Source: an optimization exercise on an open RTL-to-GDS flow (aim: small area and a short achievable clock period). Production flows keep margins and buffers that such runs may drop.
The RTL was checked by simulation tests, not by an equivalence proof against the original design.
The series may have gaps, and a smaller design here may also do less where the tests do not look.

==> flow/design.v <==
module  Zero_detection #(
    parameter   WIDTH_A = 16,                      
    parameter   WIDTH_B = 16,                      
    parameter   WIDTH_T = 2                        
)(
    input   wire   [WIDTH_A-1:0]    A,             
    input   wire   [WIDTH_B-1:0]    B,             
    input   wire   [WIDTH_T-1:0]    Thres,         
    output  wire                    Zero
);
    parameter   EXP_W           = 5;                         
    parameter   exponent_max    = WIDTH_A-2;                 
    parameter   exponent_min    = WIDTH_A-EXP_W-1;           
    wire                                    Zero_exact;
    wire                                    a_chk, b_chk, neg_chk;
    reg     [WIDTH_A-1:0]                   A_zero, A_one;
    reg     [WIDTH_B-1:0]                   B_zero, B_one;
    reg     [exponent_max:exponent_min]     A_exp, B_exp;
    wire                                    Threshold;
    integer                                 i,j,k,m;
    assign  Zero_exact  =   ((A==0) || (B==0))  ? 1 : 0;
            always @(*) begin
                if (Thres != 0) begin
                    A_exp   = A[exponent_max:exponent_min];
                    B_exp   = B[exponent_max:exponent_min];
                    for (m = exponent_min; m <= exponent_max; m = m + 1) begin
                        if (m < exponent_min + Thres) begin
                            A_exp[m]    = 1'b0;
                            B_exp[m]    = 1'b0;
                        end
                    end
                end
                else begin
                    A_exp   = {(exponent_max-exponent_min+1){1'b1}};
                    B_exp   = {(exponent_max-exponent_min+1){1'b1}};
                end
            end
            assign  a_chk   = (A_exp == {(exponent_max-exponent_min+1){1'b0}});
            assign  b_chk   = (B_exp == {(exponent_max-exponent_min+1){1'b0}});
            assign  neg_chk = a_chk & b_chk;
        assign Zero = Zero_exact | neg_chk;
endmodule
module Adder_ideal #(
	parameter 	WIDTH_A = 16,
	parameter 	WIDTH_B = 16
)(
	input	wire	[WIDTH_A-1:0]					A,
	input	wire	[WIDTH_B-1:0]					B,
	input	wire									Carry,
	output	wire	[((WIDTH_A) > (WIDTH_B) ? (WIDTH_A) : (WIDTH_B))-1:0]	OUT
);
	parameter BITS = ((WIDTH_A) > (WIDTH_B) ? (WIDTH_A) : (WIDTH_B));
	wire	signed	[BITS-1:0]			a;
	wire	signed	[BITS-1:0]			b;
	wire	signed						carry;
	wire	signed	[BITS-1:0]			sum;
	assign	a = {{{BITS-WIDTH_A}{A[WIDTH_A-1]}}, A};	
	assign	b = {{{BITS-WIDTH_B}{B[WIDTH_B-1]}}, B};	
	assign	carry = Carry;
	assign 	sum = a + b + carry;
	assign	OUT = sum;
endmodule
module Adder_generic #(
    parameter   WIDTH_A         = 16,
    parameter   WIDTH_B         = 16,
    parameter   WIDTH_OUT       = 16,
    parameter   AA_APPROX       = 1,
    parameter   A_APPROX        = 1,
    parameter   ADD_TYPE        = 0,
    parameter   SIGNED          = 0
)(
    input   wire    [WIDTH_A-1:0]   A,
    input   wire    [WIDTH_B-1:0]   B,
    input   wire                    Carry,
    output  wire    [WIDTH_OUT-1:0] OUT
);
    generate
        if(ADD_TYPE == 0) begin
            Adder_ideal #(
                .WIDTH_A(WIDTH_A),
                .WIDTH_B(WIDTH_B)
            ) a0 (
                .A(A),
                .B(B),
                .Carry(Carry),
                .OUT(OUT)
            );
        end
    endgenerate
endmodule
module Multiplier_ideal #(
	parameter	SIGNED = 0,
	parameter	WIDTH_A = 16,
	parameter	WIDTH_B = 16,
	parameter	WIDTH_MUL = WIDTH_A + WIDTH_B,
	parameter	STAGE = 0
)(
	input	wire					clk,
	input	wire					rst_n,
	input	wire					pip_en,
	input	wire	[WIDTH_A-1:0]	A,
	input	wire	[WIDTH_B-1:0]	B,
	output	wire	[WIDTH_MUL-1:0]	OUT
);
	wire	signed	[WIDTH_A-1:0]			A_sign;
	wire	signed	[WIDTH_B-1:0]			B_sign;
	reg				[WIDTH_MUL-1:0]			Buffer [0:STAGE];
	reg		signed	[WIDTH_MUL-1:0]			OUT_sign;
	always @(*) begin
		if(SIGNED)
			Buffer[0] = $signed(A) * $signed(B);
		else 
			Buffer[0] = A * B;
	end
	genvar i;
	generate
		for(i=1; i<STAGE+1; i=i+1) begin
			always @(posedge clk or negedge rst_n) begin
				if(!rst_n) begin
					Buffer[i] <= '0;
				end
				else if(pip_en) begin
					Buffer[i] <= Buffer[i-1];
				end
			end
		end
	endgenerate
	assign OUT = Buffer[STAGE];
endmodule
module Multiplier_generic #(
    parameter   WIDTH_A     = 16,
    parameter   WIDTH_B     = 16,
    parameter   MM_APPROX   = 1,
    parameter   M_APPROX    = 1,
    parameter   MUL_TYPE    = 0,
    parameter   WIDTH_MUL   = WIDTH_A + WIDTH_B,
    parameter   SIGNED      = 0,
    parameter   STAGE       = 0
)(
    input   wire                    clk,
    input   wire                    rst_n,
    input   wire                    pipeline_en,
    input   wire    [WIDTH_A-1:0]   A,
    input   wire    [WIDTH_B-1:0]   B,
    output  wire    [WIDTH_MUL-1:0] OUT
);
    generate
        if(MUL_TYPE == 0) begin
            Multiplier_ideal #(
                .SIGNED(SIGNED),
                .WIDTH_A(WIDTH_A),
                .WIDTH_B(WIDTH_B),
                .WIDTH_MUL(WIDTH_MUL),
                .STAGE(STAGE)
            ) m0 (
                .clk(clk),
                .rst_n(rst_n),
                .pip_en(pipeline_en),
                .A(A),
                .B(B),
                .OUT(OUT)
            );
        end
    endgenerate
endmodule
module processing_element_os #(                          
    parameter   WIDTH_A             = 16,                
    parameter   WIDTH_B             = 16,                
    parameter   WIDTH_MAC           = 48,                
    parameter   WIDTH_T             = 2,                 
    parameter   ZERO_GATING_MULT    = 1,                 
    parameter   ZERO_GATING_ADD     = 1,                 
    parameter   MM_APPROX           = 1,                 
    parameter   M_APPROX            = 1,                 
    parameter   AA_APPROX           = 1,                 
    parameter   A_APPROX            = 1,                 
    parameter   MUL_TYPE            = 0,                 
    parameter   ADD_TYPE            = 0,                 
    parameter   STAGE               = 0,                 
    parameter   ARITHMETIC          = 0,                 
    parameter   SIGNED              = 0,                
    parameter   INTERMEDIATE_PIPELINE_STAGE = 0
)(
    input   wire                    clk,
    input   wire                    rst_n,
    input   wire    [WIDTH_A-1:0]   act,                 
    input   wire    [WIDTH_B-1:0]   wei,                 
    input   wire    [WIDTH_MAC-1:0] MAC_IN,              
    input   wire                    pipeline_en,         
    input   wire                    reg_clear,           
    input   wire                    cell_en,             
    input   wire                    cell_sc_en,          
    input   wire                    c_switch,            
    input   wire                    cscan_en,            
    input   wire    [WIDTH_T-1:0]   Thres,               
    output  wire                    cell_out,            
    output  wire                    c_switch_out,
    output  wire    [WIDTH_A-1:0]   wei_out,             
    output  wire    [WIDTH_B-1:0]   act_out,             
    output  wire    [WIDTH_MAC-1:0] MAC_out             
);
    parameter   ZERO_DETECTION  = ZERO_GATING_ADD | ZERO_GATING_MULT;
    parameter   MUL_W           = (ARITHMETIC==0)   ?   (WIDTH_A+WIDTH_B) : WIDTH_MAC;
    reg     [WIDTH_MAC-1:0]         mac_reg;             
    wire    [WIDTH_MAC-1:0]         mac_out_fma, mac_value, mac_out_adder;          
    wire    [WIDTH_A-1:0]           act_zd;
    wire    [WIDTH_B-1:0]           wei_zd;
    reg     [WIDTH_A-1:0]           act_reg;
    reg     [WIDTH_B-1:0]           wei_reg;
    reg                             cell_reg;
    wire                            pipeline_in;
    wire                            Zero_detected;
    wire    [MUL_W-1:0]             mul_value;
    reg                             mac_is_finish;
    wire                            zero, mac_is_valid;
    reg     [STAGE:0]               pipe_valid, zero_pipe;
    wire                            zero_chk;
    wire                            acc_read_en;
    reg     [WIDTH_MAC-1:0]         mac_buffer;
    integer                         i;
    assign  mac_value       = mac_reg;                           
    assign  pipeline_in     = pipeline_en && cell_en;            
    assign  c_switch_out    = 1'b0;                              
    assign  wei_out         = wei_reg;                           
    assign  act_out         = act_reg;                           
    assign  act_zd          = zero  ? {WIDTH_A{1'b0}} : act;
    assign  wei_zd          = zero  ? {WIDTH_B{1'b0}} : wei;
    assign  mac_is_valid    = pipe_valid[STAGE];                 
    assign  zero            = ZERO_DETECTION    ? Zero_detected : 1'b0;
    assign  acc_read_en     = mac_is_valid && ~zero_chk; 
    assign  zero_chk        = zero_pipe[STAGE];                  
    Zero_detection #(
        .WIDTH_A(WIDTH_A),
        .WIDTH_B(WIDTH_B),
        .WIDTH_T(WIDTH_T)
    ) zd0 (
        .A(act),
        .B(wei),
        .Thres(Thres),
        .Zero(Zero_detected)
    );
    generate
        begin                                                    
            Adder_generic #(
                .WIDTH_A(WIDTH_MAC),
                .WIDTH_B(MUL_W),
                .WIDTH_OUT(WIDTH_MAC),
                .AA_APPROX(AA_APPROX),
                .A_APPROX(A_APPROX),
                .ADD_TYPE(ADD_TYPE),
                .SIGNED(1'b1)
            ) a0 (
                .A(mac_reg),
                .B(mul_value),
                .Carry(0),
                .OUT(mac_out_adder)
            );
            Multiplier_generic #(
                .WIDTH_A(WIDTH_A),
                .WIDTH_B(WIDTH_B),
                .MM_APPROX(MM_APPROX),
                .M_APPROX(M_APPROX),
                .MUL_TYPE(MUL_TYPE),
                .WIDTH_MUL(WIDTH_A+WIDTH_B),
                .SIGNED(1'b1),
                .STAGE(STAGE)
            ) m0 (
                .clk(clk),
                .rst_n(rst_n),
                .pipeline_en(pipeline_in),
                .A(act_reg),
                .B(wei_reg),
                .OUT(mul_value)
            );
        end
    endgenerate
    always @(posedge clk or negedge rst_n) begin
        if(!rst_n) begin
            cell_reg        <= 1'b0;
        end
        else begin
            if(reg_clear)
                cell_reg    <= 1'b0;
            else 
                cell_reg    <= cell_en;
        end
    end
    assign cell_out = cell_reg;
    always @(posedge clk or negedge rst_n) begin
        if(!rst_n) begin
            mac_buffer        <= {WIDTH_MAC{1'b0}};
        end
        else begin
            if(reg_clear) 
                mac_buffer    <= {WIDTH_MAC{1'b0}};
            else if(cscan_en)
                mac_buffer    <= MAC_IN;
            else if(mac_is_valid && ~cscan_en && pipeline_in)                                        
                mac_buffer    <= mac_reg;
        end
    end
    assign  MAC_out = mac_buffer;
    always @(posedge clk or negedge rst_n) begin
        if(!rst_n) begin
            pipe_valid  <= {(STAGE+1){1'b0}};
        end 
        else begin
            if(reg_clear)
                pipe_valid  <= {(STAGE+1){1'b0}};
            else if(pipeline_in)
                pipe_valid  <= {pipe_valid[STAGE-1:0], pipeline_in};     
        end
    end
    always @(posedge clk or negedge rst_n) begin
        if(!rst_n) begin
            zero_pipe  <= {(STAGE+1){1'b0}};
        end
        else begin
            if(reg_clear)
                zero_pipe  <= {(STAGE+1){1'b0}};
            else if(pipeline_in)
                zero_pipe  <= {zero_pipe[STAGE-1:0], Zero_detected};         
        end
    end
    always @(posedge clk or negedge rst_n) begin
        if(!rst_n) begin
            mac_reg         <= {WIDTH_MAC{1'b0}};
            mac_is_finish   <= 1'b0; 
        end
        else begin
            if(reg_clear) begin
                mac_reg         <= {WIDTH_MAC{1'b0}};
                mac_is_finish   <= 1'b0; 
            end
            else if (acc_read_en && pipeline_in) begin
                mac_reg         <= mac_out_adder;     
                mac_is_finish   <= 1'b1;   
            end
        end
    end
    always @(posedge clk or negedge rst_n) begin
        if(!rst_n) begin
            act_reg       <= {WIDTH_A{1'b0}};
            wei_reg       <= {WIDTH_B{1'b0}};
        end
        else begin
            if(reg_clear) begin
                act_reg       <= {WIDTH_A{1'b0}};
                wei_reg       <= {WIDTH_B{1'b0}};
            end
            else if(pipeline_in) begin
                act_reg       <= act;                                    
                wei_reg       <= wei;                                    
            end
        end
    end
endmodule
module systolic_array #(
    parameter   WIDTH_A                     = 16,                
    parameter   WIDTH_B                     = 16,                
    parameter   WIDTH_MAC                   = 48,                
    parameter   WIDTH_T                     = 2,                 
    parameter   ZERO_GATING_MULT            = 1,                 
    parameter   ZERO_GATING_ADD             = 1,                 
    parameter   MM_APPROX                   = 1,                 
    parameter   M_APPROX                    = 1,                 
    parameter   AA_APPROX                   = 1,                 
    parameter   A_APPROX                    = 1,                 
    parameter   MUL_TYPE                    = 0,                 
    parameter   ADD_TYPE                    = 0,                 
    parameter   STAGE                       = 1,                 
    parameter   ARITHMETIC                  = 0,                 
    parameter   SIGNED                      = 0,                
    parameter   INTERMEDIATE_PIPELINE_STAGE = 1,
    parameter   x_axis                      = 3,                 
    parameter   y_axis                      = 3,                 
    parameter   PE_TYPE                     = 0
)(
    input   wire                    clk,
    input   wire                    rst_n,
    input   wire    [WIDTH_A*y_axis-1:0]            act_flat,    
    input   wire    [WIDTH_B*x_axis-1:0]            wei_flat,    
    input   wire                    pipeline_en,                 
    input   wire                    reg_clear,                   
    input   wire                    cell_en,                     
    input   wire                    cscan_en,                    
    input   wire    [WIDTH_T-1:0]   Thres,                       
    output  wire                    cell_out,                    
    output  wire    [WIDTH_MAC*y_axis*x_axis-1:0]   MAC_out_flat     
);
    wire    [WIDTH_A-1:0]       act [0:y_axis-1];
    wire    [WIDTH_B-1:0]       wei [0:x_axis-1];
    wire    [WIDTH_MAC-1:0]     MAC_IN  [0:y_axis-1];
    wire    [WIDTH_MAC-1:0]     MAC_out [0:y_axis-1][0:x_axis-1];
    wire                        cell_sc_en  = 1'b0;          
    wire                        c_switch    = 1'b0;          
    wire                        c_switch_out;
    genvar fx, fy;
    generate
        for(fy = 0; fy < y_axis; fy = fy + 1) begin : g_flat_y
            assign  act[fy]     = act_flat[WIDTH_A*fy +: WIDTH_A];
            assign  MAC_IN[fy]  = {WIDTH_MAC{1'b0}};         
            for(fx = 0; fx < x_axis; fx = fx + 1) begin : g_flat_x
                assign  MAC_out_flat[WIDTH_MAC*(fy*x_axis+fx) +: WIDTH_MAC] = MAC_out[fy][fx];
            end
        end
        for(fx = 0; fx < x_axis; fx = fx + 1) begin : g_flat_w
            assign  wei[fx]     = wei_flat[WIDTH_B*fx +: WIDTH_B];
        end
    endgenerate
    wire    [WIDTH_A-1:0]       act_in[0:y_axis-1][0:x_axis];
    wire    [WIDTH_B-1:0]       wei_in[0:y_axis][0:x_axis-1];    
    wire    [WIDTH_MAC-1:0]     mac_in[0:y_axis][0:x_axis];
    wire    [WIDTH_MAC-1:0]     mac_in_ws[0:y_axis][0:x_axis];
    wire    [WIDTH_MAC-1:0]     mac_in_is[0:y_axis][0:x_axis];
    wire                        cell_en_in[0:y_axis][0:x_axis-1];
    wire                        cell_sc_en_in[0:y_axis][0:x_axis-1];
     wire                       cell_en_in_is[0:y_axis-1][0:x_axis];
    wire                        c_switch_out_wire[0:y_axis-1][0:x_axis-1];
    assign  cell_out        =   cell_en_in[y_axis][x_axis-1];
    assign  c_switch_out    =   c_switch_out_wire[y_axis-1][x_axis-1];   
    genvar x;
    generate
        for(x = 0; x < x_axis; x = x + 1) begin
            assign  wei_in[0][x]            =   wei[x];
            assign  cell_en_in[0][x]        =   cell_en;
            assign  cell_sc_en_in[0][x]     =   cell_sc_en;
            assign  mac_in_ws[0][x]         =   MAC_IN[x];
        end
    endgenerate
    genvar y;
    generate
        for(y = 0; y < y_axis; y = y + 1) begin
            assign  act_in[y][0]            =   act[y];
            assign  mac_in[y][x_axis]       =   MAC_IN[y];
            assign  cell_en_in_is[y][0]     =   cell_sc_en;
            assign  mac_in_is[y][0]         =   MAC_IN[y];
        end
    endgenerate
    genvar ox,oy;
    generate
        for(oy = 0; oy < y_axis; oy = oy + 1) begin
            for(ox = 0; ox < x_axis; ox = ox + 1) begin
                assign  MAC_out[oy][ox] =   (PE_TYPE == 2)    ?   mac_in_ws[oy+1][ox]   :  
                                            (PE_TYPE == 1)    ?   mac_in_is[oy][ox+1]   :
                                            mac_in[oy][ox];
            end
        end
    endgenerate
    genvar i, j;
    generate
        if(PE_TYPE == 0) begin                   
            for(i = 0; i < y_axis; i = i + 1) begin
                for(j = 0; j < x_axis; j = j + 1) begin
                    processing_element_os #(
                        .WIDTH_A(WIDTH_A),
                        .WIDTH_B(WIDTH_B),
                        .WIDTH_MAC(WIDTH_MAC),
                        .WIDTH_T(WIDTH_T),
                        .ZERO_GATING_MULT(ZERO_GATING_MULT),
                        .ZERO_GATING_ADD(ZERO_GATING_ADD),
                        .MM_APPROX(MM_APPROX),
                        .M_APPROX(M_APPROX),
                        .AA_APPROX(AA_APPROX),
                        .A_APPROX(A_APPROX),
                        .MUL_TYPE(MUL_TYPE),
                        .ADD_TYPE(ADD_TYPE),
                        .STAGE(STAGE),
                        .ARITHMETIC(ARITHMETIC),
                        .SIGNED(SIGNED),
                        .INTERMEDIATE_PIPELINE_STAGE(INTERMEDIATE_PIPELINE_STAGE)
                    ) PE_OS (
                        .clk(clk),
                        .rst_n(rst_n),
                        .act(act_in[i][j]),
                        .wei(wei_in[i][j]),
                        .MAC_IN({WIDTH_MAC{1'b0}}),
                        .pipeline_en(pipeline_en),
                        .reg_clear(reg_clear),
                        .cell_en(cell_en_in[i][j]),
                        .cell_sc_en(cell_sc_en_in[i][j]),
                        .c_switch(c_switch),
                        .cscan_en(cscan_en),
                        .Thres(Thres),
                        .cell_out(cell_en_in[i+1][j]),
                        .c_switch_out(c_switch_out_wire[i][j]),
                        .wei_out(wei_in[i+1][j]),
                        .act_out(act_in[i][j+1]),
                        .MAC_out(mac_in[i][j])
                    );
                end
            end
        end
    endgenerate
endmodule
==> flow/run.sh <==
#!/bin/bash
# synth_recipe.tcl (not shown) runs the flow's synth.tcl, then flattens the netlist and writes it again
# the make line also repeats each setting of config.mk as NAME=value (left out here)
make -C /OpenROAD-flow-scripts/flow DESIGN_CONFIG=/design/flow/config.mk WORK_HOME=/design/flow/orfs CLKGATE_MAP_FILE= SYNTH_SCRIPT=/design/flow/synth_recipe.tcl finish
==> flow/config.mk <==
export PLATFORM = sky130hd
export DESIGN_NAME = systolic_array
export DESIGN_NICKNAME = systolic_array
export VERILOG_FILES = /design/flow/design.v
export SDC_FILE = /design/flow/constraint.sdc
export NUM_CORES = 4
export LEC_CHECK = 0
export CAP_MARGIN = 20
export CORE_MARGIN = 2
export CORE_UTILIZATION = 45
export PLACE_DENSITY = 0.6
export SLEW_MARGIN = 20
==> flow/constraint.sdc <==
create_clock -name core_clock -period 7.5 [get_ports {clk}]
set_input_delay 1.5000 -clock core_clock [delete_from_list [all_inputs] [get_ports {clk}]]
set_output_delay 1.5000 -clock core_clock [all_outputs]
set_load 0.01 [all_outputs]
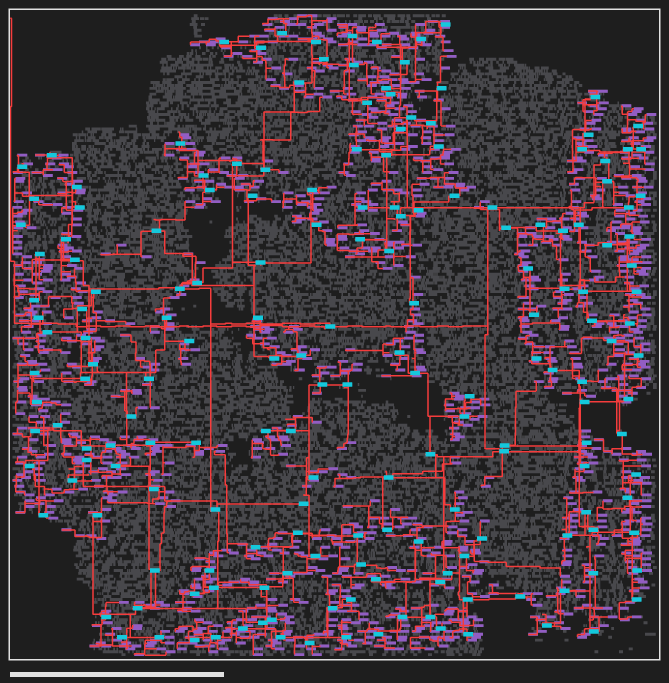
**Above:** run 1 (clock distribution).
The bar under the picture is 200 um long.
legend:
  clock drivers:
    colour: cyan
    count: 184
  clock wires:
    colour: red
    length: 25.0 mm
  flip-flops:
    colour: purple
    count: 1467
routed clock nets: 185
flops lie: all over the die
latest clock arrival within the worst-skew pair: 920 ps

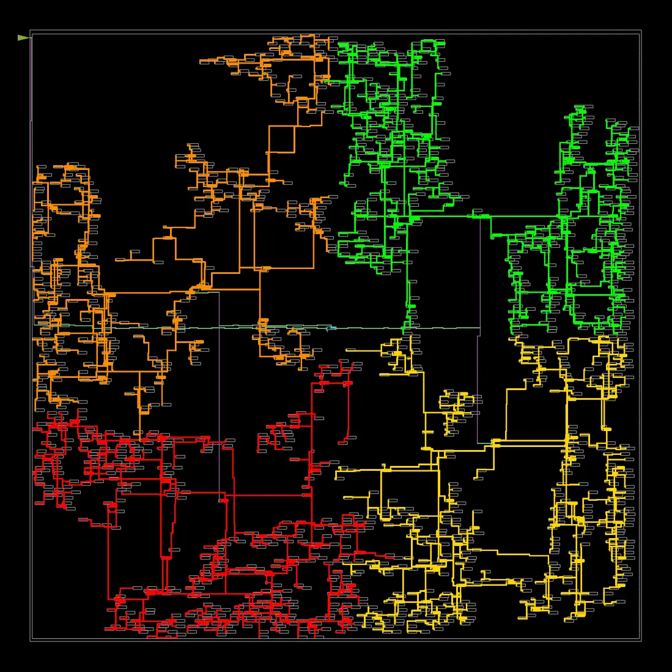
**Above:** run 1 (the clock tree on the layout).
Seq cells: 1467
TritonCTS Buffers: 184
total number of clock tree sinks: 1467
H-tree depth: 4

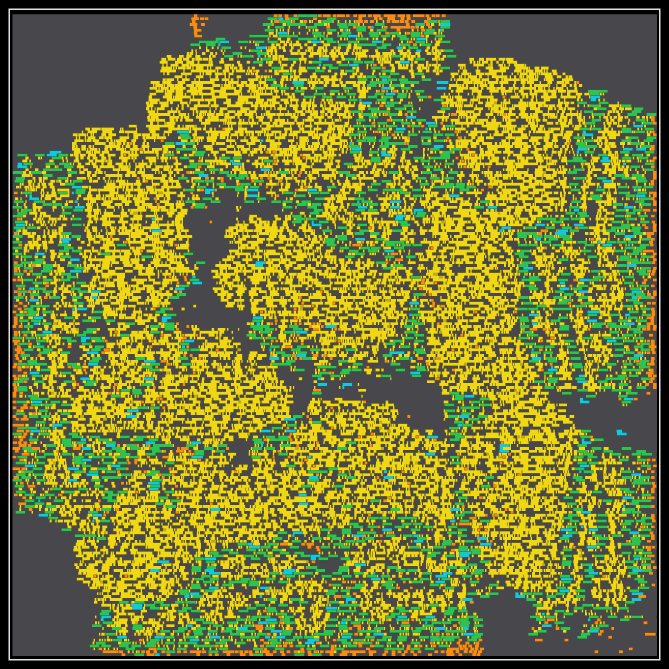
**Above:** run 1 (cell classes on the final placement).
Fill, decap, tap and diode cells in grey.
legend:
  remaining buffers and delay cells:
    colour: orange
    cells: 873
    share_of_their_area: 4.6%
  combinational and other logic:
    colour: yellow
    cells: 15882
    share_of_their_area: 71%
  clock drivers and dummy loads:
    colour: cyan
    cells: 329
    share_of_their_area: 3.7%
  sequential cells:
    colour: green
    cells: 1467
    share_of_their_area: 21%

==> summary.txt, run 1 <==
CP Depth 22; main combinational cell family by area after synthesis adder cells; multi-input gate area in the final layout around 0.11 mm2; post-synthesis instance area around 0.16 mm2; wire length of the first global-routing pass about 730000 um; startpoint type of the worst setup path flip-flop; fraction of area in registers 0.2022; number of antenna violations at the first check in global routing 18; GPL Wtd Cong approximately 0.92; share of the yosys chip area belonging to registers 0.2237; synthesized flop and latch total 1467; pins over their slew limit 0; synthesized instance count ~18000; largest stage delay on the critical path approximately 810 ps; post-detailed-route count of antenna-violating nets 0; worst reg2reg startpoint genblk6.genblk1[0].genblk1[1].PE_OS.act_reg[5]; fraction of the mapped netlist area in adder cells 0.3773; number of distinct library cells after synthesis 91; Met2 Routed Length 215200 um; status complete, no violations; highest signal layer in the routed design met5; multiplexer share of the synthesized area 0.001334; Starting DRT DRC Count approximately 7700; Sequential cell area 0.03671 mm2; first-pass iteration count of the detailed router 6; number of gates given a new drive strength after cts 0; Horiz. Die Dim about 600 um; clock tree from TritonCTS yes; global-route track usage on met2 0.4107; number of signal-net inverters in the final layout ~2700; non-clock buffer total of the final layout 873; count of final hold-check violations 0; Critical path buffers and inverters 3; peak-usage layer in the global routing report met2; Final setup viols 0; Hold Crit Depth 2; top cell category multi-input combinational cells; total of clock buffers placed in the layout 239; post-placement setup slack about 300 ps; GRT overflow 0; clock tree skew after final layout 45.97 ps; dominant delay contributor by cell family on the critical path adder cells; fin cells roughly 23000; Max-Cap Viols 0; Synth Area in Simple Gates 0.1618; number of vias per cell after detailed routing around 5.3; cells along the critical path buf_4 > and2_1 > fa_1 > fa_1 > ha_1 > fa_1 > inv_1 > fa_1 > fa_1 > inv_1 > ha_1 > a2111oi_1 > o31ai_1 > o31ai_2 > o2111ai_1 > a21oi_1 > o21ai_1 > and4_1 > a2111oi_1 > a21oi_1 > xnor2_1 > o21ai_1; number of tap instances approximately 4800; ys async rst share 1.000; top-area cell type share of the netlist area 0.2888; worst r2r path cells 22; maximum fanout along the worst path 15; routed wire length 452400 um; accumulated negative setup slack 0 ps; layout cell share with drive strength beyond 1 0.04156; Avg Synthesized Cell Area 8.986 um2; clk tree area frac 0.03617; amount of wire on met3 after detailed routing 21810 um; leading cell type in the layout, fill and taps excluded nand2_1; critical path class flip-flop to flip-flop; most frequent cells after synthesis nand2_1 (3400), inv_1 (2703), fa_1 (2367); largest area contributor in the netlist fa_1; Req. time, crit path 8280 ps; net count reported at finish about 22000; synthesized-area fraction occupied by xor and xnor cells 0.03496; DIE HEIGHT a little over 600 um; RSZ-0062 raised after global routing no; I/O pin cnt between 500 and 600; transition time of the tightest slew-check pin about 1100 ps; area enclosed by the die boundary ~0.37 mm2; Layout Utilization 0.5004; post-CTS setup buffers 0; vias after detailed routing about 120k; min-delay worst type flip-flop to flip-flop; GR Layer Usage met3 0.02926; worst reg2reg setup slack ~410 ps; multi-input gate share of the layout cell area 0.6278; cell chosen for the clock root clkbuf_16; Multi-In Gates roughly 13000; total instance count after detailed placement approximately 23000; IO buf count between 500 and 600; Core Region approximately 0.36 mm2; layout-stage area growth over the synthesis result 10.62%; Final Instance Area approximately 0.18 mm2; Longest Clk Path Bufs 4; compound-cell area share of the yosys netlist 0.1181; maximum number of pins on one net before global-route repair between 150 and 200; type of destination of the critical path flip-flop; number of rows in the core area roughly 220; most frequent CP cell fa_1; Critical Path Source genblk6.genblk1[0].genblk1[1].PE_OS.act_reg[5]; WL met1 between 150000 and 200000 um; fin crit period about 7100 ps; Starting Density 0.4523; worst relative slew slack 0.2340; final setup margin 414.9 ps; CP Data Arrival Time 7870 ps; final worst hold slack between 400 and 500 ps; hold-fix buffers at CTS 0; slowest CP cell dfrtp_1; net count after synthesis 21890; vias in the first global route about 130k; Cell Area, Placed 0.1749 mm2; Wirelength per Cell between 15 and 20 um; all-layer global routing usage 0.2472; Detailed Place HPWL roughly 360000 um; antenna fix cells 12; post-route fraction of the period consumed by the critical path 0.9447
## Run 2: files that changed since run 1, shown whole
==> flow/design.v <==
module Zero_detection (
    input  wire [15:0] A,
    input  wire [15:0] B,
    input  wire [1:0]  Thres,
    output wire        Zero
);
    wire a_hi = |A[14:13];
    wire b_hi = |B[14:13];
    wire a_e1 = a_hi | A[12] | A[11];
    wire a_e2 = a_hi | A[12];
    wire b_e1 = b_hi | B[12] | B[11];
    wire b_e2 = b_hi | B[12];
    wire neg  = (Thres == 2'd1) ? ~(a_e1 | b_e1) :
                (Thres == 2'd2) ? ~(a_e2 | b_e2) :
                (Thres == 2'd3) ? ~(a_hi | b_hi) : 1'b0;
    assign Zero = ~|A | ~|B | neg;
endmodule
module booth_mul_cs (
    input  wire [15:0] a,
    input  wire [15:0] b,
    output wire [31:0] s,
    output wire [31:0] c
);
    wire one0 = b[0] ^ 1'b0;
    wire two0 = (b[1] & ~b[0] & ~1'b0) | (~b[1] & b[0] & 1'b0);
    wire neg0 = b[1];
    wire pp0_0 = ((one0 & a[0]) | (two0 & 1'b0)) ^ neg0;
    wire pp0_1 = ((one0 & a[1]) | (two0 & a[0])) ^ neg0;
    wire pp0_2 = ((one0 & a[2]) | (two0 & a[1])) ^ neg0;
    wire pp0_3 = ((one0 & a[3]) | (two0 & a[2])) ^ neg0;
    wire pp0_4 = ((one0 & a[4]) | (two0 & a[3])) ^ neg0;
    wire pp0_5 = ((one0 & a[5]) | (two0 & a[4])) ^ neg0;
    wire pp0_6 = ((one0 & a[6]) | (two0 & a[5])) ^ neg0;
    wire pp0_7 = ((one0 & a[7]) | (two0 & a[6])) ^ neg0;
    wire pp0_8 = ((one0 & a[8]) | (two0 & a[7])) ^ neg0;
    wire pp0_9 = ((one0 & a[9]) | (two0 & a[8])) ^ neg0;
    wire pp0_10 = ((one0 & a[10]) | (two0 & a[9])) ^ neg0;
    wire pp0_11 = ((one0 & a[11]) | (two0 & a[10])) ^ neg0;
    wire pp0_12 = ((one0 & a[12]) | (two0 & a[11])) ^ neg0;
    wire pp0_13 = ((one0 & a[13]) | (two0 & a[12])) ^ neg0;
    wire pp0_14 = ((one0 & a[14]) | (two0 & a[13])) ^ neg0;
    wire pp0_15 = ((one0 & a[15]) | (two0 & a[14])) ^ neg0;
    wire pp0_16 = ~(((one0 | two0) & a[15]) ^ neg0);
    wire one1 = b[2] ^ b[1];
    wire two1 = (b[3] & ~b[2] & ~b[1]) | (~b[3] & b[2] & b[1]);
    wire neg1 = b[3];
    wire pp1_0 = ((one1 & a[0]) | (two1 & 1'b0)) ^ neg1;
    wire pp1_1 = ((one1 & a[1]) | (two1 & a[0])) ^ neg1;
    wire pp1_2 = ((one1 & a[2]) | (two1 & a[1])) ^ neg1;
    wire pp1_3 = ((one1 & a[3]) | (two1 & a[2])) ^ neg1;
    wire pp1_4 = ((one1 & a[4]) | (two1 & a[3])) ^ neg1;
    wire pp1_5 = ((one1 & a[5]) | (two1 & a[4])) ^ neg1;
    wire pp1_6 = ((one1 & a[6]) | (two1 & a[5])) ^ neg1;
    wire pp1_7 = ((one1 & a[7]) | (two1 & a[6])) ^ neg1;
    wire pp1_8 = ((one1 & a[8]) | (two1 & a[7])) ^ neg1;
    wire pp1_9 = ((one1 & a[9]) | (two1 & a[8])) ^ neg1;
    wire pp1_10 = ((one1 & a[10]) | (two1 & a[9])) ^ neg1;
    wire pp1_11 = ((one1 & a[11]) | (two1 & a[10])) ^ neg1;
    wire pp1_12 = ((one1 & a[12]) | (two1 & a[11])) ^ neg1;
    wire pp1_13 = ((one1 & a[13]) | (two1 & a[12])) ^ neg1;
    wire pp1_14 = ((one1 & a[14]) | (two1 & a[13])) ^ neg1;
    wire pp1_15 = ((one1 & a[15]) | (two1 & a[14])) ^ neg1;
    wire pp1_16 = ~(((one1 | two1) & a[15]) ^ neg1);
    wire one2 = b[4] ^ b[3];
    wire two2 = (b[5] & ~b[4] & ~b[3]) | (~b[5] & b[4] & b[3]);
    wire neg2 = b[5];
    wire pp2_0 = ((one2 & a[0]) | (two2 & 1'b0)) ^ neg2;
    wire pp2_1 = ((one2 & a[1]) | (two2 & a[0])) ^ neg2;
    wire pp2_2 = ((one2 & a[2]) | (two2 & a[1])) ^ neg2;
    wire pp2_3 = ((one2 & a[3]) | (two2 & a[2])) ^ neg2;
    wire pp2_4 = ((one2 & a[4]) | (two2 & a[3])) ^ neg2;
    wire pp2_5 = ((one2 & a[5]) | (two2 & a[4])) ^ neg2;
    wire pp2_6 = ((one2 & a[6]) | (two2 & a[5])) ^ neg2;
    wire pp2_7 = ((one2 & a[7]) | (two2 & a[6])) ^ neg2;
    wire pp2_8 = ((one2 & a[8]) | (two2 & a[7])) ^ neg2;
    wire pp2_9 = ((one2 & a[9]) | (two2 & a[8])) ^ neg2;
    wire pp2_10 = ((one2 & a[10]) | (two2 & a[9])) ^ neg2;
    wire pp2_11 = ((one2 & a[11]) | (two2 & a[10])) ^ neg2;
    wire pp2_12 = ((one2 & a[12]) | (two2 & a[11])) ^ neg2;
    wire pp2_13 = ((one2 & a[13]) | (two2 & a[12])) ^ neg2;
    wire pp2_14 = ((one2 & a[14]) | (two2 & a[13])) ^ neg2;
    wire pp2_15 = ((one2 & a[15]) | (two2 & a[14])) ^ neg2;
    wire pp2_16 = ~(((one2 | two2) & a[15]) ^ neg2);
    wire one3 = b[6] ^ b[5];
    wire two3 = (b[7] & ~b[6] & ~b[5]) | (~b[7] & b[6] & b[5]);
    wire neg3 = b[7];
    wire pp3_0 = ((one3 & a[0]) | (two3 & 1'b0)) ^ neg3;
    wire pp3_1 = ((one3 & a[1]) | (two3 & a[0])) ^ neg3;
    wire pp3_2 = ((one3 & a[2]) | (two3 & a[1])) ^ neg3;
    wire pp3_3 = ((one3 & a[3]) | (two3 & a[2])) ^ neg3;
    wire pp3_4 = ((one3 & a[4]) | (two3 & a[3])) ^ neg3;
    wire pp3_5 = ((one3 & a[5]) | (two3 & a[4])) ^ neg3;
    wire pp3_6 = ((one3 & a[6]) | (two3 & a[5])) ^ neg3;
    wire pp3_7 = ((one3 & a[7]) | (two3 & a[6])) ^ neg3;
    wire pp3_8 = ((one3 & a[8]) | (two3 & a[7])) ^ neg3;
    wire pp3_9 = ((one3 & a[9]) | (two3 & a[8])) ^ neg3;
    wire pp3_10 = ((one3 & a[10]) | (two3 & a[9])) ^ neg3;
    wire pp3_11 = ((one3 & a[11]) | (two3 & a[10])) ^ neg3;
    wire pp3_12 = ((one3 & a[12]) | (two3 & a[11])) ^ neg3;
    wire pp3_13 = ((one3 & a[13]) | (two3 & a[12])) ^ neg3;
    wire pp3_14 = ((one3 & a[14]) | (two3 & a[13])) ^ neg3;
    wire pp3_15 = ((one3 & a[15]) | (two3 & a[14])) ^ neg3;
    wire pp3_16 = ~(((one3 | two3) & a[15]) ^ neg3);
    wire one4 = b[8] ^ b[7];
    wire two4 = (b[9] & ~b[8] & ~b[7]) | (~b[9] & b[8] & b[7]);
    wire neg4 = b[9];
    wire pp4_0 = ((one4 & a[0]) | (two4 & 1'b0)) ^ neg4;
    wire pp4_1 = ((one4 & a[1]) | (two4 & a[0])) ^ neg4;
    wire pp4_2 = ((one4 & a[2]) | (two4 & a[1])) ^ neg4;
    wire pp4_3 = ((one4 & a[3]) | (two4 & a[2])) ^ neg4;
    wire pp4_4 = ((one4 & a[4]) | (two4 & a[3])) ^ neg4;
    wire pp4_5 = ((one4 & a[5]) | (two4 & a[4])) ^ neg4;
    wire pp4_6 = ((one4 & a[6]) | (two4 & a[5])) ^ neg4;
    wire pp4_7 = ((one4 & a[7]) | (two4 & a[6])) ^ neg4;
    wire pp4_8 = ((one4 & a[8]) | (two4 & a[7])) ^ neg4;
    wire pp4_9 = ((one4 & a[9]) | (two4 & a[8])) ^ neg4;
    wire pp4_10 = ((one4 & a[10]) | (two4 & a[9])) ^ neg4;
    wire pp4_11 = ((one4 & a[11]) | (two4 & a[10])) ^ neg4;
    wire pp4_12 = ((one4 & a[12]) | (two4 & a[11])) ^ neg4;
    wire pp4_13 = ((one4 & a[13]) | (two4 & a[12])) ^ neg4;
    wire pp4_14 = ((one4 & a[14]) | (two4 & a[13])) ^ neg4;
    wire pp4_15 = ((one4 & a[15]) | (two4 & a[14])) ^ neg4;
    wire pp4_16 = ~(((one4 | two4) & a[15]) ^ neg4);
    wire one5 = b[10] ^ b[9];
    wire two5 = (b[11] & ~b[10] & ~b[9]) | (~b[11] & b[10] & b[9]);
    wire neg5 = b[11];
    wire pp5_0 = ((one5 & a[0]) | (two5 & 1'b0)) ^ neg5;
    wire pp5_1 = ((one5 & a[1]) | (two5 & a[0])) ^ neg5;
    wire pp5_2 = ((one5 & a[2]) | (two5 & a[1])) ^ neg5;
    wire pp5_3 = ((one5 & a[3]) | (two5 & a[2])) ^ neg5;
    wire pp5_4 = ((one5 & a[4]) | (two5 & a[3])) ^ neg5;
    wire pp5_5 = ((one5 & a[5]) | (two5 & a[4])) ^ neg5;
    wire pp5_6 = ((one5 & a[6]) | (two5 & a[5])) ^ neg5;
    wire pp5_7 = ((one5 & a[7]) | (two5 & a[6])) ^ neg5;
    wire pp5_8 = ((one5 & a[8]) | (two5 & a[7])) ^ neg5;
    wire pp5_9 = ((one5 & a[9]) | (two5 & a[8])) ^ neg5;
    wire pp5_10 = ((one5 & a[10]) | (two5 & a[9])) ^ neg5;
    wire pp5_11 = ((one5 & a[11]) | (two5 & a[10])) ^ neg5;
    wire pp5_12 = ((one5 & a[12]) | (two5 & a[11])) ^ neg5;
    wire pp5_13 = ((one5 & a[13]) | (two5 & a[12])) ^ neg5;
    wire pp5_14 = ((one5 & a[14]) | (two5 & a[13])) ^ neg5;
    wire pp5_15 = ((one5 & a[15]) | (two5 & a[14])) ^ neg5;
    wire pp5_16 = ~(((one5 | two5) & a[15]) ^ neg5);
    wire one6 = b[12] ^ b[11];
    wire two6 = (b[13] & ~b[12] & ~b[11]) | (~b[13] & b[12] & b[11]);
    wire neg6 = b[13];
    wire pp6_0 = ((one6 & a[0]) | (two6 & 1'b0)) ^ neg6;
    wire pp6_1 = ((one6 & a[1]) | (two6 & a[0])) ^ neg6;
    wire pp6_2 = ((one6 & a[2]) | (two6 & a[1])) ^ neg6;
    wire pp6_3 = ((one6 & a[3]) | (two6 & a[2])) ^ neg6;
    wire pp6_4 = ((one6 & a[4]) | (two6 & a[3])) ^ neg6;
    wire pp6_5 = ((one6 & a[5]) | (two6 & a[4])) ^ neg6;
    wire pp6_6 = ((one6 & a[6]) | (two6 & a[5])) ^ neg6;
    wire pp6_7 = ((one6 & a[7]) | (two6 & a[6])) ^ neg6;
    wire pp6_8 = ((one6 & a[8]) | (two6 & a[7])) ^ neg6;
    wire pp6_9 = ((one6 & a[9]) | (two6 & a[8])) ^ neg6;
    wire pp6_10 = ((one6 & a[10]) | (two6 & a[9])) ^ neg6;
    wire pp6_11 = ((one6 & a[11]) | (two6 & a[10])) ^ neg6;
    wire pp6_12 = ((one6 & a[12]) | (two6 & a[11])) ^ neg6;
    wire pp6_13 = ((one6 & a[13]) | (two6 & a[12])) ^ neg6;
    wire pp6_14 = ((one6 & a[14]) | (two6 & a[13])) ^ neg6;
    wire pp6_15 = ((one6 & a[15]) | (two6 & a[14])) ^ neg6;
    wire pp6_16 = ~(((one6 | two6) & a[15]) ^ neg6);
    wire one7 = b[14] ^ b[13];
    wire two7 = (b[15] & ~b[14] & ~b[13]) | (~b[15] & b[14] & b[13]);
    wire neg7 = b[15];
    wire pp7_0 = ((one7 & a[0]) | (two7 & 1'b0)) ^ neg7;
    wire pp7_1 = ((one7 & a[1]) | (two7 & a[0])) ^ neg7;
    wire pp7_2 = ((one7 & a[2]) | (two7 & a[1])) ^ neg7;
    wire pp7_3 = ((one7 & a[3]) | (two7 & a[2])) ^ neg7;
    wire pp7_4 = ((one7 & a[4]) | (two7 & a[3])) ^ neg7;
    wire pp7_5 = ((one7 & a[5]) | (two7 & a[4])) ^ neg7;
    wire pp7_6 = ((one7 & a[6]) | (two7 & a[5])) ^ neg7;
    wire pp7_7 = ((one7 & a[7]) | (two7 & a[6])) ^ neg7;
    wire pp7_8 = ((one7 & a[8]) | (two7 & a[7])) ^ neg7;
    wire pp7_9 = ((one7 & a[9]) | (two7 & a[8])) ^ neg7;
    wire pp7_10 = ((one7 & a[10]) | (two7 & a[9])) ^ neg7;
    wire pp7_11 = ((one7 & a[11]) | (two7 & a[10])) ^ neg7;
    wire pp7_12 = ((one7 & a[12]) | (two7 & a[11])) ^ neg7;
    wire pp7_13 = ((one7 & a[13]) | (two7 & a[12])) ^ neg7;
    wire pp7_14 = ((one7 & a[14]) | (two7 & a[13])) ^ neg7;
    wire pp7_15 = ((one7 & a[15]) | (two7 & a[14])) ^ neg7;
    wire pp7_16 = ~(((one7 | two7) & a[15]) ^ neg7);
    wire s0 = neg5 ^ pp0_10;
    wire k0 = neg5 & pp0_10;
    wire s1 = pp0_11 ^ pp1_9;
    wire k1 = pp0_11 & pp1_9;
    wire s2 = neg6 ^ pp0_12 ^ pp1_10;
    wire k2 = (neg6 & pp0_12) | (neg6 & pp1_10) | (pp0_12 & pp1_10);
    wire s3 = pp2_8 ^ pp3_6;
    wire k3 = pp2_8 & pp3_6;
    wire s4 = pp0_13 ^ pp1_11 ^ pp2_9;
    wire k4 = (pp0_13 & pp1_11) | (pp0_13 & pp2_9) | (pp1_11 & pp2_9);
    wire s5 = pp3_7 ^ pp4_5;
    wire k5 = pp3_7 & pp4_5;
    wire s6 = neg7 ^ pp0_14 ^ pp1_12;
    wire k6 = (neg7 & pp0_14) | (neg7 & pp1_12) | (pp0_14 & pp1_12);
    wire s7 = pp2_10 ^ pp3_8 ^ pp4_6;
    wire k7 = (pp2_10 & pp3_8) | (pp2_10 & pp4_6) | (pp3_8 & pp4_6);
    wire s8 = pp5_4 ^ pp6_2;
    wire k8 = pp5_4 & pp6_2;
    wire s9 = pp0_15 ^ pp1_13 ^ pp2_11;
    wire k9 = (pp0_15 & pp1_13) | (pp0_15 & pp2_11) | (pp1_13 & pp2_11);
    wire s10 = pp3_9 ^ pp4_7 ^ pp5_5;
    wire k10 = (pp3_9 & pp4_7) | (pp3_9 & pp5_5) | (pp4_7 & pp5_5);
    wire s11 = pp6_3 ^ pp7_1;
    wire k11 = pp6_3 & pp7_1;
    wire s12 = ~(pp0_16 ^ pp1_14);
    wire k12 = pp0_16 | pp1_14;
    wire s13 = pp2_12 ^ pp3_10 ^ pp4_8;
    wire k13 = (pp2_12 & pp3_10) | (pp2_12 & pp4_8) | (pp3_10 & pp4_8);
    wire s14 = pp5_6 ^ pp6_4 ^ pp7_2;
    wire k14 = (pp5_6 & pp6_4) | (pp5_6 & pp7_2) | (pp6_4 & pp7_2);
    wire s15 = ~(pp1_15 ^ pp2_13);
    wire k15 = pp1_15 | pp2_13;
    wire s16 = pp3_11 ^ pp4_9 ^ pp5_7;
    wire k16 = (pp3_11 & pp4_9) | (pp3_11 & pp5_7) | (pp4_9 & pp5_7);
    wire s17 = pp6_5 ^ pp7_3;
    wire k17 = pp6_5 & pp7_3;
    wire s18 = pp1_16 ^ pp2_14 ^ pp3_12;
    wire k18 = (pp1_16 & pp2_14) | (pp1_16 & pp3_12) | (pp2_14 & pp3_12);
    wire s19 = pp4_10 ^ pp5_8 ^ pp6_6;
    wire k19 = (pp4_10 & pp5_8) | (pp4_10 & pp6_6) | (pp5_8 & pp6_6);
    wire s20 = ~(pp2_15 ^ pp3_13);
    wire k20 = pp2_15 | pp3_13;
    wire s21 = pp4_11 ^ pp5_9;
    wire k21 = pp4_11 & pp5_9;
    wire s22 = pp2_16 ^ pp3_14 ^ pp4_12;
    wire k22 = (pp2_16 & pp3_14) | (pp2_16 & pp4_12) | (pp3_14 & pp4_12);
    wire s23 = ~pp3_15;
    wire k23 = pp3_15;
    wire s24 = neg3 ^ pp0_6;
    wire k24 = neg3 & pp0_6;
    wire s25 = pp0_7 ^ pp1_5;
    wire k25 = pp0_7 & pp1_5;
    wire s26 = neg4 ^ pp0_8 ^ pp1_6;
    wire k26 = (neg4 & pp0_8) | (neg4 & pp1_6) | (pp0_8 & pp1_6);
    wire s27 = pp2_4 ^ pp3_2;
    wire k27 = pp2_4 & pp3_2;
    wire s28 = pp0_9 ^ pp1_7 ^ pp2_5;
    wire k28 = (pp0_9 & pp1_7) | (pp0_9 & pp2_5) | (pp1_7 & pp2_5);
    wire s29 = pp3_3 ^ pp4_1;
    wire k29 = pp3_3 & pp4_1;
    wire s30 = pp1_8 ^ pp2_6 ^ pp3_4;
    wire k30 = (pp1_8 & pp2_6) | (pp1_8 & pp3_4) | (pp2_6 & pp3_4);
    wire s31 = pp4_2 ^ pp5_0 ^ s0;
    wire k31 = (pp4_2 & pp5_0) | (pp4_2 & s0) | (pp5_0 & s0);
    wire s32 = pp2_7 ^ pp3_5 ^ pp4_3;
    wire k32 = (pp2_7 & pp3_5) | (pp2_7 & pp4_3) | (pp3_5 & pp4_3);
    wire s33 = pp5_1 ^ k0 ^ s1;
    wire k33 = (pp5_1 & k0) | (pp5_1 & s1) | (k0 & s1);
    wire s34 = pp4_4 ^ pp5_2 ^ pp6_0;
    wire k34 = (pp4_4 & pp5_2) | (pp4_4 & pp6_0) | (pp5_2 & pp6_0);
    wire s35 = k1 ^ s2 ^ s3;
    wire k35 = (k1 & s2) | (k1 & s3) | (s2 & s3);
    wire s36 = pp5_3 ^ pp6_1 ^ k2;
    wire k36 = (pp5_3 & pp6_1) | (pp5_3 & k2) | (pp6_1 & k2);
    wire s37 = k3 ^ s4 ^ s5;
    wire k37 = (k3 & s4) | (k3 & s5) | (s4 & s5);
    wire s38 = pp7_0 ^ k4 ^ k5;
    wire k38 = (pp7_0 & k4) | (pp7_0 & k5) | (k4 & k5);
    wire s39 = s6 ^ s7 ^ s8;
    wire k39 = (s6 & s7) | (s6 & s8) | (s7 & s8);
    wire s40 = k6 ^ k7 ^ k8;
    wire k40 = (k6 & k7) | (k6 & k8) | (k7 & k8);
    wire s41 = s9 ^ s10 ^ s11;
    wire k41 = (s9 & s10) | (s9 & s11) | (s10 & s11);
    wire s42 = k9 ^ k10 ^ k11;
    wire k42 = (k9 & k10) | (k9 & k11) | (k10 & k11);
    wire s43 = s12 ^ s13 ^ s14;
    wire k43 = (s12 & s13) | (s12 & s14) | (s13 & s14);
    wire s44 = k12 ^ k13 ^ k14;
    wire k44 = (k12 & k13) | (k12 & k14) | (k13 & k14);
    wire s45 = s15 ^ s16 ^ s17;
    wire k45 = (s15 & s16) | (s15 & s17) | (s16 & s17);
    wire s46 = pp7_4 ^ k15 ^ k16;
    wire k46 = (pp7_4 & k15) | (pp7_4 & k16) | (k15 & k16);
    wire s47 = k17 ^ s18 ^ s19;
    wire k47 = (k17 & s18) | (k17 & s19) | (s18 & s19);
    wire s48 = pp6_7 ^ pp7_5 ^ k18;
    wire k48 = (pp6_7 & pp7_5) | (pp6_7 & k18) | (pp7_5 & k18);
    wire s49 = k19 ^ s20 ^ s21;
    wire k49 = (k19 & s20) | (k19 & s21) | (s20 & s21);
    wire s50 = pp5_10 ^ pp6_8 ^ pp7_6;
    wire k50 = (pp5_10 & pp6_8) | (pp5_10 & pp7_6) | (pp6_8 & pp7_6);
    wire s51 = k20 ^ k21 ^ s22;
    wire k51 = (k20 & k21) | (k20 & s22) | (k21 & s22);
    wire s52 = pp4_13 ^ pp5_11 ^ pp6_9;
    wire k52 = (pp4_13 & pp5_11) | (pp4_13 & pp6_9) | (pp5_11 & pp6_9);
    wire s53 = pp7_7 ^ k22 ^ s23;
    wire k53 = (pp7_7 & k22) | (pp7_7 & s23) | (k22 & s23);
    wire s54 = pp3_16 ^ pp4_14 ^ pp5_12;
    wire k54 = (pp3_16 & pp4_14) | (pp3_16 & pp5_12) | (pp4_14 & pp5_12);
    wire s55 = pp6_10 ^ pp7_8 ^ k23;
    wire k55 = (pp6_10 & pp7_8) | (pp6_10 & k23) | (pp7_8 & k23);
    wire s56 = ~(pp4_15 ^ pp5_13);
    wire k56 = pp4_15 | pp5_13;
    wire s57 = pp6_11 ^ pp7_9;
    wire k57 = pp6_11 & pp7_9;
    wire s58 = pp4_16 ^ pp5_14 ^ pp6_12;
    wire k58 = (pp4_16 & pp5_14) | (pp4_16 & pp6_12) | (pp5_14 & pp6_12);
    wire s59 = ~pp5_15;
    wire k59 = pp5_15;
    wire s60 = neg2 ^ pp0_4;
    wire k60 = neg2 & pp0_4;
    wire s61 = pp0_5 ^ pp1_3;
    wire k61 = pp0_5 & pp1_3;
    wire s62 = pp1_4 ^ pp2_2 ^ pp3_0;
    wire k62 = (pp1_4 & pp2_2) | (pp1_4 & pp3_0) | (pp2_2 & pp3_0);
    wire s63 = pp2_3 ^ pp3_1 ^ k24;
    wire k63 = (pp2_3 & pp3_1) | (pp2_3 & k24) | (pp3_1 & k24);
    wire s64 = pp4_0 ^ k25 ^ s26;
    wire k64 = (pp4_0 & k25) | (pp4_0 & s26) | (k25 & s26);
    wire s65 = k26 ^ k27 ^ s28;
    wire k65 = (k26 & k27) | (k26 & s28) | (k27 & s28);
    wire s66 = k28 ^ k29 ^ s30;
    wire k66 = (k28 & k29) | (k28 & s30) | (k29 & s30);
    wire s67 = k30 ^ s32 ^ k31;
    wire k67 = (k30 & s32) | (k30 & k31) | (s32 & k31);
    wire s68 = k32 ^ s34 ^ k33;
    wire k68 = (k32 & s34) | (k32 & k33) | (s34 & k33);
    wire s69 = k34 ^ k35 ^ s36;
    wire k69 = (k34 & k35) | (k34 & s36) | (k35 & s36);
    wire s70 = k36 ^ k37 ^ s38;
    wire k70 = (k36 & k37) | (k36 & s38) | (k37 & s38);
    wire s71 = k38 ^ k39 ^ s40;
    wire k71 = (k38 & k39) | (k38 & s40) | (k39 & s40);
    wire s72 = k40 ^ k41 ^ s42;
    wire k72 = (k40 & k41) | (k40 & s42) | (k41 & s42);
    wire s73 = k42 ^ k43 ^ s44;
    wire k73 = (k42 & k43) | (k42 & s44) | (k43 & s44);
    wire s74 = k44 ^ k45 ^ s46;
    wire k74 = (k44 & k45) | (k44 & s46) | (k45 & s46);
    wire s75 = k46 ^ k47 ^ s48;
    wire k75 = (k46 & k47) | (k46 & s48) | (k47 & s48);
    wire s76 = s50 ^ k48 ^ k49;
    wire k76 = (s50 & k48) | (s50 & k49) | (k48 & k49);
    wire s77 = k50 ^ s52 ^ k51;
    wire k77 = (k50 & s52) | (k50 & k51) | (s52 & k51);
    wire s78 = k52 ^ s54 ^ k53;
    wire k78 = (k52 & s54) | (k52 & k53) | (s54 & k53);
    wire s79 = k54 ^ s56 ^ s57;
    wire k79 = (k54 & s56) | (k54 & s57) | (s56 & s57);
    wire s80 = pp7_10 ^ k56 ^ k57;
    wire k80 = (pp7_10 & k56) | (pp7_10 & k57) | (k56 & k57);
    wire s81 = pp6_13 ^ pp7_11 ^ k58;
    wire k81 = (pp6_13 & pp7_11) | (pp6_13 & k58) | (pp7_11 & k58);
    wire s82 = pp5_16 ^ pp6_14 ^ pp7_12;
    wire k82 = (pp5_16 & pp6_14) | (pp5_16 & pp7_12) | (pp6_14 & pp7_12);
    wire s83 = ~pp6_15;
    wire k83 = pp6_15;
    wire s84 = neg1 ^ pp0_2;
    wire k84 = neg1 & pp0_2;
    wire s85 = pp0_3 ^ pp1_1;
    wire k85 = pp0_3 & pp1_1;
    wire s86 = pp1_2 ^ pp2_0 ^ s60;
    wire k86 = (pp1_2 & pp2_0) | (pp1_2 & s60) | (pp2_0 & s60);
    wire s87 = pp2_1 ^ k60 ^ s61;
    wire k87 = (pp2_1 & k60) | (pp2_1 & s61) | (k60 & s61);
    wire s88 = k61 ^ s62 ^ s24;
    wire k88 = (k61 & s62) | (k61 & s24) | (s62 & s24);
    wire s89 = k62 ^ s25 ^ s63;
    wire k89 = (k62 & s25) | (k62 & s63) | (s25 & s63);
    wire s90 = s27 ^ k63 ^ s64;
    wire k90 = (s27 & k63) | (s27 & s64) | (k63 & s64);
    wire s91 = s29 ^ k64 ^ s65;
    wire k91 = (s29 & k64) | (s29 & s65) | (k64 & s65);
    wire s92 = k65 ^ s66 ^ s31;
    wire k92 = (k65 & s66) | (k65 & s31) | (s66 & s31);
    wire s93 = k66 ^ s33 ^ s67;
    wire k93 = (k66 & s33) | (k66 & s67) | (s33 & s67);
    wire s94 = s35 ^ k67 ^ s68;
    wire k94 = (s35 & k67) | (s35 & s68) | (k67 & s68);
    wire s95 = s37 ^ k68 ^ s69;
    wire k95 = (s37 & k68) | (s37 & s69) | (k68 & s69);
    wire s96 = s39 ^ k69 ^ s70;
    wire k96 = (s39 & k69) | (s39 & s70) | (k69 & s70);
    wire s97 = s41 ^ k70 ^ s71;
    wire k97 = (s41 & k70) | (s41 & s71) | (k70 & s71);
    wire s98 = s43 ^ k71 ^ s72;
    wire k98 = (s43 & k71) | (s43 & s72) | (k71 & s72);
    wire s99 = s45 ^ k72 ^ s73;
    wire k99 = (s45 & k72) | (s45 & s73) | (k72 & s73);
    wire s100 = s47 ^ k73 ^ s74;
    wire k100 = (s47 & k73) | (s47 & s74) | (k73 & s74);
    wire s101 = s49 ^ k74 ^ s75;
    wire k101 = (s49 & k74) | (s49 & s75) | (k74 & s75);
    wire s102 = s51 ^ k75 ^ s76;
    wire k102 = (s51 & k75) | (s51 & s76) | (k75 & s76);
    wire s103 = s53 ^ k76 ^ s77;
    wire k103 = (s53 & k76) | (s53 & s77) | (k76 & s77);
    wire s104 = s55 ^ k77 ^ s78;
    wire k104 = (s55 & k77) | (s55 & s78) | (k77 & s78);
    wire s105 = k55 ^ s79 ^ k78;
    wire k105 = (k55 & s79) | (k55 & k78) | (s79 & k78);
    wire s106 = s58 ^ k79 ^ s80;
    wire k106 = (s58 & k79) | (s58 & s80) | (k79 & s80);
    wire s107 = s59 ^ k80 ^ s81;
    wire k107 = (s59 & k80) | (s59 & s81) | (k80 & s81);
    wire s108 = k59 ^ s82 ^ k81;
    wire k108 = (k59 & s82) | (k59 & k81) | (s82 & k81);
    wire s109 = pp7_13 ^ k82 ^ s83;
    wire k109 = (pp7_13 & k82) | (pp7_13 & s83) | (k82 & s83);
    wire s110 = pp6_16 ^ pp7_14 ^ k83;
    wire k110 = (pp6_16 & pp7_14) | (pp6_16 & k83) | (pp7_14 & k83);
    wire s111 = ~pp7_15;
    wire k111 = pp7_15;
    assign s = {1'b0, pp7_16, s111, k109, s109, k107, k106, s106, k104, k103, k102, k101, k100, k99, k98, k97, k96, k95, k94, k93, k92, k91, k90, k89, k88, k87, k86, k85, k84, pp1_0, pp0_1, neg0};
    assign c = {1'b0, k111, k110, s110, k108, s108, s107, k105, s105, s104, s103, s102, s101, s100, s99, s98, s97, s96, s95, s94, s93, s92, s91, s90, s89, s88, s87, s86, s85, s84, 1'b0, pp0_0};
endmodule
module processing_element_os (
    input  wire        clk,
    input  wire        rst_n,
    input  wire [15:0] a_in,
    input  wire [15:0] w_in,
    input  wire        step,       
    input  wire        clr,        
    input  wire        bclr,       
    input  wire        valid1,     
    input  wire        aval,       
    input  wire        wval,       
    input  wire [1:0]  thr,        
    output reg  [15:0] act,
    output reg  [15:0] wei,
    output reg  [47:0] buf_q
);
    reg  [31:0] ps, pc;
    reg         zf;
    reg  [47:0] mac;
    wire [31:0] s, c;
    booth_mul_cs m0 (.a(act), .b(wei), .s(s), .c(c));
    wire zero;
    Zero_detection zd0 (.A(act), .B(wei), .Thres(thr), .Zero(zero));
    always @(posedge clk) begin
        if (step) begin
            act <= a_in;
            wei <= w_in;
            ps  <= s;
            pc  <= c;
            zf  <= zero | ~aval | ~wval;
        end
    end
    wire [31:0] x  = mac[31:0] ^ ps ^ pc;
    wire [32:0] y  = {(mac[31:0] & ps) | (mac[31:0] & pc) | (ps & pc), 1'b0};
    wire        inc = y[32] & x[31];
    wire        dec = ~y[32] & ~x[31];
    wire [47:0] opa = {mac[47:32], ~x[31], x[30:0]};
    wire [47:0] opb = {{15{dec}}, inc | dec, y[31:0]};
    wire [47:0] sum = opa + opb;
    always @(posedge clk or negedge rst_n) begin
        if (!rst_n)
            mac <= 48'd0;
        else if (clr)
            mac <= 48'd0;
        else if (step & valid1 & ~zf)
            mac <= sum;
    end
    always @(posedge clk or negedge rst_n) begin
        if (!rst_n)
            buf_q <= 48'd0;
        else if (bclr)
            buf_q <= 48'd0;
        else if (step & valid1)
            buf_q <= mac;
    end
endmodule
module systolic_array (
    input  wire         clk,
    input  wire         rst_n,
    input  wire [47:0]  act_flat,
    input  wire [47:0]  wei_flat,
    input  wire         pipeline_en,
    input  wire         reg_clear,
    input  wire         cell_en,
    input  wire         cscan_en,
    input  wire [1:0]   Thres,
    output wire         cell_out,
    output wire [431:0] MAC_out_flat
);
    wire [2:0] cel;            
    wire [2:0] wv;             
    wire [2:0] c_in = {cel[1], cel[0], cell_en};
    wire [2:0] step = c_in & {3{pipeline_en}};
    wire       bclr = reg_clear | cscan_en;
    wire [15:0] act [0:2][0:2];
    wire [15:0] wei [0:2][0:2];
    genvar y, x;
    generate
        for (y = 0; y < 3; y = y + 1) begin : g_row
            reg       cell_r;
            reg [2:0] v;           
            reg [1:0] thr;         
            always @(posedge clk or negedge rst_n) begin
                if (!rst_n) begin
                    cell_r <= 1'b0;
                    v      <= 3'b000;
                end else if (reg_clear) begin
                    cell_r <= 1'b0;
                    v      <= 3'b000;
                end else begin
                    cell_r <= c_in[y];
                    if (step[y])
                        v <= {v[1:0], 1'b1};
                end
            end
            assign cel[y] = cell_r;
            always @(posedge clk) begin
                if (step[y])
                    thr <= Thres;
            end
            if (y == 0) begin : g_w0
                assign wv[0] = v[0];
            end else begin : g_wn
                reg wv_r;
                always @(posedge clk or negedge rst_n) begin
                    if (!rst_n)
                        wv_r <= 1'b0;
                    else if (reg_clear)
                        wv_r <= 1'b0;
                    else if (step[y])
                        wv_r <= wv[y-1];
                end
                assign wv[y] = wv_r;
            end
            for (x = 0; x < 3; x = x + 1) begin : g_col
                processing_element_os pe (
                    .clk    (clk),
                    .rst_n  (rst_n),
                    .a_in   (x == 0 ? act_flat[16*y +: 16] : act[y][x-1]),
                    .w_in   (y == 0 ? wei_flat[16*x +: 16] : wei[y-1][x]),
                    .step   (step[y]),
                    .clr    (reg_clear),
                    .bclr   (bclr),
                    .valid1 (v[1]),
                    .aval   (v[x]),
                    .wval   (wv[y]),
                    .thr    (thr),
                    .act    (act[y][x]),
                    .wei    (wei[y][x]),
                    .buf_q  (MAC_out_flat[48*(3*y+x) +: 48])
                );
            end
        end
    endgenerate
    assign cell_out = cel[2];
endmodule
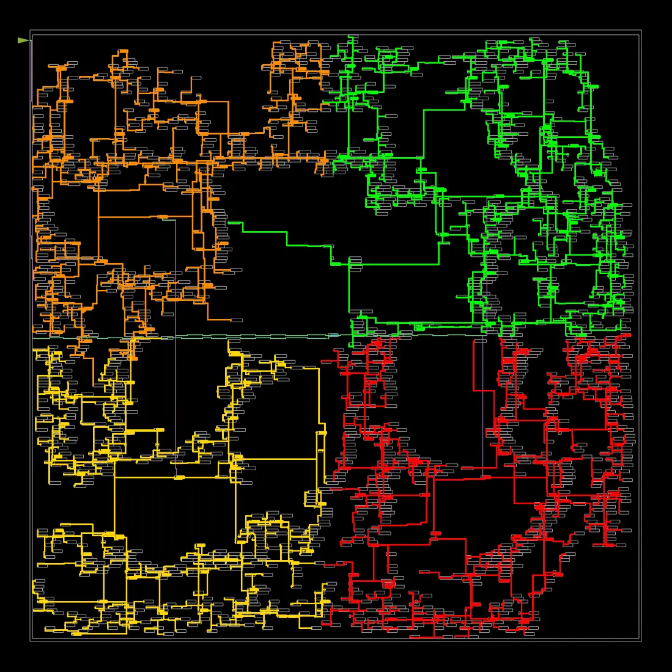
**Above:** run 2 (the clock tree on the layout).
cell chosen for the clock root: clkbuf_16
TritonCTS Buffers: 201
total number of clock tree sinks: 1730
Seq cells: 1730

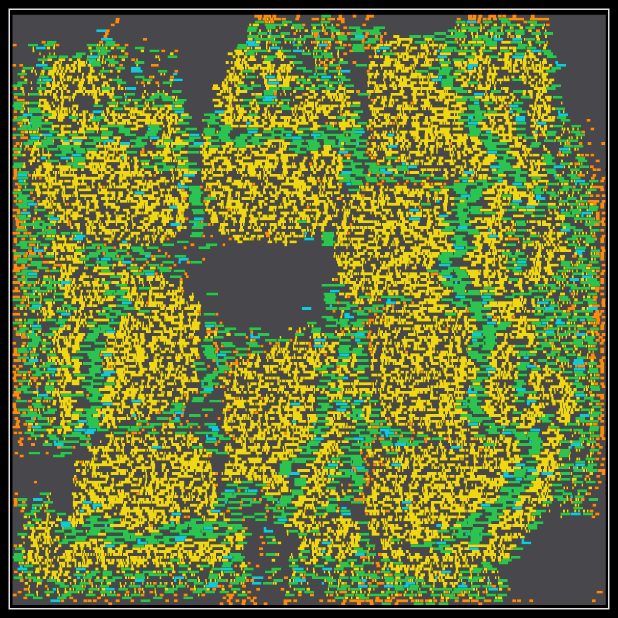
**Above:** run 2 (cell classes on the final placement).
Fill, decap, tap and diode cells in grey.
legend:
  sequential cells:
    colour: green
    cells: 1730
    share_of_their_area: 32%
  clock drivers and dummy loads:
    colour: cyan
    cells: 375
    share_of_their_area: 4.7%
  remaining buffers and delay cells:
    colour: orange
    cells: 901
    share_of_their_area: 5.5%
  combinational and other logic:
    colour: yellow
    cells: 12350
    share_of_their_area: 58%
Layout Utilization: 0.5031
Final Instance Area: 0.1556 mm2

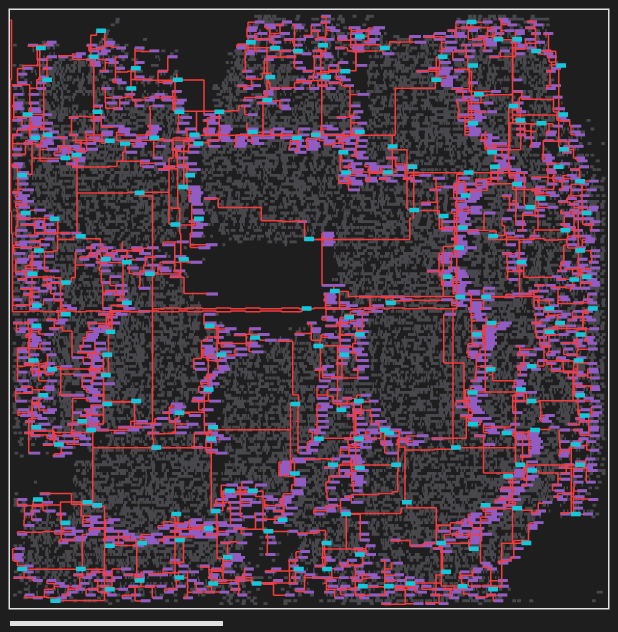
**Above:** run 2 (clock distribution).
The bar under the picture is 200 um long.
legend:
  clock drivers:
    colour: cyan
    count: 201
  clock wires:
    colour: red
    length: 25.9 mm
  flip-flops:
    colour: purple
    count: 1730
flops lie: all over the die
routed clock nets: 202

==> summary.txt, run 2 <==
routed wire length 427500 um; RSZ-0062 raised after global routing no; multi-input gate share of the layout cell area 0.5415; final worst hold slack 514.7 ps; compound-cell area share of the yosys netlist 0.2060; wire length of the first global-routing pass between 600000 and 700000 um; number of antenna violations at the first check in global routing 26; main combinational cell family by area after synthesis adder cells; share of the yosys chip area belonging to registers 0.3393; post-route fraction of the period consumed by the critical path 0.6354; critical path class flip-flop to flip-flop; number of distinct library cells after synthesis 95; I/O pin cnt between 500 and 600; worst relative slew slack 0.2425; number of gates given a new drive strength after cts 0; peak-usage layer in the global routing report met2; layout-stage area growth over the synthesis result 11.06%; number of vias per cell after detailed routing around 5.9; non-clock buffer total of the final layout 901; hold-fix buffers at CTS 0; post-CTS setup buffers 0; Hold Crit Depth 2; top cell category multi-input combinational cells; synthesized flop and latch total 1730; startpoint type of the worst setup path flip-flop; multiplexer share of the synthesized area 0.01315; GR Layer Usage met3 0.03751; Critical path buffers and inverters 0; multi-input gate area in the final layout ~0.084 mm2; total instance count after detailed placement around 19000; WL met1 190700 um; leading cell type in the layout, fill and taps excluded nand2_1; fin cells 19480; transition time of the tightest slew-check pin roughly 1100 ps; final setup margin about 2700 ps; Longest Clk Path Bufs 4; status complete, no violations; latest clock arrival within the worst-skew pair roughly 910 ps; Multi-In Gates around 11000; net count after synthesis approximately 17000; DIE HEIGHT 562.1 um; slowest CP cell a211oi_1; most frequent CP cell a21oi_1; area enclosed by the die boundary 0.3159 mm2; ys async rst share 0.5075; fin crit period roughly 4800 ps; min-delay worst type flip-flop to flip-flop; worst reg2reg startpoint g_row[0].g_col[2].pe.mac[0]; number of rows in the core area between 200 and 250; Detailed Place HPWL roughly 300000 um; maximum number of pins on one net before global-route repair roughly 170; net count reported at finish approximately 17000; Max-Cap Viols 0; Sequential cell area roughly 0.048 mm2; cells along the critical path fa_1 > ha_1 > fa_1 > a21oi_1 > o21bai_1 > a2111oi_0 > o21bai_1 > a211oi_1 > o21ai_0 > a21oi_1 > o21ai_0 > a21oi_1 > xnor2_1 > a21oi_1 > o22ai_1; accumulated negative setup slack 0 ps; number of signal-net inverters in the final layout roughly 900; Synth Area in Simple Gates 0.1292; worst r2r path cells 15; first-pass iteration count of the detailed router 7; Wirelength per Cell between 20 and 25 um; amount of wire on met3 after detailed routing ~32000 um; Starting DRT DRC Count 11930; highest signal layer in the routed design met5; total of clock buffers placed in the layout roughly 270
## Run 3: what changed since run 2
--- a/flow/config.mk
+++ b/flow/config.mk
@@ -7,2 +7,3 @@
 export LEC_CHECK = 0
+export ABC_CLOCK_PERIOD_IN_PS = 3000
 export CAP_MARGIN = 20
@@ -11,2 +12,3 @@
 export PLACE_DENSITY = 0.6
+export SETUP_SLACK_MARGIN = 4.3
 export SLEW_MARGIN = 20
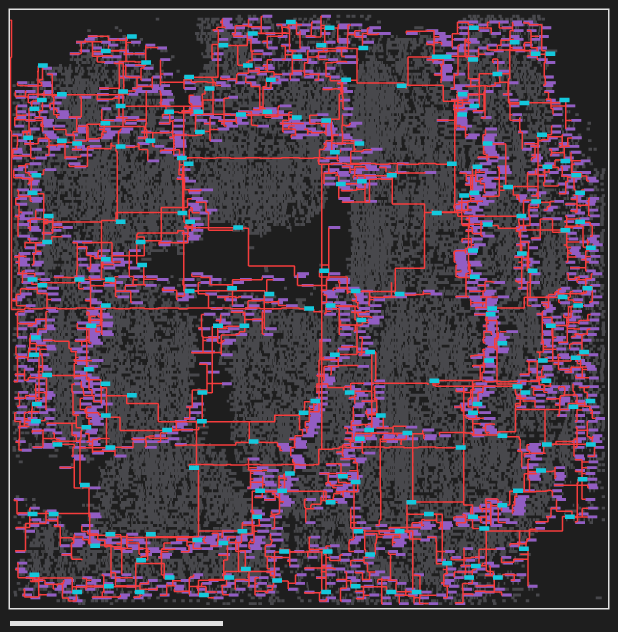
**Above:** run 3 (clock distribution).
The bar under the picture is 200 um long.
legend:
  clock drivers:
    colour: cyan
    count: 203
  flip-flops:
    colour: purple
    count: 1730
  clock wires:
    colour: red
    length: 26.6 mm
routed clock nets: 204

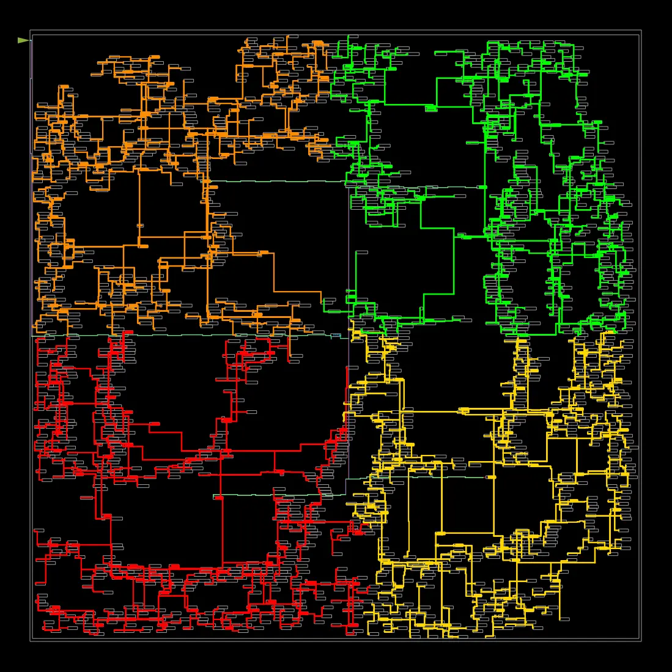
**Above:** run 3 (the clock tree on the layout).
TritonCTS Buffers: 203

==> summary.txt, run 3 <==
non-clock buffer total of the final layout ~2700; most frequent CP cell buf_6; Sequential cell area between 0.04 and 0.05 mm2; worst r2r path cells 17; status complete, no violations; number of gates given a new drive strength after cts about 3300; hold-fix buffers at CTS 0; transition time of the tightest slew-check pin 1178 ps; maximum number of pins on one net before global-route repair around 140; accumulated negative setup slack 0 ps; synthesized instance count around 15000; DIE HEIGHT 562.1 um; compound-cell area share of the yosys netlist 0.2060; most frequent cells after synthesis nand2_1 (3084), a21oi_1 (1673), clkbuf_1 (1363); main combinational cell family by area after synthesis adder cells; cell chosen for the clock root clkbuf_16; clk tree area frac 0.03697; cells along the critical path fa_1 > buf_6 > fa_2 > a211oi_2 > o21bai_1 > or2_4 > nand4_1 > nand2_1 > a2111o_1 > a31oi_4 > buf_6 > buf_6 > buf_4 > buf_6 > o31ai_2 > xor2_1 > a22o_1; multi-input gate area in the final layout 0.09635 mm2; multi-input gate share of the layout cell area 0.5164; largest area contributor in the netlist edfxtp_1; global-route track usage on met2 0.4529; Met2 Routed Length roughly 220000 um; IO buf count around 540; ys async rst share 0.5075; number of vias per cell after detailed routing about 6; clock tree skew after final layout around 73 ps; number of distinct library cells after synthesis 95; final setup margin 3470 ps; fin cells between 20000 and 25000; Seq cells approximately 1700; Horiz. Die Dim about 560 um; GRT overflow 0; post-placement setup slack 2486 ps; Starting DRT DRC Count 15510; peak-usage layer in the global routing report met2; GR Layer Usage met3 0.06265; Final setup viols 0; synthesized flop and latch total 1730; leading cell type in the layout, fill and taps excluded nand2_1; slowest CP cell fa_1; largest stage delay on the critical path a little over 500 ps; post-synthesis instance area about 0.14 mm2; critical path class flip-flop to flip-flop; I/O pin cnt around 540; synthesized-area fraction occupied by xor and xnor cells 0.04012; worst relative slew slack 0.2148; Multi-In Gates 11520; Detailed Place HPWL between 200000 and 300000 um; total instance count after detailed placement between 15000 and 20000; Critical path buffers and inverters 5; amount of wire on met3 after detailed routing about 50000 um; Critical Path Source g_row[1].g_col[0].pe.mac[2]; CP Depth 17; Longest Clk Path Bufs 4; latest clock arrival within the worst-skew pair approximately 950 ps; Starting Density 0.4530; fraction of the mapped netlist area in adder cells 0.2108; layout cell share with drive strength beyond 1 0.2896; Avg Synthesized Cell Area about 9 um2; type of destination of the critical path flip-flop
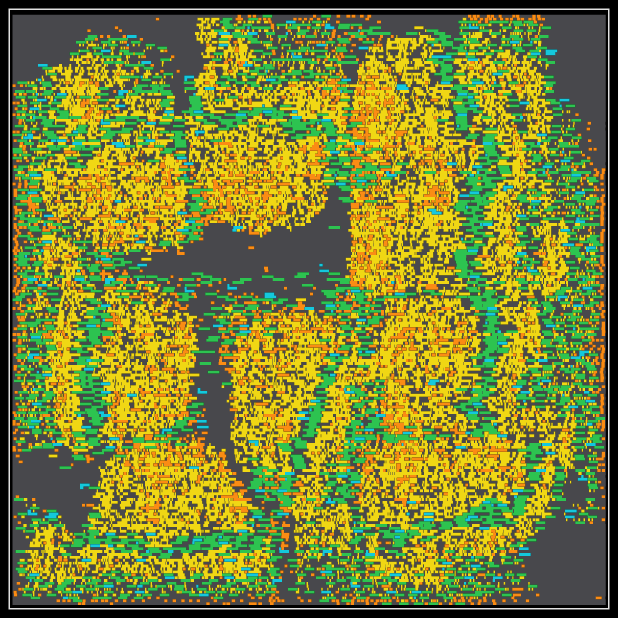
**Above:** run 3 (cell classes on the final placement).
Fill, decap, tap and diode cells in grey.
legend:
  combinational and other logic:
    colour: yellow
    cells: 12395
    share_of_their_area: 55%
  sequential cells:
    colour: green
    cells: 1730
    share_of_their_area: 26%
  remaining buffers and delay cells:
    colour: orange
    cells: 2667
    share_of_their_area: 15%
  clock drivers and dummy loads:
    colour: cyan
    cells: 379
    share_of_their_area: 3.8%
number of rows in the core area: 204
fraction of area in registers: 0.2552

## Run 4: large edit since run 3, in outline
flow/design.v: 546 -> 617 lines; modules unchanged: 1
  booth_mul_cs: edited, 393 -> 425 lines
  processing_element_os: edited, 56 -> 82 lines
  systolic_array: edited, 80 -> 93 lines
==> module processing_element_os as of run 4 <==
module processing_element_os (
    input  wire        clk,
    input  wire        rst_n,
    input  wire [15:0] a_in,
    input  wire [23:0] w_in,       
    input  wire        step,       
    input  wire        clr,        
    input  wire        bclr,       
    input  wire        valid1,     
    input  wire        aval,       
    input  wire        wval,       
    input  wire [1:0]  thr,        
    output reg  [15:0] act,
    output reg  [23:0] wei,
    output reg  [47:0] buf_q
);
    reg  [31:0] q0, q1;
    reg         zf;
    reg  [23:0] mh;
    reg  [23:0] ml;
    reg         k;
    wire [7:0] one = wei[7:0];
    wire [7:0] two = wei[15:8];
    wire [7:0] neg = wei[23:16];
    wire [15:0] wdec;
    genvar i;
    generate
        for (i = 0; i < 8; i = i + 1) begin : g_dec
            assign wdec[2*i+1] = neg[i];
            if (i == 0) begin : g0
                assign wdec[0] = one[0];
            end else begin : gi
                assign wdec[2*i] = one[i] ^ neg[i-1];
            end
        end
    endgenerate
    wire [31:0] r0, r1;
    booth_mul_cs m0 (.a(act), .bone(one), .btwo(two), .bneg(neg), .r0(r0), .r1(r1));
    wire zero;
    Zero_detection zd0 (.A(act), .B(wdec), .Thres(thr), .Zero(zero));
    always @(posedge clk) begin
        if (step) begin
            act <= a_in;
            wei <= w_in;
            q0 <= r0;
            q1 <= r1;
            zf  <= zero | ~aval | ~wval;
        end
    end
    wire [31:0] m32 = {mh[7:0], ml};
    wire [31:0] x  = m32 ^ q0 ^ q1;
    wire [32:0] y  = {(m32 & q0) | (m32 & q1) | (q0 & q1), 1'b0};
    wire [1:0]  t  = y[32] + x[31];
    wire [2:0]  d  = {1'b0, t} - 3'd1;     
    wire [47:0] opa = {mh[23:8], ~x[31], x[30:0]};
    wire [47:0] opb = {{13{d[2]}}, d, y[31:0]};
    wire [24:0] lo = opa[23:0] + opb[23:0];
    wire [23:0] hi = opa[47:24] + opb[47:24] + k;
    always @(posedge clk or negedge rst_n) begin
        if (!rst_n) begin
            ml <= 24'd0;
            mh <= 24'd0;
            k  <= 1'b0;
        end else if (clr) begin
            ml <= 24'd0;
            mh <= 24'd0;
            k  <= 1'b0;
        end else if (step & valid1 & ~zf) begin
            ml <= lo[23:0];
            mh <= hi;
            k  <= lo[24];
        end
    end
    always @(posedge clk or negedge rst_n) begin
        if (!rst_n)
            buf_q <= 48'd0;
        else if (bclr)
            buf_q <= 48'd0;
        else if (step & valid1)
            buf_q <= {mh + k, ml};
    end
endmodule
==> module systolic_array as of run 4 <==
module systolic_array (
    input  wire         clk,
    input  wire         rst_n,
    input  wire [47:0]  act_flat,
    input  wire [47:0]  wei_flat,
    input  wire         pipeline_en,
    input  wire         reg_clear,
    input  wire         cell_en,
    input  wire         cscan_en,
    input  wire [1:0]   Thres,
    output wire         cell_out,
    output wire [431:0] MAC_out_flat
);
    wire [2:0] cel;            
    wire [2:0] wv;             
    wire [2:0] c_in = {cel[1], cel[0], cell_en};
    wire [2:0] step = c_in & {3{pipeline_en}};
    wire       bclr = reg_clear | cscan_en;
    wire [15:0] act [0:2][0:2];
    wire [23:0] wei [0:2][0:2];    
    wire [23:0] wenc [0:2];
    genvar e, d;
    generate
        for (e = 0; e < 3; e = e + 1) begin : g_enc
            wire [15:0] b = wei_flat[16*e +: 16];
            for (d = 0; d < 8; d = d + 1) begin : g_dig
                wire bm = (d == 0) ? 1'b0 : b[(d == 0) ? 0 : 2*d-1];
                assign wenc[e][d]      = b[2*d] ^ bm;
                assign wenc[e][8 + d]  = (b[2*d+1] & ~b[2*d] & ~bm) | (~b[2*d+1] & b[2*d] & bm);
                assign wenc[e][16 + d] = b[2*d+1];
            end
        end
    endgenerate
    genvar y, x;
    generate
        for (y = 0; y < 3; y = y + 1) begin : g_row
            reg       cell_r;
            reg [2:0] v;           
            reg [1:0] thr;         
            always @(posedge clk or negedge rst_n) begin
                if (!rst_n) begin
                    cell_r <= 1'b0;
                    v      <= 3'b000;
                end else if (reg_clear) begin
                    cell_r <= 1'b0;
                    v      <= 3'b000;
                end else begin
                    cell_r <= c_in[y];
                    if (step[y])
                        v <= {v[1:0], 1'b1};
                end
            end
            assign cel[y] = cell_r;
            always @(posedge clk) begin
                if (step[y])
                    thr <= Thres;
            end
            if (y == 0) begin : g_w0
                assign wv[0] = v[0];
            end else begin : g_wn
                reg wv_r;
                always @(posedge clk or negedge rst_n) begin
                    if (!rst_n)
                        wv_r <= 1'b0;
                    else if (reg_clear)
                        wv_r <= 1'b0;
                    else if (step[y])
                        wv_r <= wv[y-1];
                end
                assign wv[y] = wv_r;
            end
            for (x = 0; x < 3; x = x + 1) begin : g_col
                processing_element_os pe (
                    .clk    (clk),
                    .rst_n  (rst_n),
                    .a_in   (x == 0 ? act_flat[16*y +: 16] : act[y][x-1]),
                    .w_in   (y == 0 ? wenc[x] : wei[y-1][x]),
                    .step   (step[y]),
                    .clr    (reg_clear),
                    .bclr   (bclr),
                    .valid1 (v[1]),
                    .aval   (v[x]),
                    .wval   (wv[y]),
                    .thr    (thr),
                    .act    (act[y][x]),
                    .wei    (wei[y][x]),
                    .buf_q  (MAC_out_flat[48*(3*y+x) +: 48])
                );
            end
        end
    endgenerate
    assign cell_out = cel[2];
endmodule
--- a/flow/config.mk
+++ b/flow/config.mk
@@ -6,9 +6,8 @@
 export NUM_CORES = 4
 export LEC_CHECK = 0
-export ABC_CLOCK_PERIOD_IN_PS = 3000
 export CAP_MARGIN = 20
 export CORE_MARGIN = 2
 export CORE_UTILIZATION = 45
 export PLACE_DENSITY = 0.6
-export SETUP_SLACK_MARGIN = 4.3
+export SETUP_SLACK_MARGIN = 4.2
 export SLEW_MARGIN = 20
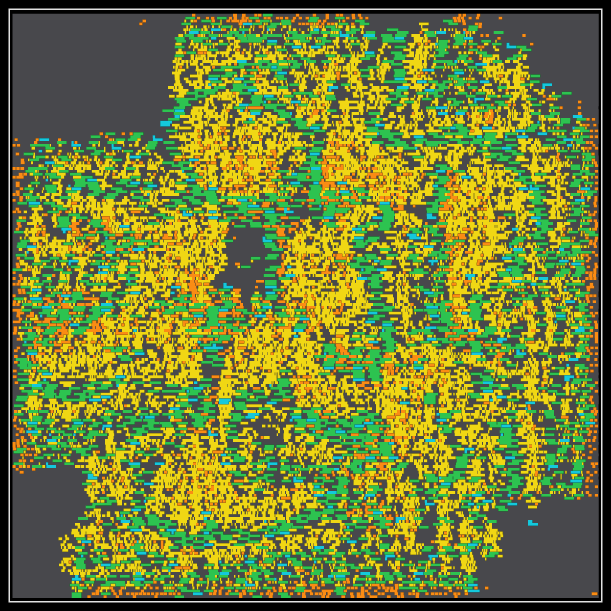
**Above:** run 4 (cell classes on the final placement).
Fill, decap, tap and diode cells in grey.
legend:
  sequential cells:
    colour: green
    cells: 1820
    share_of_their_area: 30%
  clock drivers and dummy loads:
    colour: cyan
    cells: 402
    share_of_their_area: 4.5%
  remaining buffers and delay cells:
    colour: orange
    cells: 2038
    share_of_their_area: 12%
  combinational and other logic:
    colour: yellow
    cells: 10415
    share_of_their_area: 54%

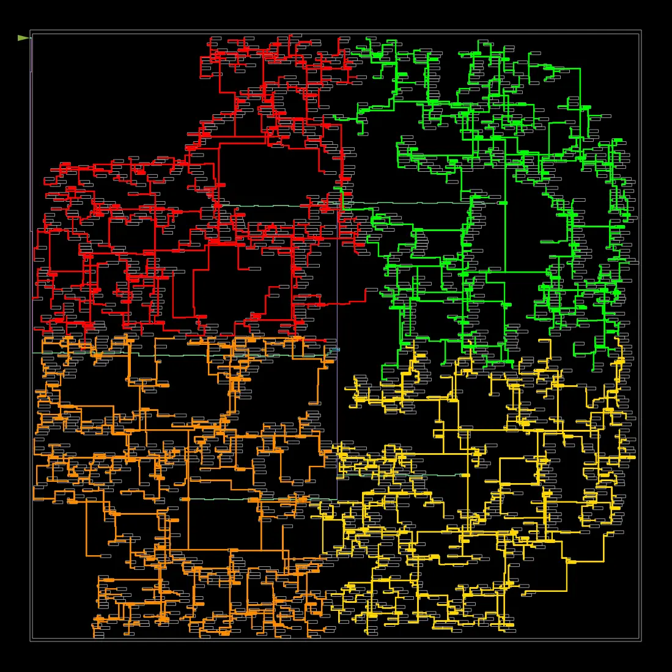
**Above:** run 4 (the clock tree on the layout).
Seq cells: 1820
TritonCTS Buffers: 215
total number of clock tree sinks: 1820

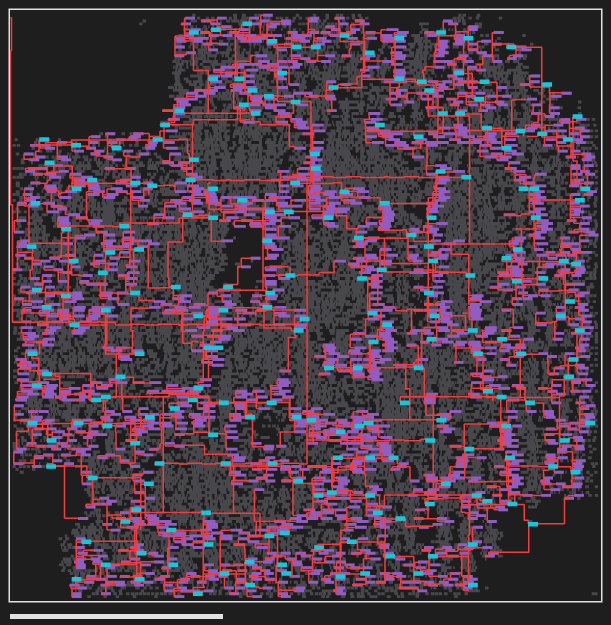
**Above:** run 4 (clock distribution).
The bar under the picture is 200 um long.
clock tree skew after final layout: 54.21 ps
latest clock arrival within the worst-skew pair: 940 ps

==> summary.txt, run 4 <==
post-detailed-route count of antenna-violating nets 0; critical path class flip-flop to flip-flop; Horiz. Die Dim 555.7 um; total of clock buffers placed in the layout between 200 and 300; DIE HEIGHT about 560 um; fin cells roughly 19000; Critical path buffers and inverters 3; cell chosen for the clock root clkbuf_16; Sequential cell area ~0.050 mm2; compound-cell area share of the yosys netlist 0.1546; wire length of the first global-routing pass about 670000 um; routed wire length 450700 um; GR Layer Usage met3 0.06620; accumulated negative setup slack 0 ps; GPL Wtd Cong approximately 0.9; Cell Area, Placed ~0.15 mm2; startpoint type of the worst setup path flip-flop; clock tree from TritonCTS yes; type of destination of the critical path flip-flop; hold-fix buffers at CTS 0; RSZ-0062 raised after global routing yes; Layout Utilization 0.5642; Detailed Place HPWL about 300000 um; highest signal layer in the routed design met5; all-layer global routing usage 0.2813; Critical Path Source g_row[0].g_col[2].pe.q1[24]; global-route track usage on met2 0.4439; Met2 Routed Length ~210000 um; multiplexer share of the synthesized area 0.0004659; post-route fraction of the period consumed by the critical path 0.4951; post-CTS setup buffers 1118; fraction of the mapped netlist area in adder cells 0.2271; net count after synthesis 15080; Req. time, crit path ~8300 ps; Starting DRT DRC Count 11400; worst reg2reg setup slack about 3800 ps; number of vias per cell after detailed routing 5.858; maximum number of pins on one net before global-route repair 186; Max-Cap Viols 0; Final setup viols 0; total instance count after detailed placement between 15000 and 20000; fraction of area in registers 0.2943; IO buf count around 540; I/O pin cnt between 500 and 600; area enclosed by the die boundary ~0.31 mm2; status complete, no violations; multi-input gate area in the final layout 0.08446 mm2; CP Depth 15; leading cell type in the layout, fill and taps excluded nand2_1; worst relative slew slack 0.2268; CP Data Arrival Time about 4500 ps; main combinational cell family by area after synthesis adder cells; antenna fix cells 18; synthesized flop and latch total approximately 1800; worst reg2reg startpoint g_row[0].g_col[2].pe.q1[24]; number of antenna violations at the first check in global routing 31; number of distinct library cells after synthesis 86; fin crit period approximately 3700 ps; post-synthesis instance area between 0.1 and 0.15 mm2; Core Region roughly 0.3 mm2; worst r2r path cells 15; Multi-In Gates around 9300; WL met1 between 150000 and 200000 um; final setup margin between 3000 and 4000 ps; Final Instance Area ~0.17 mm2; top-area cell type share of the netlist area 0.2046; amount of wire on met3 after detailed routing between 40000 and 50000 um; layout-stage area growth over the synthesis result 24.73%; vias in the first global route ~110k; largest area contributor in the netlist edfxtp_1; cells along the critical path fa_1 > inv_1 > fa_2 > inv_2 > fa_2 > a211oi_2 > o211ai_1 > a41oi_2 > o21bai_1 > a21o_1 > a21o_1 > a221o_1 > buf_4 > xor2_1 > a22o_1; synthesized-area fraction occupied by xor and xnor cells 0.1111; top cell category multi-input combinational cells; count of final hold-check violations 0; Hold Crit Depth 0; dominant delay contributor by cell family on the critical path compound AO/OA/AOI/OAI gates; largest stage delay on the critical path slightly below 500 ps; Wirelength per Cell roughly 24 um; number of tap instances a little under 4000; min-delay worst type flip-flop to flip-flop; layout cell share with drive strength beyond 1 0.2104; net count reported at finish 16420; top register by number of flip-flops g_row.g_col.pe.buf_q; GRT overflow 0; Starting Density 0.4523; vias after detailed routing 109400; transition time of the tightest slew-check pin approximately 1200 ps; ys async rst share 0.4874; first-pass iteration count of the detailed router 9; number of rows in the core area between 200 and 250; number of signal-net inverters in the final layout between 1000 and 1500; Synth Area in Simple Gates 0.08297; post-placement setup slack 2035 ps; maximum fanout along the worst path 2
## Run 5: what changed since run 4
--- a/flow/design.v
+++ b/flow/design.v
@@ -460,5 +460,4 @@
     reg         zf;
-    reg  [23:0] mh;
-    reg  [23:0] ml;
-    reg         k;
+    reg  [47:0] mac;
+    reg  [5:1] k;       
     wire [7:0] one = wei[7:0];
@@ -491,3 +490,3 @@
     end
-    wire [31:0] m32 = {mh[7:0], ml};
+    wire [31:0] m32 = mac[31:0];
     wire [31:0] x  = m32 ^ q0 ^ q1;
@@ -496,19 +495,31 @@
     wire [2:0]  d  = {1'b0, t} - 3'd1;     
-    wire [47:0] opa = {mh[23:8], ~x[31], x[30:0]};
+    wire [47:0] opa = {mac[47:32], ~x[31], x[30:0]};
     wire [47:0] opb = {{13{d[2]}}, d, y[31:0]};
-    wire [24:0] lo = opa[23:0] + opb[23:0];
-    wire [23:0] hi = opa[47:24] + opb[47:24] + k;
+    wire [8:0] sg0 = opa[7:0] + opb[7:0] + 1'b0;
+    wire [8:0] sg1 = opa[15:8] + opb[15:8] + k[1];
+    wire [8:0] sg2 = opa[23:16] + opb[23:16] + k[2];
+    wire [8:0] sg3 = opa[31:24] + opb[31:24] + k[3];
+    wire [8:0] sg4 = opa[39:32] + opb[39:32] + k[4];
+    wire [8:0] sg5 = opa[47:40] + opb[47:40] + k[5];
+    wire [47:0] kpend = (48'd1 << 8) & {48{k[1]}} | (48'd1 << 16) & {48{k[2]}} | (48'd1 << 24) & {48{k[3]}} | (48'd1 << 32) & {48{k[4]}} | (48'd1 << 40) & {48{k[5]}};
+    wire [47:0] macv  = mac + kpend;
     always @(posedge clk or negedge rst_n) begin
         if (!rst_n) begin
-            ml <= 24'd0;
-            mh <= 24'd0;
-            k  <= 1'b0;
+            mac <= 48'd0;
+            k   <= 5'd0;
         end else if (clr) begin
-            ml <= 24'd0;
-            mh <= 24'd0;
-            k  <= 1'b0;
+            mac <= 48'd0;
+            k   <= 5'd0;
         end else if (step & valid1 & ~zf) begin
-            ml <= lo[23:0];
-            mh <= hi;
-            k  <= lo[24];
+            mac[7:0] <= sg0[7:0];
+            k[1] <= sg0[8];
+            mac[15:8] <= sg1[7:0];
+            k[2] <= sg1[8];
+            mac[23:16] <= sg2[7:0];
+            k[3] <= sg2[8];
+            mac[31:24] <= sg3[7:0];
+            k[4] <= sg3[8];
+            mac[39:32] <= sg4[7:0];
+            k[5] <= sg4[8];
+            mac[47:40] <= sg5[7:0];
         end
@@ -521,3 +532,3 @@
         else if (step & valid1)
-            buf_q <= {mh + k, ml};
+            buf_q <= macv;
     end
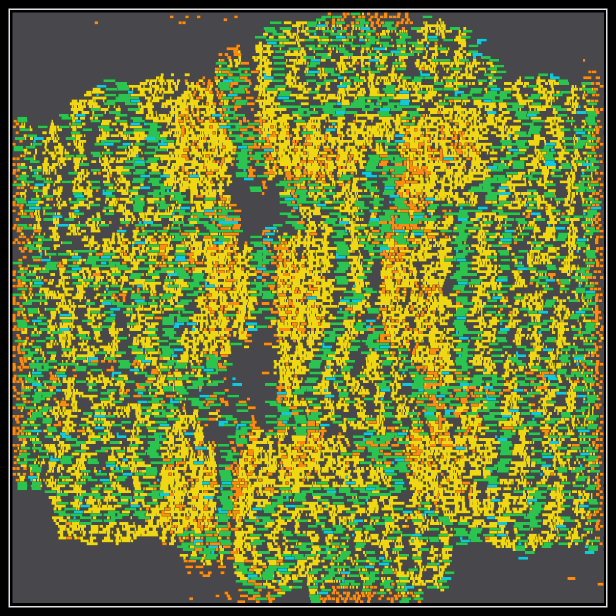
**Above:** run 5 (cell classes on the final placement).
Fill, decap, tap and diode cells in grey.
Final Instance Area: 0.1678 mm2
fraction of area in registers: 0.3048
Core Region: 0.3083 mm2
Layout Utilization: 0.5443

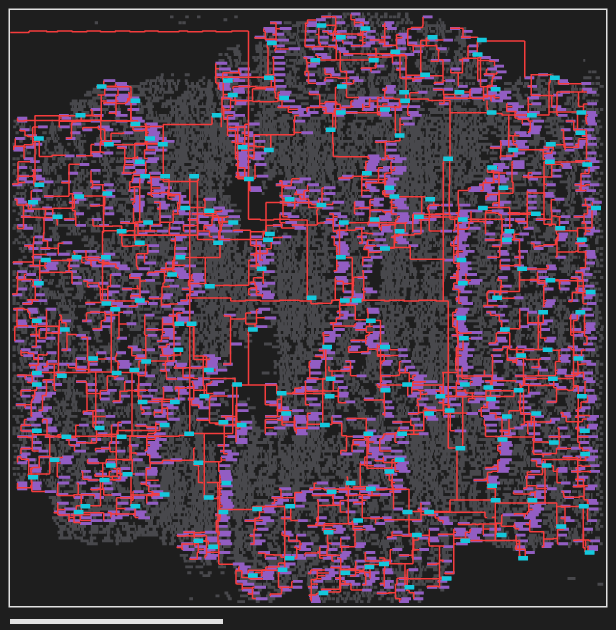
**Above:** run 5 (clock distribution).
The bar under the picture is 200 um long.
clock tree skew after final layout: 48.91 ps
latest clock arrival within the worst-skew pair: 920 ps

==> summary.txt, run 5 <==
DIE HEIGHT about 560 um; layout-stage area growth over the synthesis result 20.62%; net count reported at finish approximately 16000; dominant cell by count in the synthesized netlist inv_1; cells along the critical path buf_4 > buf_6 > a22oi_2 > xnor2_2 > fa_2 > fa_1 > inv_1 > fa_1 > inv_1 > fa_2; Max-Cap Viols 0; net count after synthesis approximately 15000; min-delay worst type flip-flop to flip-flop; cell chosen for the clock root clkbuf_16; vias after detailed routing between 100k and 150k; antenna fix cells 15; routed wire length between 400000 and 500000 um; WL met1 between 150000 and 200000 um; vias in the first global route 110000; Req. time, crit path roughly 8000 ps; wire length of the first global-routing pass ~670000 um; multi-input gate area in the final layout between 0.08 and 0.09 mm2; leading cell type in the layout, fill and taps excluded inv_1; amount of wire on met3 after detailed routing about 40000 um; fin cells around 18000; worst relative slew slack 0.3094; synthesized instance count around 13000; GPL Wtd Cong ~0.9; I/O pin cnt 537; Starting DRT DRC Count roughly 10000; status complete, no violations; Starting Density 0.4512; post-route fraction of the period consumed by the critical path 0.4482; Critical Path Source g_row[1].g_col[0].pe.wei[2]; synthesized flop and latch total about 1900; Hold Crit Depth 2; post-placement setup slack ~2600 ps; number of distinct library cells after synthesis between 90 and 100; area enclosed by the die boundary between 0.3 and 0.4 mm2; pins over their slew limit 0; layout cell share with drive strength beyond 1 0.1637; Sequential cell area a little over 0.05 mm2; number of rows in the core area 204; number of tap instances 4120; Multi-In Gates between 8000 and 9000; CP Depth 10; total instance count after detailed placement 16880; GRT overflow 0; ys async rst share 0.4973; number of antenna violations at the first check in global routing 36; multi-input gate share of the layout cell area 0.4914; IO buf count 536; critical path class flip-flop to flip-flop; Wirelength per Cell between 20 and 25 um; Synth Area in Simple Gates 0.07813; compound-cell area share of the yosys netlist 0.1567; all-layer global routing usage 0.2753; fin crit period around 3400 ps; Final setup viols 0; global-route track usage on met2 0.4164; dominant delay contributor by cell family on the critical path adder cells; fraction of the mapped netlist area in adder cells 0.2339; Critical path buffers and inverters 4; Longest Clk Path Bufs 4; final setup margin 4138 ps; worst r2r path cells 10; maximum fanout along the worst path 4; maximum number of pins on one net before global-route repair around 150; post-synthesis instance area around 0.14 mm2; hold-fix buffers at CTS 0; Detailed Place HPWL about 290000 um; clock tree from TritonCTS yes; most frequent cells after synthesis inv_1 (1204), fa_1 (1170), xnor2_1 (1158); worst reg2reg setup slack around 4100 ps; startpoint type of the worst setup path flip-flop; non-clock buffer total of the final layout about 1800; Horiz. Die Dim 560.0 um; highest signal layer in the routed design met5; top-area cell type share of the netlist area 0.2014; largest stage delay on the critical path a little over 500 ps; final worst hold slack roughly 500 ps; share of the yosys chip area belonging to registers 0.3674; number of vias per cell after detailed routing around 6; multiplexer share of the synthesized area 0.0009533; GR Layer Usage met3 0.05212; first-pass iteration count of the detailed router 10; accumulated negative setup slack 0 ps; post-detailed-route count of antenna-violating nets 0; synthesized-area fraction occupied by xor and xnor cells 0.1046; main combinational cell family by area after synthesis adder cells; type of destination of the critical path flip-flop; count of final hold-check violations 0; clk tree area frac 0.04275; worst reg2reg startpoint g_row[1].g_col[0].pe.wei[2]; CP Data Arrival Time approximately 4000 ps; H-tree depth 4; total of clock buffers placed in the layout just under 300
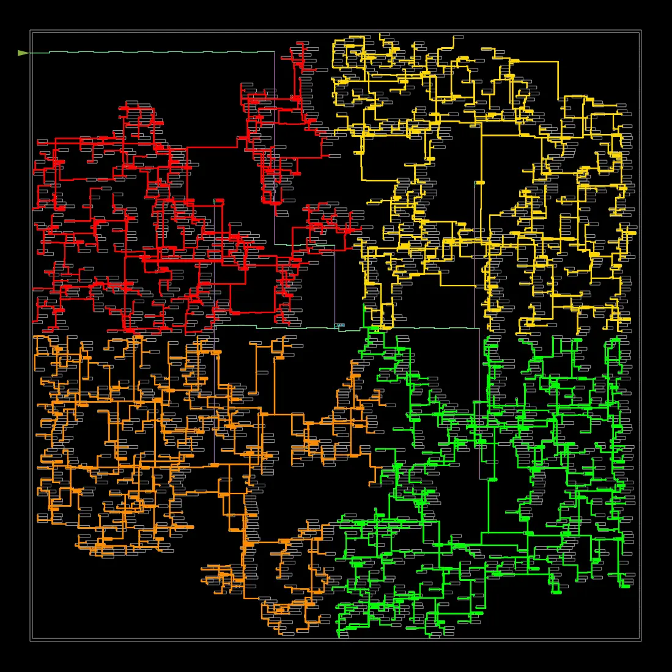
**Above:** run 5 (the clock tree on the layout).
Seq cells: 1856
total number of clock tree sinks: 1856
TritonCTS Buffers: 214

## Run 6: what changed since run 5
--- a/flow/design.v
+++ b/flow/design.v
@@ -23,3 +23,4 @@
     output wire [31:0] r0,
-    output wire [31:0] r1
+    output wire [31:0] r1,
+    output wire [31:0] r2
 );
@@ -381,62 +382,5 @@
     wire k89 = pp6_16 & pp7_14;
-    wire s90 = neg1 ^ pp0_2;
-    wire k90 = neg1 & pp0_2;
-    wire s91 = pp0_3 ^ pp1_1;
-    wire k91 = pp0_3 & pp1_1;
-    wire s92 = pp1_2 ^ pp2_0 ^ s65;
-    wire k92 = (pp1_2 & pp2_0) | (pp1_2 & s65) | (pp2_0 & s65);
-    wire s93 = pp2_1 ^ k65 ^ s66;
-    wire k93 = (pp2_1 & k65) | (pp2_1 & s66) | (k65 & s66);
-    wire s94 = k66 ^ s67 ^ s27;
-    wire k94 = (k66 & s67) | (k66 & s27) | (s67 & s27);
-    wire s95 = k67 ^ s28 ^ s68;
-    wire k95 = (k67 & s28) | (k67 & s68) | (s28 & s68);
-    wire s96 = s30 ^ k68 ^ s69;
-    wire k96 = (s30 & k68) | (s30 & s69) | (k68 & s69);
-    wire s97 = s32 ^ k69 ^ s70;
-    wire k97 = (s32 & k69) | (s32 & s70) | (k69 & s70);
-    wire s98 = k70 ^ s71 ^ s34;
-    wire k98 = (k70 & s71) | (k70 & s34) | (s71 & s34);
-    wire s99 = k71 ^ s36 ^ s72;
-    wire k99 = (k71 & s36) | (k71 & s72) | (s36 & s72);
-    wire s100 = s38 ^ k72 ^ s73;
-    wire k100 = (s38 & k72) | (s38 & s73) | (k72 & s73);
-    wire s101 = s40 ^ k73 ^ s74;
-    wire k101 = (s40 & k73) | (s40 & s74) | (k73 & s74);
-    wire s102 = s42 ^ k74 ^ s75;
-    wire k102 = (s42 & k74) | (s42 & s75) | (k74 & s75);
-    wire s103 = s44 ^ k75 ^ s76;
-    wire k103 = (s44 & k75) | (s44 & s76) | (k75 & s76);
-    wire s104 = s46 ^ k76 ^ s77;
-    wire k104 = (s46 & k76) | (s46 & s77) | (k76 & s77);
-    wire s105 = s48 ^ k77 ^ s78;
-    wire k105 = (s48 & k77) | (s48 & s78) | (k77 & s78);
-    wire s106 = s50 ^ k78 ^ s79;
-    wire k106 = (s50 & k78) | (s50 & s79) | (k78 & s79);
-    wire s107 = s52 ^ k79 ^ s80;
-    wire k107 = (s52 & k79) | (s52 & s80) | (k79 & s80);
-    wire s108 = s54 ^ k80 ^ s81;
-    wire k108 = (s54 & k80) | (s54 & s81) | (k80 & s81);
-    wire s109 = s56 ^ k81 ^ s82;
-    wire k109 = (s56 & k81) | (s56 & s82) | (k81 & s82);
-    wire s110 = s58 ^ k82 ^ s83;
-    wire k110 = (s58 & k82) | (s58 & s83) | (k82 & s83);
-    wire s111 = s60 ^ k83 ^ s84;
-    wire k111 = (s60 & k83) | (s60 & s84) | (k83 & s84);
-    wire s112 = k60 ^ s85 ^ k84;
-    wire k112 = (k60 & s85) | (k60 & k84) | (s85 & k84);
-    wire s113 = s63 ^ k85 ^ s86;
-    wire k113 = (s63 & k85) | (s63 & s86) | (k85 & s86);
-    wire s114 = s64 ^ k86 ^ s87;
-    wire k114 = (s64 & k86) | (s64 & s87) | (k86 & s87);
-    wire s115 = k64 ^ s88 ^ k87;
-    wire k115 = (k64 & s88) | (k64 & k87) | (s88 & k87);
-    wire s116 = pp6_15 ^ k88 ^ s89;
-    wire k116 = (pp6_15 & k88) | (pp6_15 & s89) | (k88 & s89);
-    wire s117 = pp7_15_n ^ k89;
-    wire k117 = pp7_15_n & k89;
-    wire s118 = pp7_16 ^ pp7_15;
-    wire k118 = pp7_16 & pp7_15;
-    assign r0 = {k118, s118, k116, s116, k114, k113, s113, k111, k110, k109, k108, k107, k106, k105, k104, k103, k102, k101, k100, k99, k98, k97, k96, k95, k94, k93, k92, k91, k90, pp1_0, pp0_1, neg0};
-    assign r1 = {1'b0, k117, s117, k115, s115, s114, k112, s112, s111, s110, s109, s108, s107, s106, s105, s104, s103, s102, s101, s100, s99, s98, s97, s96, s95, s94, s93, s92, s91, s90, 1'b0, pp0_0};
+    assign r0 = {1'b0, pp7_16, pp7_15_n, pp6_15, k64, s64, s63, k60, s60, s58, s56, s54, s52, s50, s48, s46, s44, s42, s40, s38, k71, k70, s32, s30, k67, k66, pp2_1, pp1_2, pp0_3, neg1, pp0_1, neg0};
+    assign r1 = {1'b0, pp7_15, k89, k88, s88, k86, k85, s85, k83, k82, k81, k80, k79, k78, k77, k76, k75, k74, k73, k72, s36, s71, k69, k68, s28, s67, k65, pp2_0, pp1_1, pp0_2, 1'b0, pp0_0};
+    assign r2 = {1'b0, 1'b0, 1'b0, s89, k87, s87, s86, k84, s84, s83, s82, s81, s80, s79, s78, s77, s76, s75, s74, s73, s72, s34, s70, s69, s68, s27, s66, s65, 1'b0, pp1_0, 1'b0, 1'b0};
 endmodule
@@ -458,3 +402,3 @@
 );
-    reg  [31:0] q0, q1;
+    reg  [31:0] q0, q1, q2;
     reg         zf;
@@ -477,4 +421,4 @@
     endgenerate
-    wire [31:0] r0, r1;
-    booth_mul_cs m0 (.a(act), .bone(one), .btwo(two), .bneg(neg), .r0(r0), .r1(r1));
+    wire [31:0] r0, r1, r2;
+    booth_mul_cs m0 (.a(act), .bone(one), .btwo(two), .bneg(neg), .r0(r0), .r1(r1), .r2(r2));
     wire zero;
@@ -487,2 +431,3 @@
             q1 <= r1;
+            q2 <= r2;
             zf  <= zero | ~aval | ~wval;
@@ -491,5 +436,7 @@
     wire [31:0] m32 = mac[31:0];
-    wire [31:0] x  = m32 ^ q0 ^ q1;
-    wire [32:0] y  = {(m32 & q0) | (m32 & q1) | (q0 & q1), 1'b0};
-    wire [1:0]  t  = y[32] + x[31];
+    wire [31:0] x1 = m32 ^ q0 ^ q1;
+    wire [32:0] y1 = {(m32 & q0) | (m32 & q1) | (q0 & q1), 1'b0};
+    wire [31:0] x  = x1 ^ y1[31:0] ^ q2;
+    wire [32:0] y  = {(x1 & y1[31:0]) | (x1 & q2) | (y1[31:0] & q2), 1'b0};
+    wire [1:0]  t  = y1[32] + y[32] + x[31];
     wire [2:0]  d  = {1'b0, t} - 3'd1;     
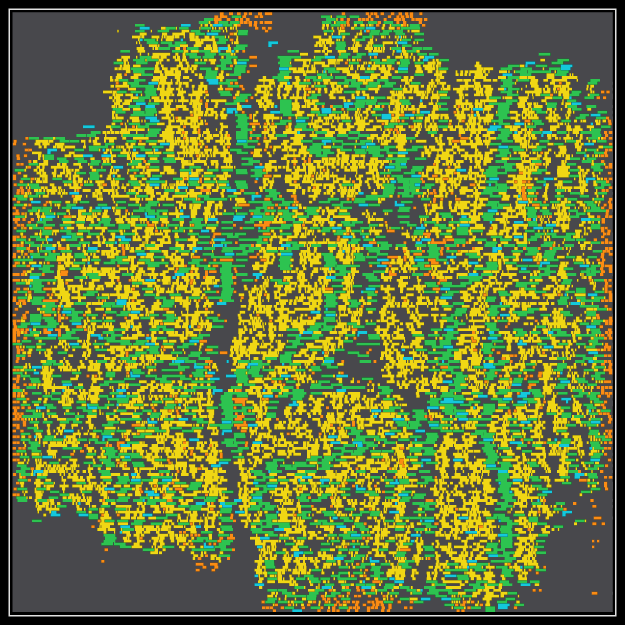
**Above:** run 6 (cell classes on the final placement).
Fill, decap, tap and diode cells in grey.
legend:
  remaining buffers and delay cells:
    colour: orange
    cells: 1106
    share_of_their_area: 6.3%
  clock drivers and dummy loads:
    colour: cyan
    cells: 443
    share_of_their_area: 5.2%
  combinational and other logic:
    colour: yellow
    cells: 9876
    share_of_their_area: 52%
  sequential cells:
    colour: green
    cells: 2081
    share_of_their_area: 36%
Final Instance Area: 0.1644 mm2
fraction of area in registers: 0.3524
Layout Utilization: 0.5183
Core Region: 0.3173 mm2
number of rows in the core area: 207

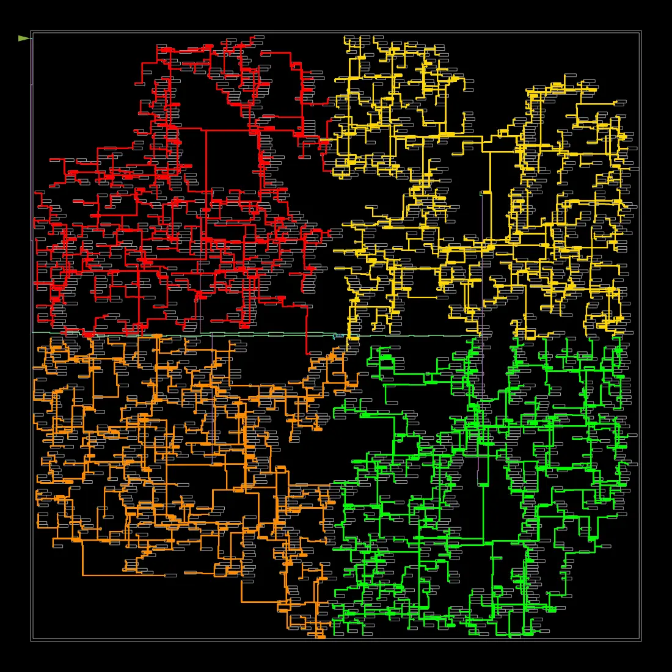
**Above:** run 6 (the clock tree on the layout).
total number of clock tree sinks: 2081
Seq cells: 2081
TritonCTS Buffers: 236

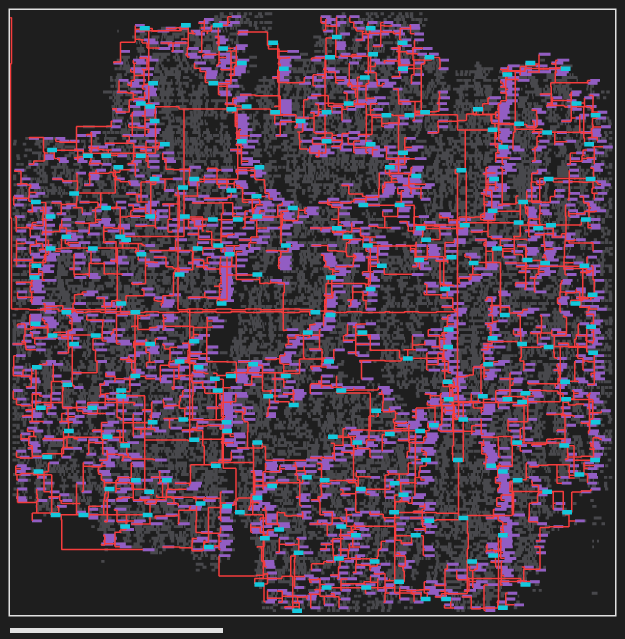
**Above:** run 6 (clock distribution).
The bar under the picture is 200 um long.
legend:
  flip-flops:
    colour: purple
    count: 2081
  clock wires:
    colour: red
    length: 30.1 mm
  clock drivers:
    colour: cyan
    count: 236
routed clock nets: 237
latest clock arrival within the worst-skew pair: 950 ps
clock tree skew after final layout: 79.19 ps

==> summary.txt, run 6 <==
final worst hold slack around 490 ps; clock tree from TritonCTS yes; total of clock buffers placed in the layout 327; antenna fix cells 14; CP Data Arrival Time around 4100 ps; largest stage delay on the critical path 520 ps; accumulated negative setup slack 0 ps; filler instances approximately 28000; all-layer global routing usage 0.2639; count of final hold-check violations 0; area enclosed by the die boundary approximately 0.32 mm2; wire length of the first global-routing pass approximately 660000 um; number of vias per cell after detailed routing ~5.8; Sequential cell area around 0.058 mm2; layout cell share with drive strength beyond 1 0.1011; GR Layer Usage met3 0.04684; hold-fix buffers at CTS 0; Critical path buffers and inverters 1; global-route track usage on met2 0.4107; amount of wire on met3 after detailed routing about 35000 um; layout-stage area growth over the synthesis result 14.91%; Critical Path Source g_row[1].g_col[0].pe.mac[8]; IO buf count ~540; number of antenna violations at the first check in global routing 34; maximum number of pins on one net before global-route repair 234; cells along the critical path inv_2 > fa_1 > fa_1 > fa_2 > fa_2 > nor2b_2 > o21ai_2 > a21boi_2 > o21a_1 > nor2_2 > xnor2_2 > a22o_1; Met2 Routed Length between 150000 and 200000 um; Detailed Place HPWL 299100 um; startpoint type of the worst setup path flip-flop; Starting Density 0.4510; type of destination of the critical path flip-flop; vias after detailed routing slightly above 100k; worst r2r path cells 12; post-detailed-route count of antenna-violating nets 0; Req. time, crit path 8320 ps; compound-cell area share of the yosys netlist 0.1363; cell chosen for the clock root clkbuf_16; net count reported at finish about 15000; synthesized flop and latch total 2081; Cell Area, Placed approximately 0.15 mm2; GRT overflow 0; slowest CP cell fa_1; Wirelength per Cell around 24 um; worst reg2reg startpoint g_row[1].g_col[0].pe.mac[8]; leading cell type in the layout, fill and taps excluded xnor2_1; DIE HEIGHT approximately 570 um; main combinational cell family by area after synthesis adder cells; I/O pin cnt around 540; Avg Synthesized Cell Area 11.13 um2; CP Depth 12; number of signal-net inverters in the final layout 1171; synthesized-area fraction occupied by xor and xnor cells 0.1067; post-placement setup slack about 1800 ps; post-synthesis instance area around 0.14 mm2; maximum fanout along the worst path 2; top cell category multi-input combinational cells; fin cells approximately 18000; Longest Clk Path Bufs 4; clk tree area frac 0.04998; min-delay worst type flip-flop to flip-flop; highest signal layer in the routed design met5; number of tap instances between 4000 and 5000; WL met1 182700 um; multiplexer share of the synthesized area 0.0001399; multi-input gate share of the layout cell area 0.4773; final setup margin between 4000 and 5000 ps; H-tree depth 4; pins over their slew limit 0; ys async rst share 0.4435; number of gates given a new drive strength after cts ~670; transition time of the tightest slew-check pin between 1000 and 1500 ps; post-route fraction of the period consumed by the critical path 0.4412; vias in the first global route roughly 100k; Synth Area in Simple Gates 0.06974; synthesized instance count approximately 13000; fraction of the mapped netlist area in adder cells 0.2284; share of the yosys chip area belonging to registers 0.4044; dominant cell by count in the synthesized netlist xnor2_1; worst relative slew slack 0.2295; routed wire length between 400000 and 500000 um; worst reg2reg setup slack ~4200 ps; total instance count after detailed placement 16850; dominant delay contributor by cell family on the critical path adder cells; RSZ-0062 raised after global routing yes; Multi-In Gates around 8700; Final setup viols 0; most frequent cells after synthesis xnor2_1 (1289), fa_1 (1188), inv_1 (1168); fin crit period approximately 3300 ps; status complete, no violations; Max-Cap Viols 0; Horiz. Die Dim ~570 um; largest area contributor in the netlist edfxtp_1; number of distinct library cells after synthesis a little under 80; non-clock buffer total of the final layout roughly 1100; post-CTS setup buffers 160; GPL Wtd Cong slightly below 0.9; Hold Crit Depth 2
## Run 7: what changed since run 6
--- a/flow/config.mk
+++ b/flow/config.mk
@@ -11,3 +11,3 @@
 export PLACE_DENSITY = 0.6
-export SETUP_SLACK_MARGIN = 4.2
+export SETUP_SLACK_MARGIN = 4.4
 export SLEW_MARGIN = 20
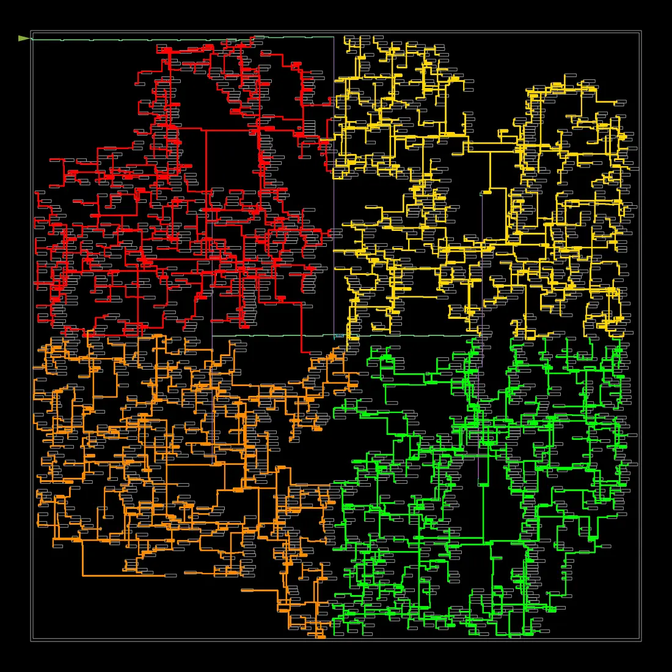
**Above:** run 7 (the clock tree on the layout).

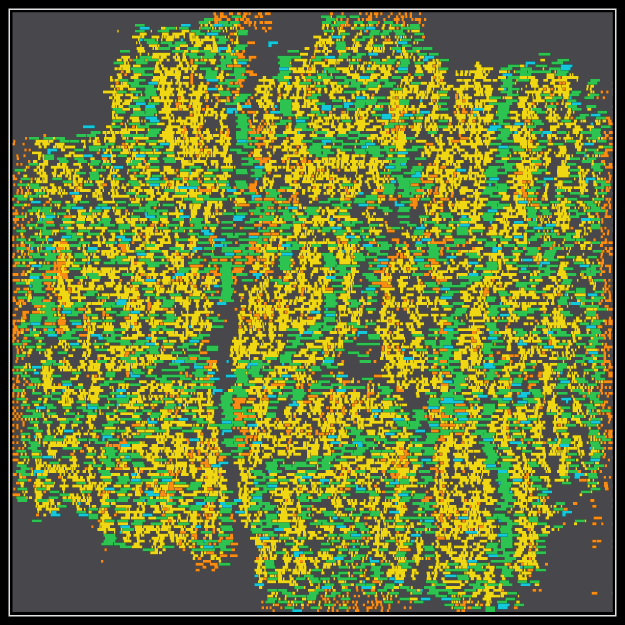
**Above:** run 7 (cell classes on the final placement).
Fill, decap, tap and diode cells in grey.
legend:
  remaining buffers and delay cells:
    colour: orange
    cells: 1713
    share_of_their_area: 9.1%
  clock drivers and dummy loads:
    colour: cyan
    cells: 443
    share_of_their_area: 5.0%
  combinational and other logic:
    colour: yellow
    cells: 9877
    share_of_their_area: 51%
  sequential cells:
    colour: green
    cells: 2081
    share_of_their_area: 35%
Final Instance Area: 0.1700 mm2
fraction of area in registers: 0.3409

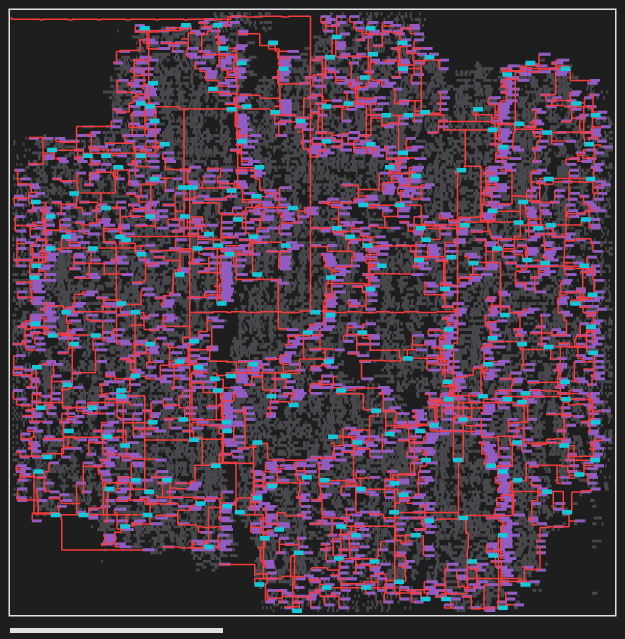
**Above:** run 7 (clock distribution).
The bar under the picture is 200 um long.
legend:
  clock drivers:
    colour: cyan
    count: 236
  flip-flops:
    colour: purple
    count: 2081
  clock wires:
    colour: red
    length: 30.2 mm
flops lie: all over the die
latest clock arrival within the worst-skew pair: 960 ps
clock tree skew after final layout: 79.59 ps

==> summary.txt, run 7 <==
H-tree depth 4; top-area cell type share of the netlist area 0.2430; GPL Wtd Cong roughly 0.9; multi-input gate share of the layout cell area 0.4660; IO buf count 536; total instance count after detailed placement about 17000; Synth Area in Simple Gates 0.06974; CP Data Arrival Time approximately 4100 ps; synthesized flop and latch total between 2000 and 2500; CP Depth 12; GR Layer Usage met3 0.04785; Horiz. Die Dim 567.9 um; Core Region around 0.32 mm2; vias in the first global route between 100k and 150k; net count after synthesis 14860; final setup margin around 4200 ps; Multi-In Gates around 8700; net count reported at finish approximately 16000; area enclosed by the die boundary about 0.32 mm2; Critical path buffers and inverters 1; Max-Cap Viols 0; final worst hold slack between 400 and 500 ps; dominant cell by count in the synthesized netlist xnor2_1; routed wire length around 440000 um; number of distinct library cells after synthesis slightly below 80; highest signal layer in the routed design met5; post-placement setup slack 1780 ps; Detailed Place HPWL about 300000 um; min-delay worst type flip-flop to flip-flop; worst r2r path cells 12; type of destination of the critical path flip-flop; compound-cell area share of the yosys netlist 0.1363; Hold Crit Depth 2; fraction of the mapped netlist area in adder cells 0.2284; critical path class flip-flop to flip-flop; fin crit period 3282 ps; accumulated negative setup slack 0 ps; post-route fraction of the period consumed by the critical path 0.4376; global-route track usage on met2 0.4224; largest stage delay on the critical path 490 ps; total number of clock tree sinks 2081; worst reg2reg setup slack 4220 ps; Sequential cell area about 0.058 mm2; layout cell share with drive strength beyond 1 0.1810; cell chosen for the clock root clkbuf_16; antenna fix cells 11; WL met1 184700 um; non-clock buffer total of the final layout 1713; status complete, no violations; amount of wire on met3 after detailed routing approximately 36000 um; Starting Density 0.4510; number of signal-net inverters in the final layout between 1000 and 1500; vias after detailed routing between 100k and 150k; transition time of the tightest slew-check pin around 1200 ps; number of rows in the core area 207; DIE HEIGHT 567.9 um; number of tap instances 4180; Wirelength per Cell around 24 um; number of antenna violations at the first check in global routing 19; RSZ-0062 raised after global routing yes; cells along the critical path inv_2 > fa_1 > fa_1 > fa_2 > fa_2 > nor2b_1 > o21ai_1 > a21boi_1 > o21a_1 > nor2_1 > xnor2_1 > a22o_1; I/O pin cnt 537; hold-fix buffers at CTS 0; Cell Area, Placed 0.1522 mm2; Seq cells roughly 2100; clk tree area frac 0.04835; Layout Utilization 0.5358; count of final hold-check violations 0; worst relative slew slack 0.2303; top cell category multi-input combinational cells; largest area contributor in the netlist edfxtp_1; worst reg2reg startpoint g_row[0].g_col[2].pe.q0[16]; fin cells ~18000; maximum number of pins on one net before global-route repair between 200 and 250; pins over their slew limit 0; layout-stage area growth over the synthesis result 18.80%; TritonCTS Buffers about 240; leading cell type in the layout, fill and taps excluded xnor2_1; multiplexer share of the synthesized area 0.0001399; all-layer global routing usage 0.2695; Avg Synthesized Cell Area 11.13 um2; main combinational cell family by area after synthesis adder cells; slowest CP cell fa_1; startpoint type of the worst setup path flip-flop; post-detailed-route count of antenna-violating nets 0; number of gates given a new drive strength after cts about 2100; synthesized-area fraction occupied by xor and xnor cells 0.1067; number of vias per cell after detailed routing roughly 5.8; post-CTS setup buffers around 650; Starting DRT DRC Count 10260; wire length of the first global-routing pass ~670000 um; synthesized instance count 12860; most frequent cells after synthesis xnor2_1 (1289), fa_1 (1188), inv_1 (1168); ys async rst share 0.4435; clock tree from TritonCTS yes; peak-usage layer in the global routing report met2; total of clock buffers placed in the layout around 330
## Run 8: what changed since run 7
--- a/flow/config.mk
+++ b/flow/config.mk
@@ -9,5 +9,5 @@
 export CORE_MARGIN = 2
-export CORE_UTILIZATION = 45
-export PLACE_DENSITY = 0.6
-export SETUP_SLACK_MARGIN = 4.4
+export CORE_UTILIZATION = 60
+export PLACE_DENSITY = 0.75
+export SETUP_SLACK_MARGIN = 4.2
 export SLEW_MARGIN = 20
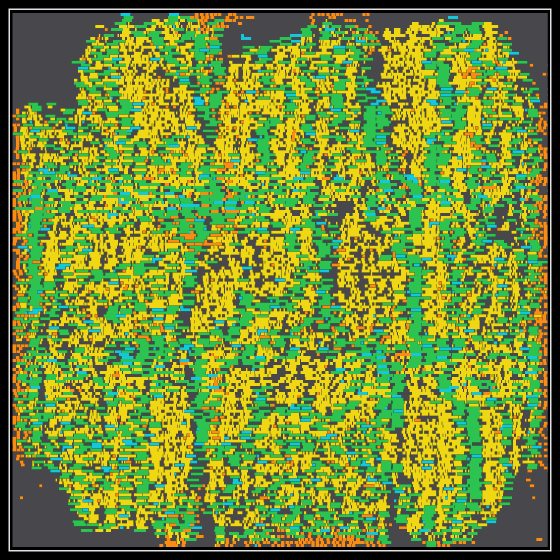
**Above:** run 8 (cell classes on the final placement).
Fill, decap, tap and diode cells in grey.
legend:
  remaining buffers and delay cells:
    colour: orange
    cells: 1037
    share_of_their_area: 6.0%
  clock drivers and dummy loads:
    colour: cyan
    cells: 423
    share_of_their_area: 4.8%
  sequential cells:
    colour: green
    cells: 2081
    share_of_their_area: 37%
  combinational and other logic:
    colour: yellow
    cells: 9881
    share_of_their_area: 53%
Layout Utilization: 0.6821
Final Instance Area: 0.1621 mm2
Core Region: 0.2376 mm2

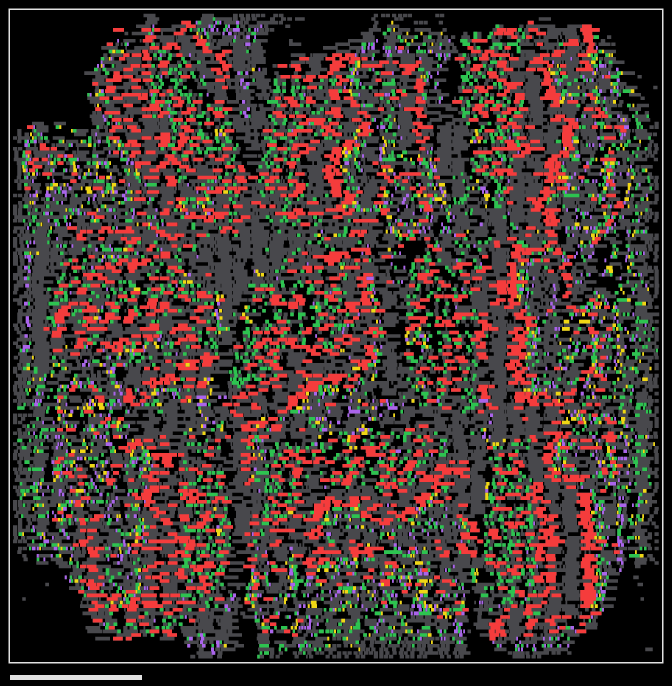
**Above:** run 8 (logic cells by family).
The bar under the picture is 100 um long.
legend:
  nand cells:
    colour: purple
    cells: 1224
    where: all over the die
  nor cells:
    colour: yellow
    cells: 745
    where: all over the die
  fa/ha/maj cells:
    colour: red
    cells: 1899
    where: all over the die
  aoi and oai cells:
    colour: green
    cells: 2649
    where: all over the die
fin cells: 16600
leading cell type in the layout, fill and taps excluded: xnor2_1
multi-input gate share of the layout cell area: 0.4849

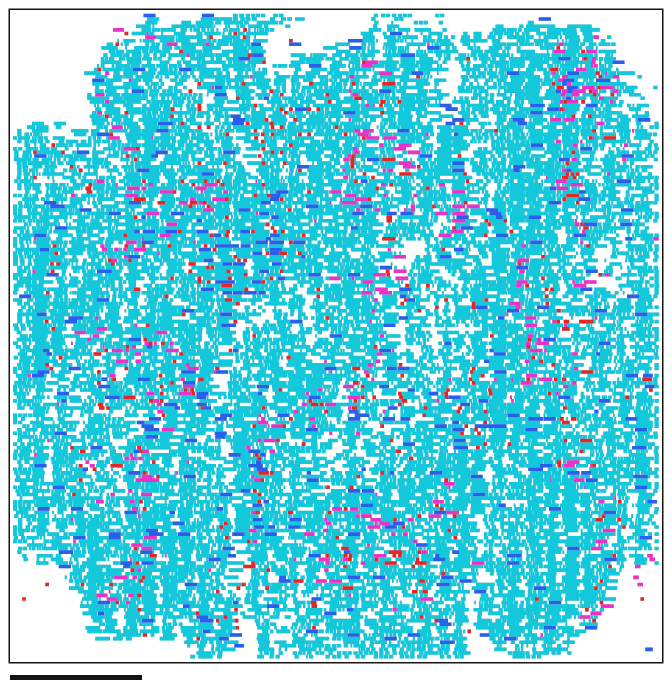
**Above:** run 8 (sizing map).
The bar under the picture is 100 um long.
legend:
  _6 and larger:
    colour: blue
    cells: 391
    share: 2.9%
  _0 and _1 cells:
    colour: cyan
    cells: 12150
    share: 91%
  _3 and _4 cells:
    colour: red
    cells: 497
    share: 3.7%
  _2 cells:
    colour: magenta
    cells: 384
    share: 2.9%

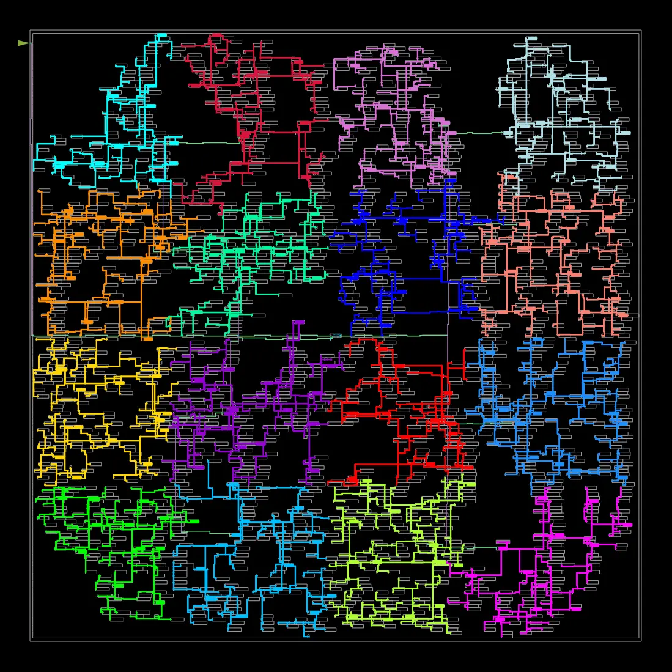
**Above:** run 8 (the clock tree on the layout).
TritonCTS Buffers: 221

==> summary.txt, run 8 <==
startpoint type of the worst setup path flip-flop; Detailed Place HPWL between 200000 and 300000 um; post-synthesis instance area 0.1431 mm2; IO buf count roughly 540; net count after synthesis 14860; all-layer global routing usage 0.3371; share of the yosys chip area belonging to registers 0.4044; transition time of the tightest slew-check pin 1315 ps; layout cell share with drive strength beyond 1 0.09477; critical path class flip-flop to flip-flop; Max-Cap Viols 0; WL met1 159300 um; peak-usage layer in the global routing report met2; number of signal-net inverters in the final layout around 1200; non-clock buffer total of the final layout around 1000; Critical path buffers and inverters 3; Horiz. Die Dim roughly 490 um; Multi-In Gates 8709; CP Depth 13; I/O pin cnt about 540; cells along the critical path inv_2 > fa_1 > fa_1 > fa_2 > buf_4 > buf_6 > nor2b_4 > o21ai_2 > a21boi_2 > o21ai_2 > a211oi_2 > o21ai_1 > a32o_1; wire length of the first global-routing pass about 630000 um; Sequential cell area slightly below 0.06 mm2; latest clock arrival within the worst-skew pair 900 ps; number of gates given a new drive strength after cts 665; post-route fraction of the period consumed by the critical path 0.4493; fin crit period around 3400 ps; synthesized instance count ~13000; Wirelength per Cell ~25 um; GR Layer Usage met3 0.06853; count of final hold-check violations 0; number of rows in the core area ~180; Starting DRT DRC Count 10970; multi-input gate area in the final layout ~0.08 mm2; number of antenna violations at the first check in global routing 22; net count reported at finish approximately 15000; ys async rst share 0.4435; post-placement setup slack around 1700 ps; multiplexer share of the synthesized area 0.0001399; number of tap instances 3167; synthesized-area fraction occupied by xor and xnor cells 0.1067; Final setup viols 0; dominant cell by count in the synthesized netlist xnor2_1; final worst hold slack between 400 and 500 ps; post-CTS setup buffers 147; maximum number of pins on one net before global-route repair between 200 and 250; fraction of area in registers 0.3575; fraction of the mapped netlist area in adder cells 0.2284; largest stage delay on the critical path 540 ps; worst relative slew slack 0.1233; Req. time, crit path ~8300 ps; total of clock buffers placed in the layout between 200 and 300; total number of clock tree sinks ~2100; synthesized flop and latch total between 2000 and 2500; RSZ-0062 raised after global routing yes; status complete, no violations; vias after detailed routing around 100k; vias in the first global route between 100k and 150k; filler instances around 17000; area enclosed by the die boundary ~0.24 mm2; most frequent cells after synthesis xnor2_1 (1289), fa_1 (1188), inv_1 (1168); Critical Path Source g_row[0].g_col[0].pe.mac[8]; DIE HEIGHT around 500 um; highest signal layer in the routed design met5; Met2 Routed Length roughly 190000 um; number of vias per cell after detailed routing between 6 and 7; CP Data Arrival Time approximately 4200 ps; Avg Synthesized Cell Area ~11 um2; accumulated negative setup slack 0 ps; GPL Wtd Cong around 0.93; Starting Density 0.6022; pins over their slew limit 0; Cell Area, Placed ~0.15 mm2; routed wire length approximately 420000 um; number of distinct library cells after synthesis 78; min-delay worst type input pin to asynchronous set/reset pin; hold-fix buffers at CTS 0; top cell category multi-input combinational cells; largest area contributor in the netlist edfxtp_1; antenna fix cells 8; global-route track usage on met2 0.5194; clock tree skew after final layout 48.37 ps; top-area cell type share of the netlist area 0.2430; worst r2r path cells 13; worst reg2reg startpoint g_row[0].g_col[0].pe.mac[8]; total instance count after detailed placement 15800; amount of wire on met3 after detailed routing 42430 um; dominant delay contributor by cell family on the critical path adder cells; GRT overflow 0

what the ideal ports hide:
The results above use ideal ports. As a check the final layouts listed here were re-extracted and re-timed, cells and wires unchanged.
Step 1 (the two cells are an assumption about what drives the block):
set clk [get_ports {clk}]
set_driving_cell -lib_cell sky130_fd_sc_hd__clkbuf_16 $clk
set_driving_cell -lib_cell sky130_fd_sc_hd__buf_2 [delete_from_list [all_inputs] $clk]
Step 2 times the ports against the registers' clock, not the clock port: input delays grow and output delays shrink by t, the midpoint of the rising clock arrivals with the driver on.
Three values: ideal, step 1, step 2; two values: the first two.
| run | t, ns | setup slack, ns | worst hold slack (ns) |
|---|---|---|---|
| run 1 | 1.000 | 0.415 / 0.415 / 0.415 | 0.473 / 0.473 / 0.473 |
| run 2 | 0.989 | 2.734 / 2.734 / 2.078 | 0.515 / 0.515 / 0.515 |
| run 3 | 1.015 | 3.470 / 3.470 / 3.130 | 0.516 / 0.505 / 0.516 |
| run 4 | 1.025 | 3.787 / 3.787 / 3.262 | 0.463 / 0.463 / 0.463 |
| run 5 | 0.994 | 4.138 / 4.135 / 3.313 | 0.500 / 0.500 / 0.500 |
| run 6 | 1.022 | 4.191 / 4.116 / 3.221 | 0.485 / 0.485 / 0.485 |
| run 7 | 1.028 | 4.218 / 4.218 / 3.422 | 0.487 / 0.487 / 0.487 |
| run 8 | 0.980 | 4.130 / 4.130 / 3.218 | 0.497 / 0.456 / 0.497 |
After both steps setup and hold are still met in every run listed. The setup slack of run 6, which loses most, moves by -0.075 ns with the drivers and by -0.970 ns with both steps.
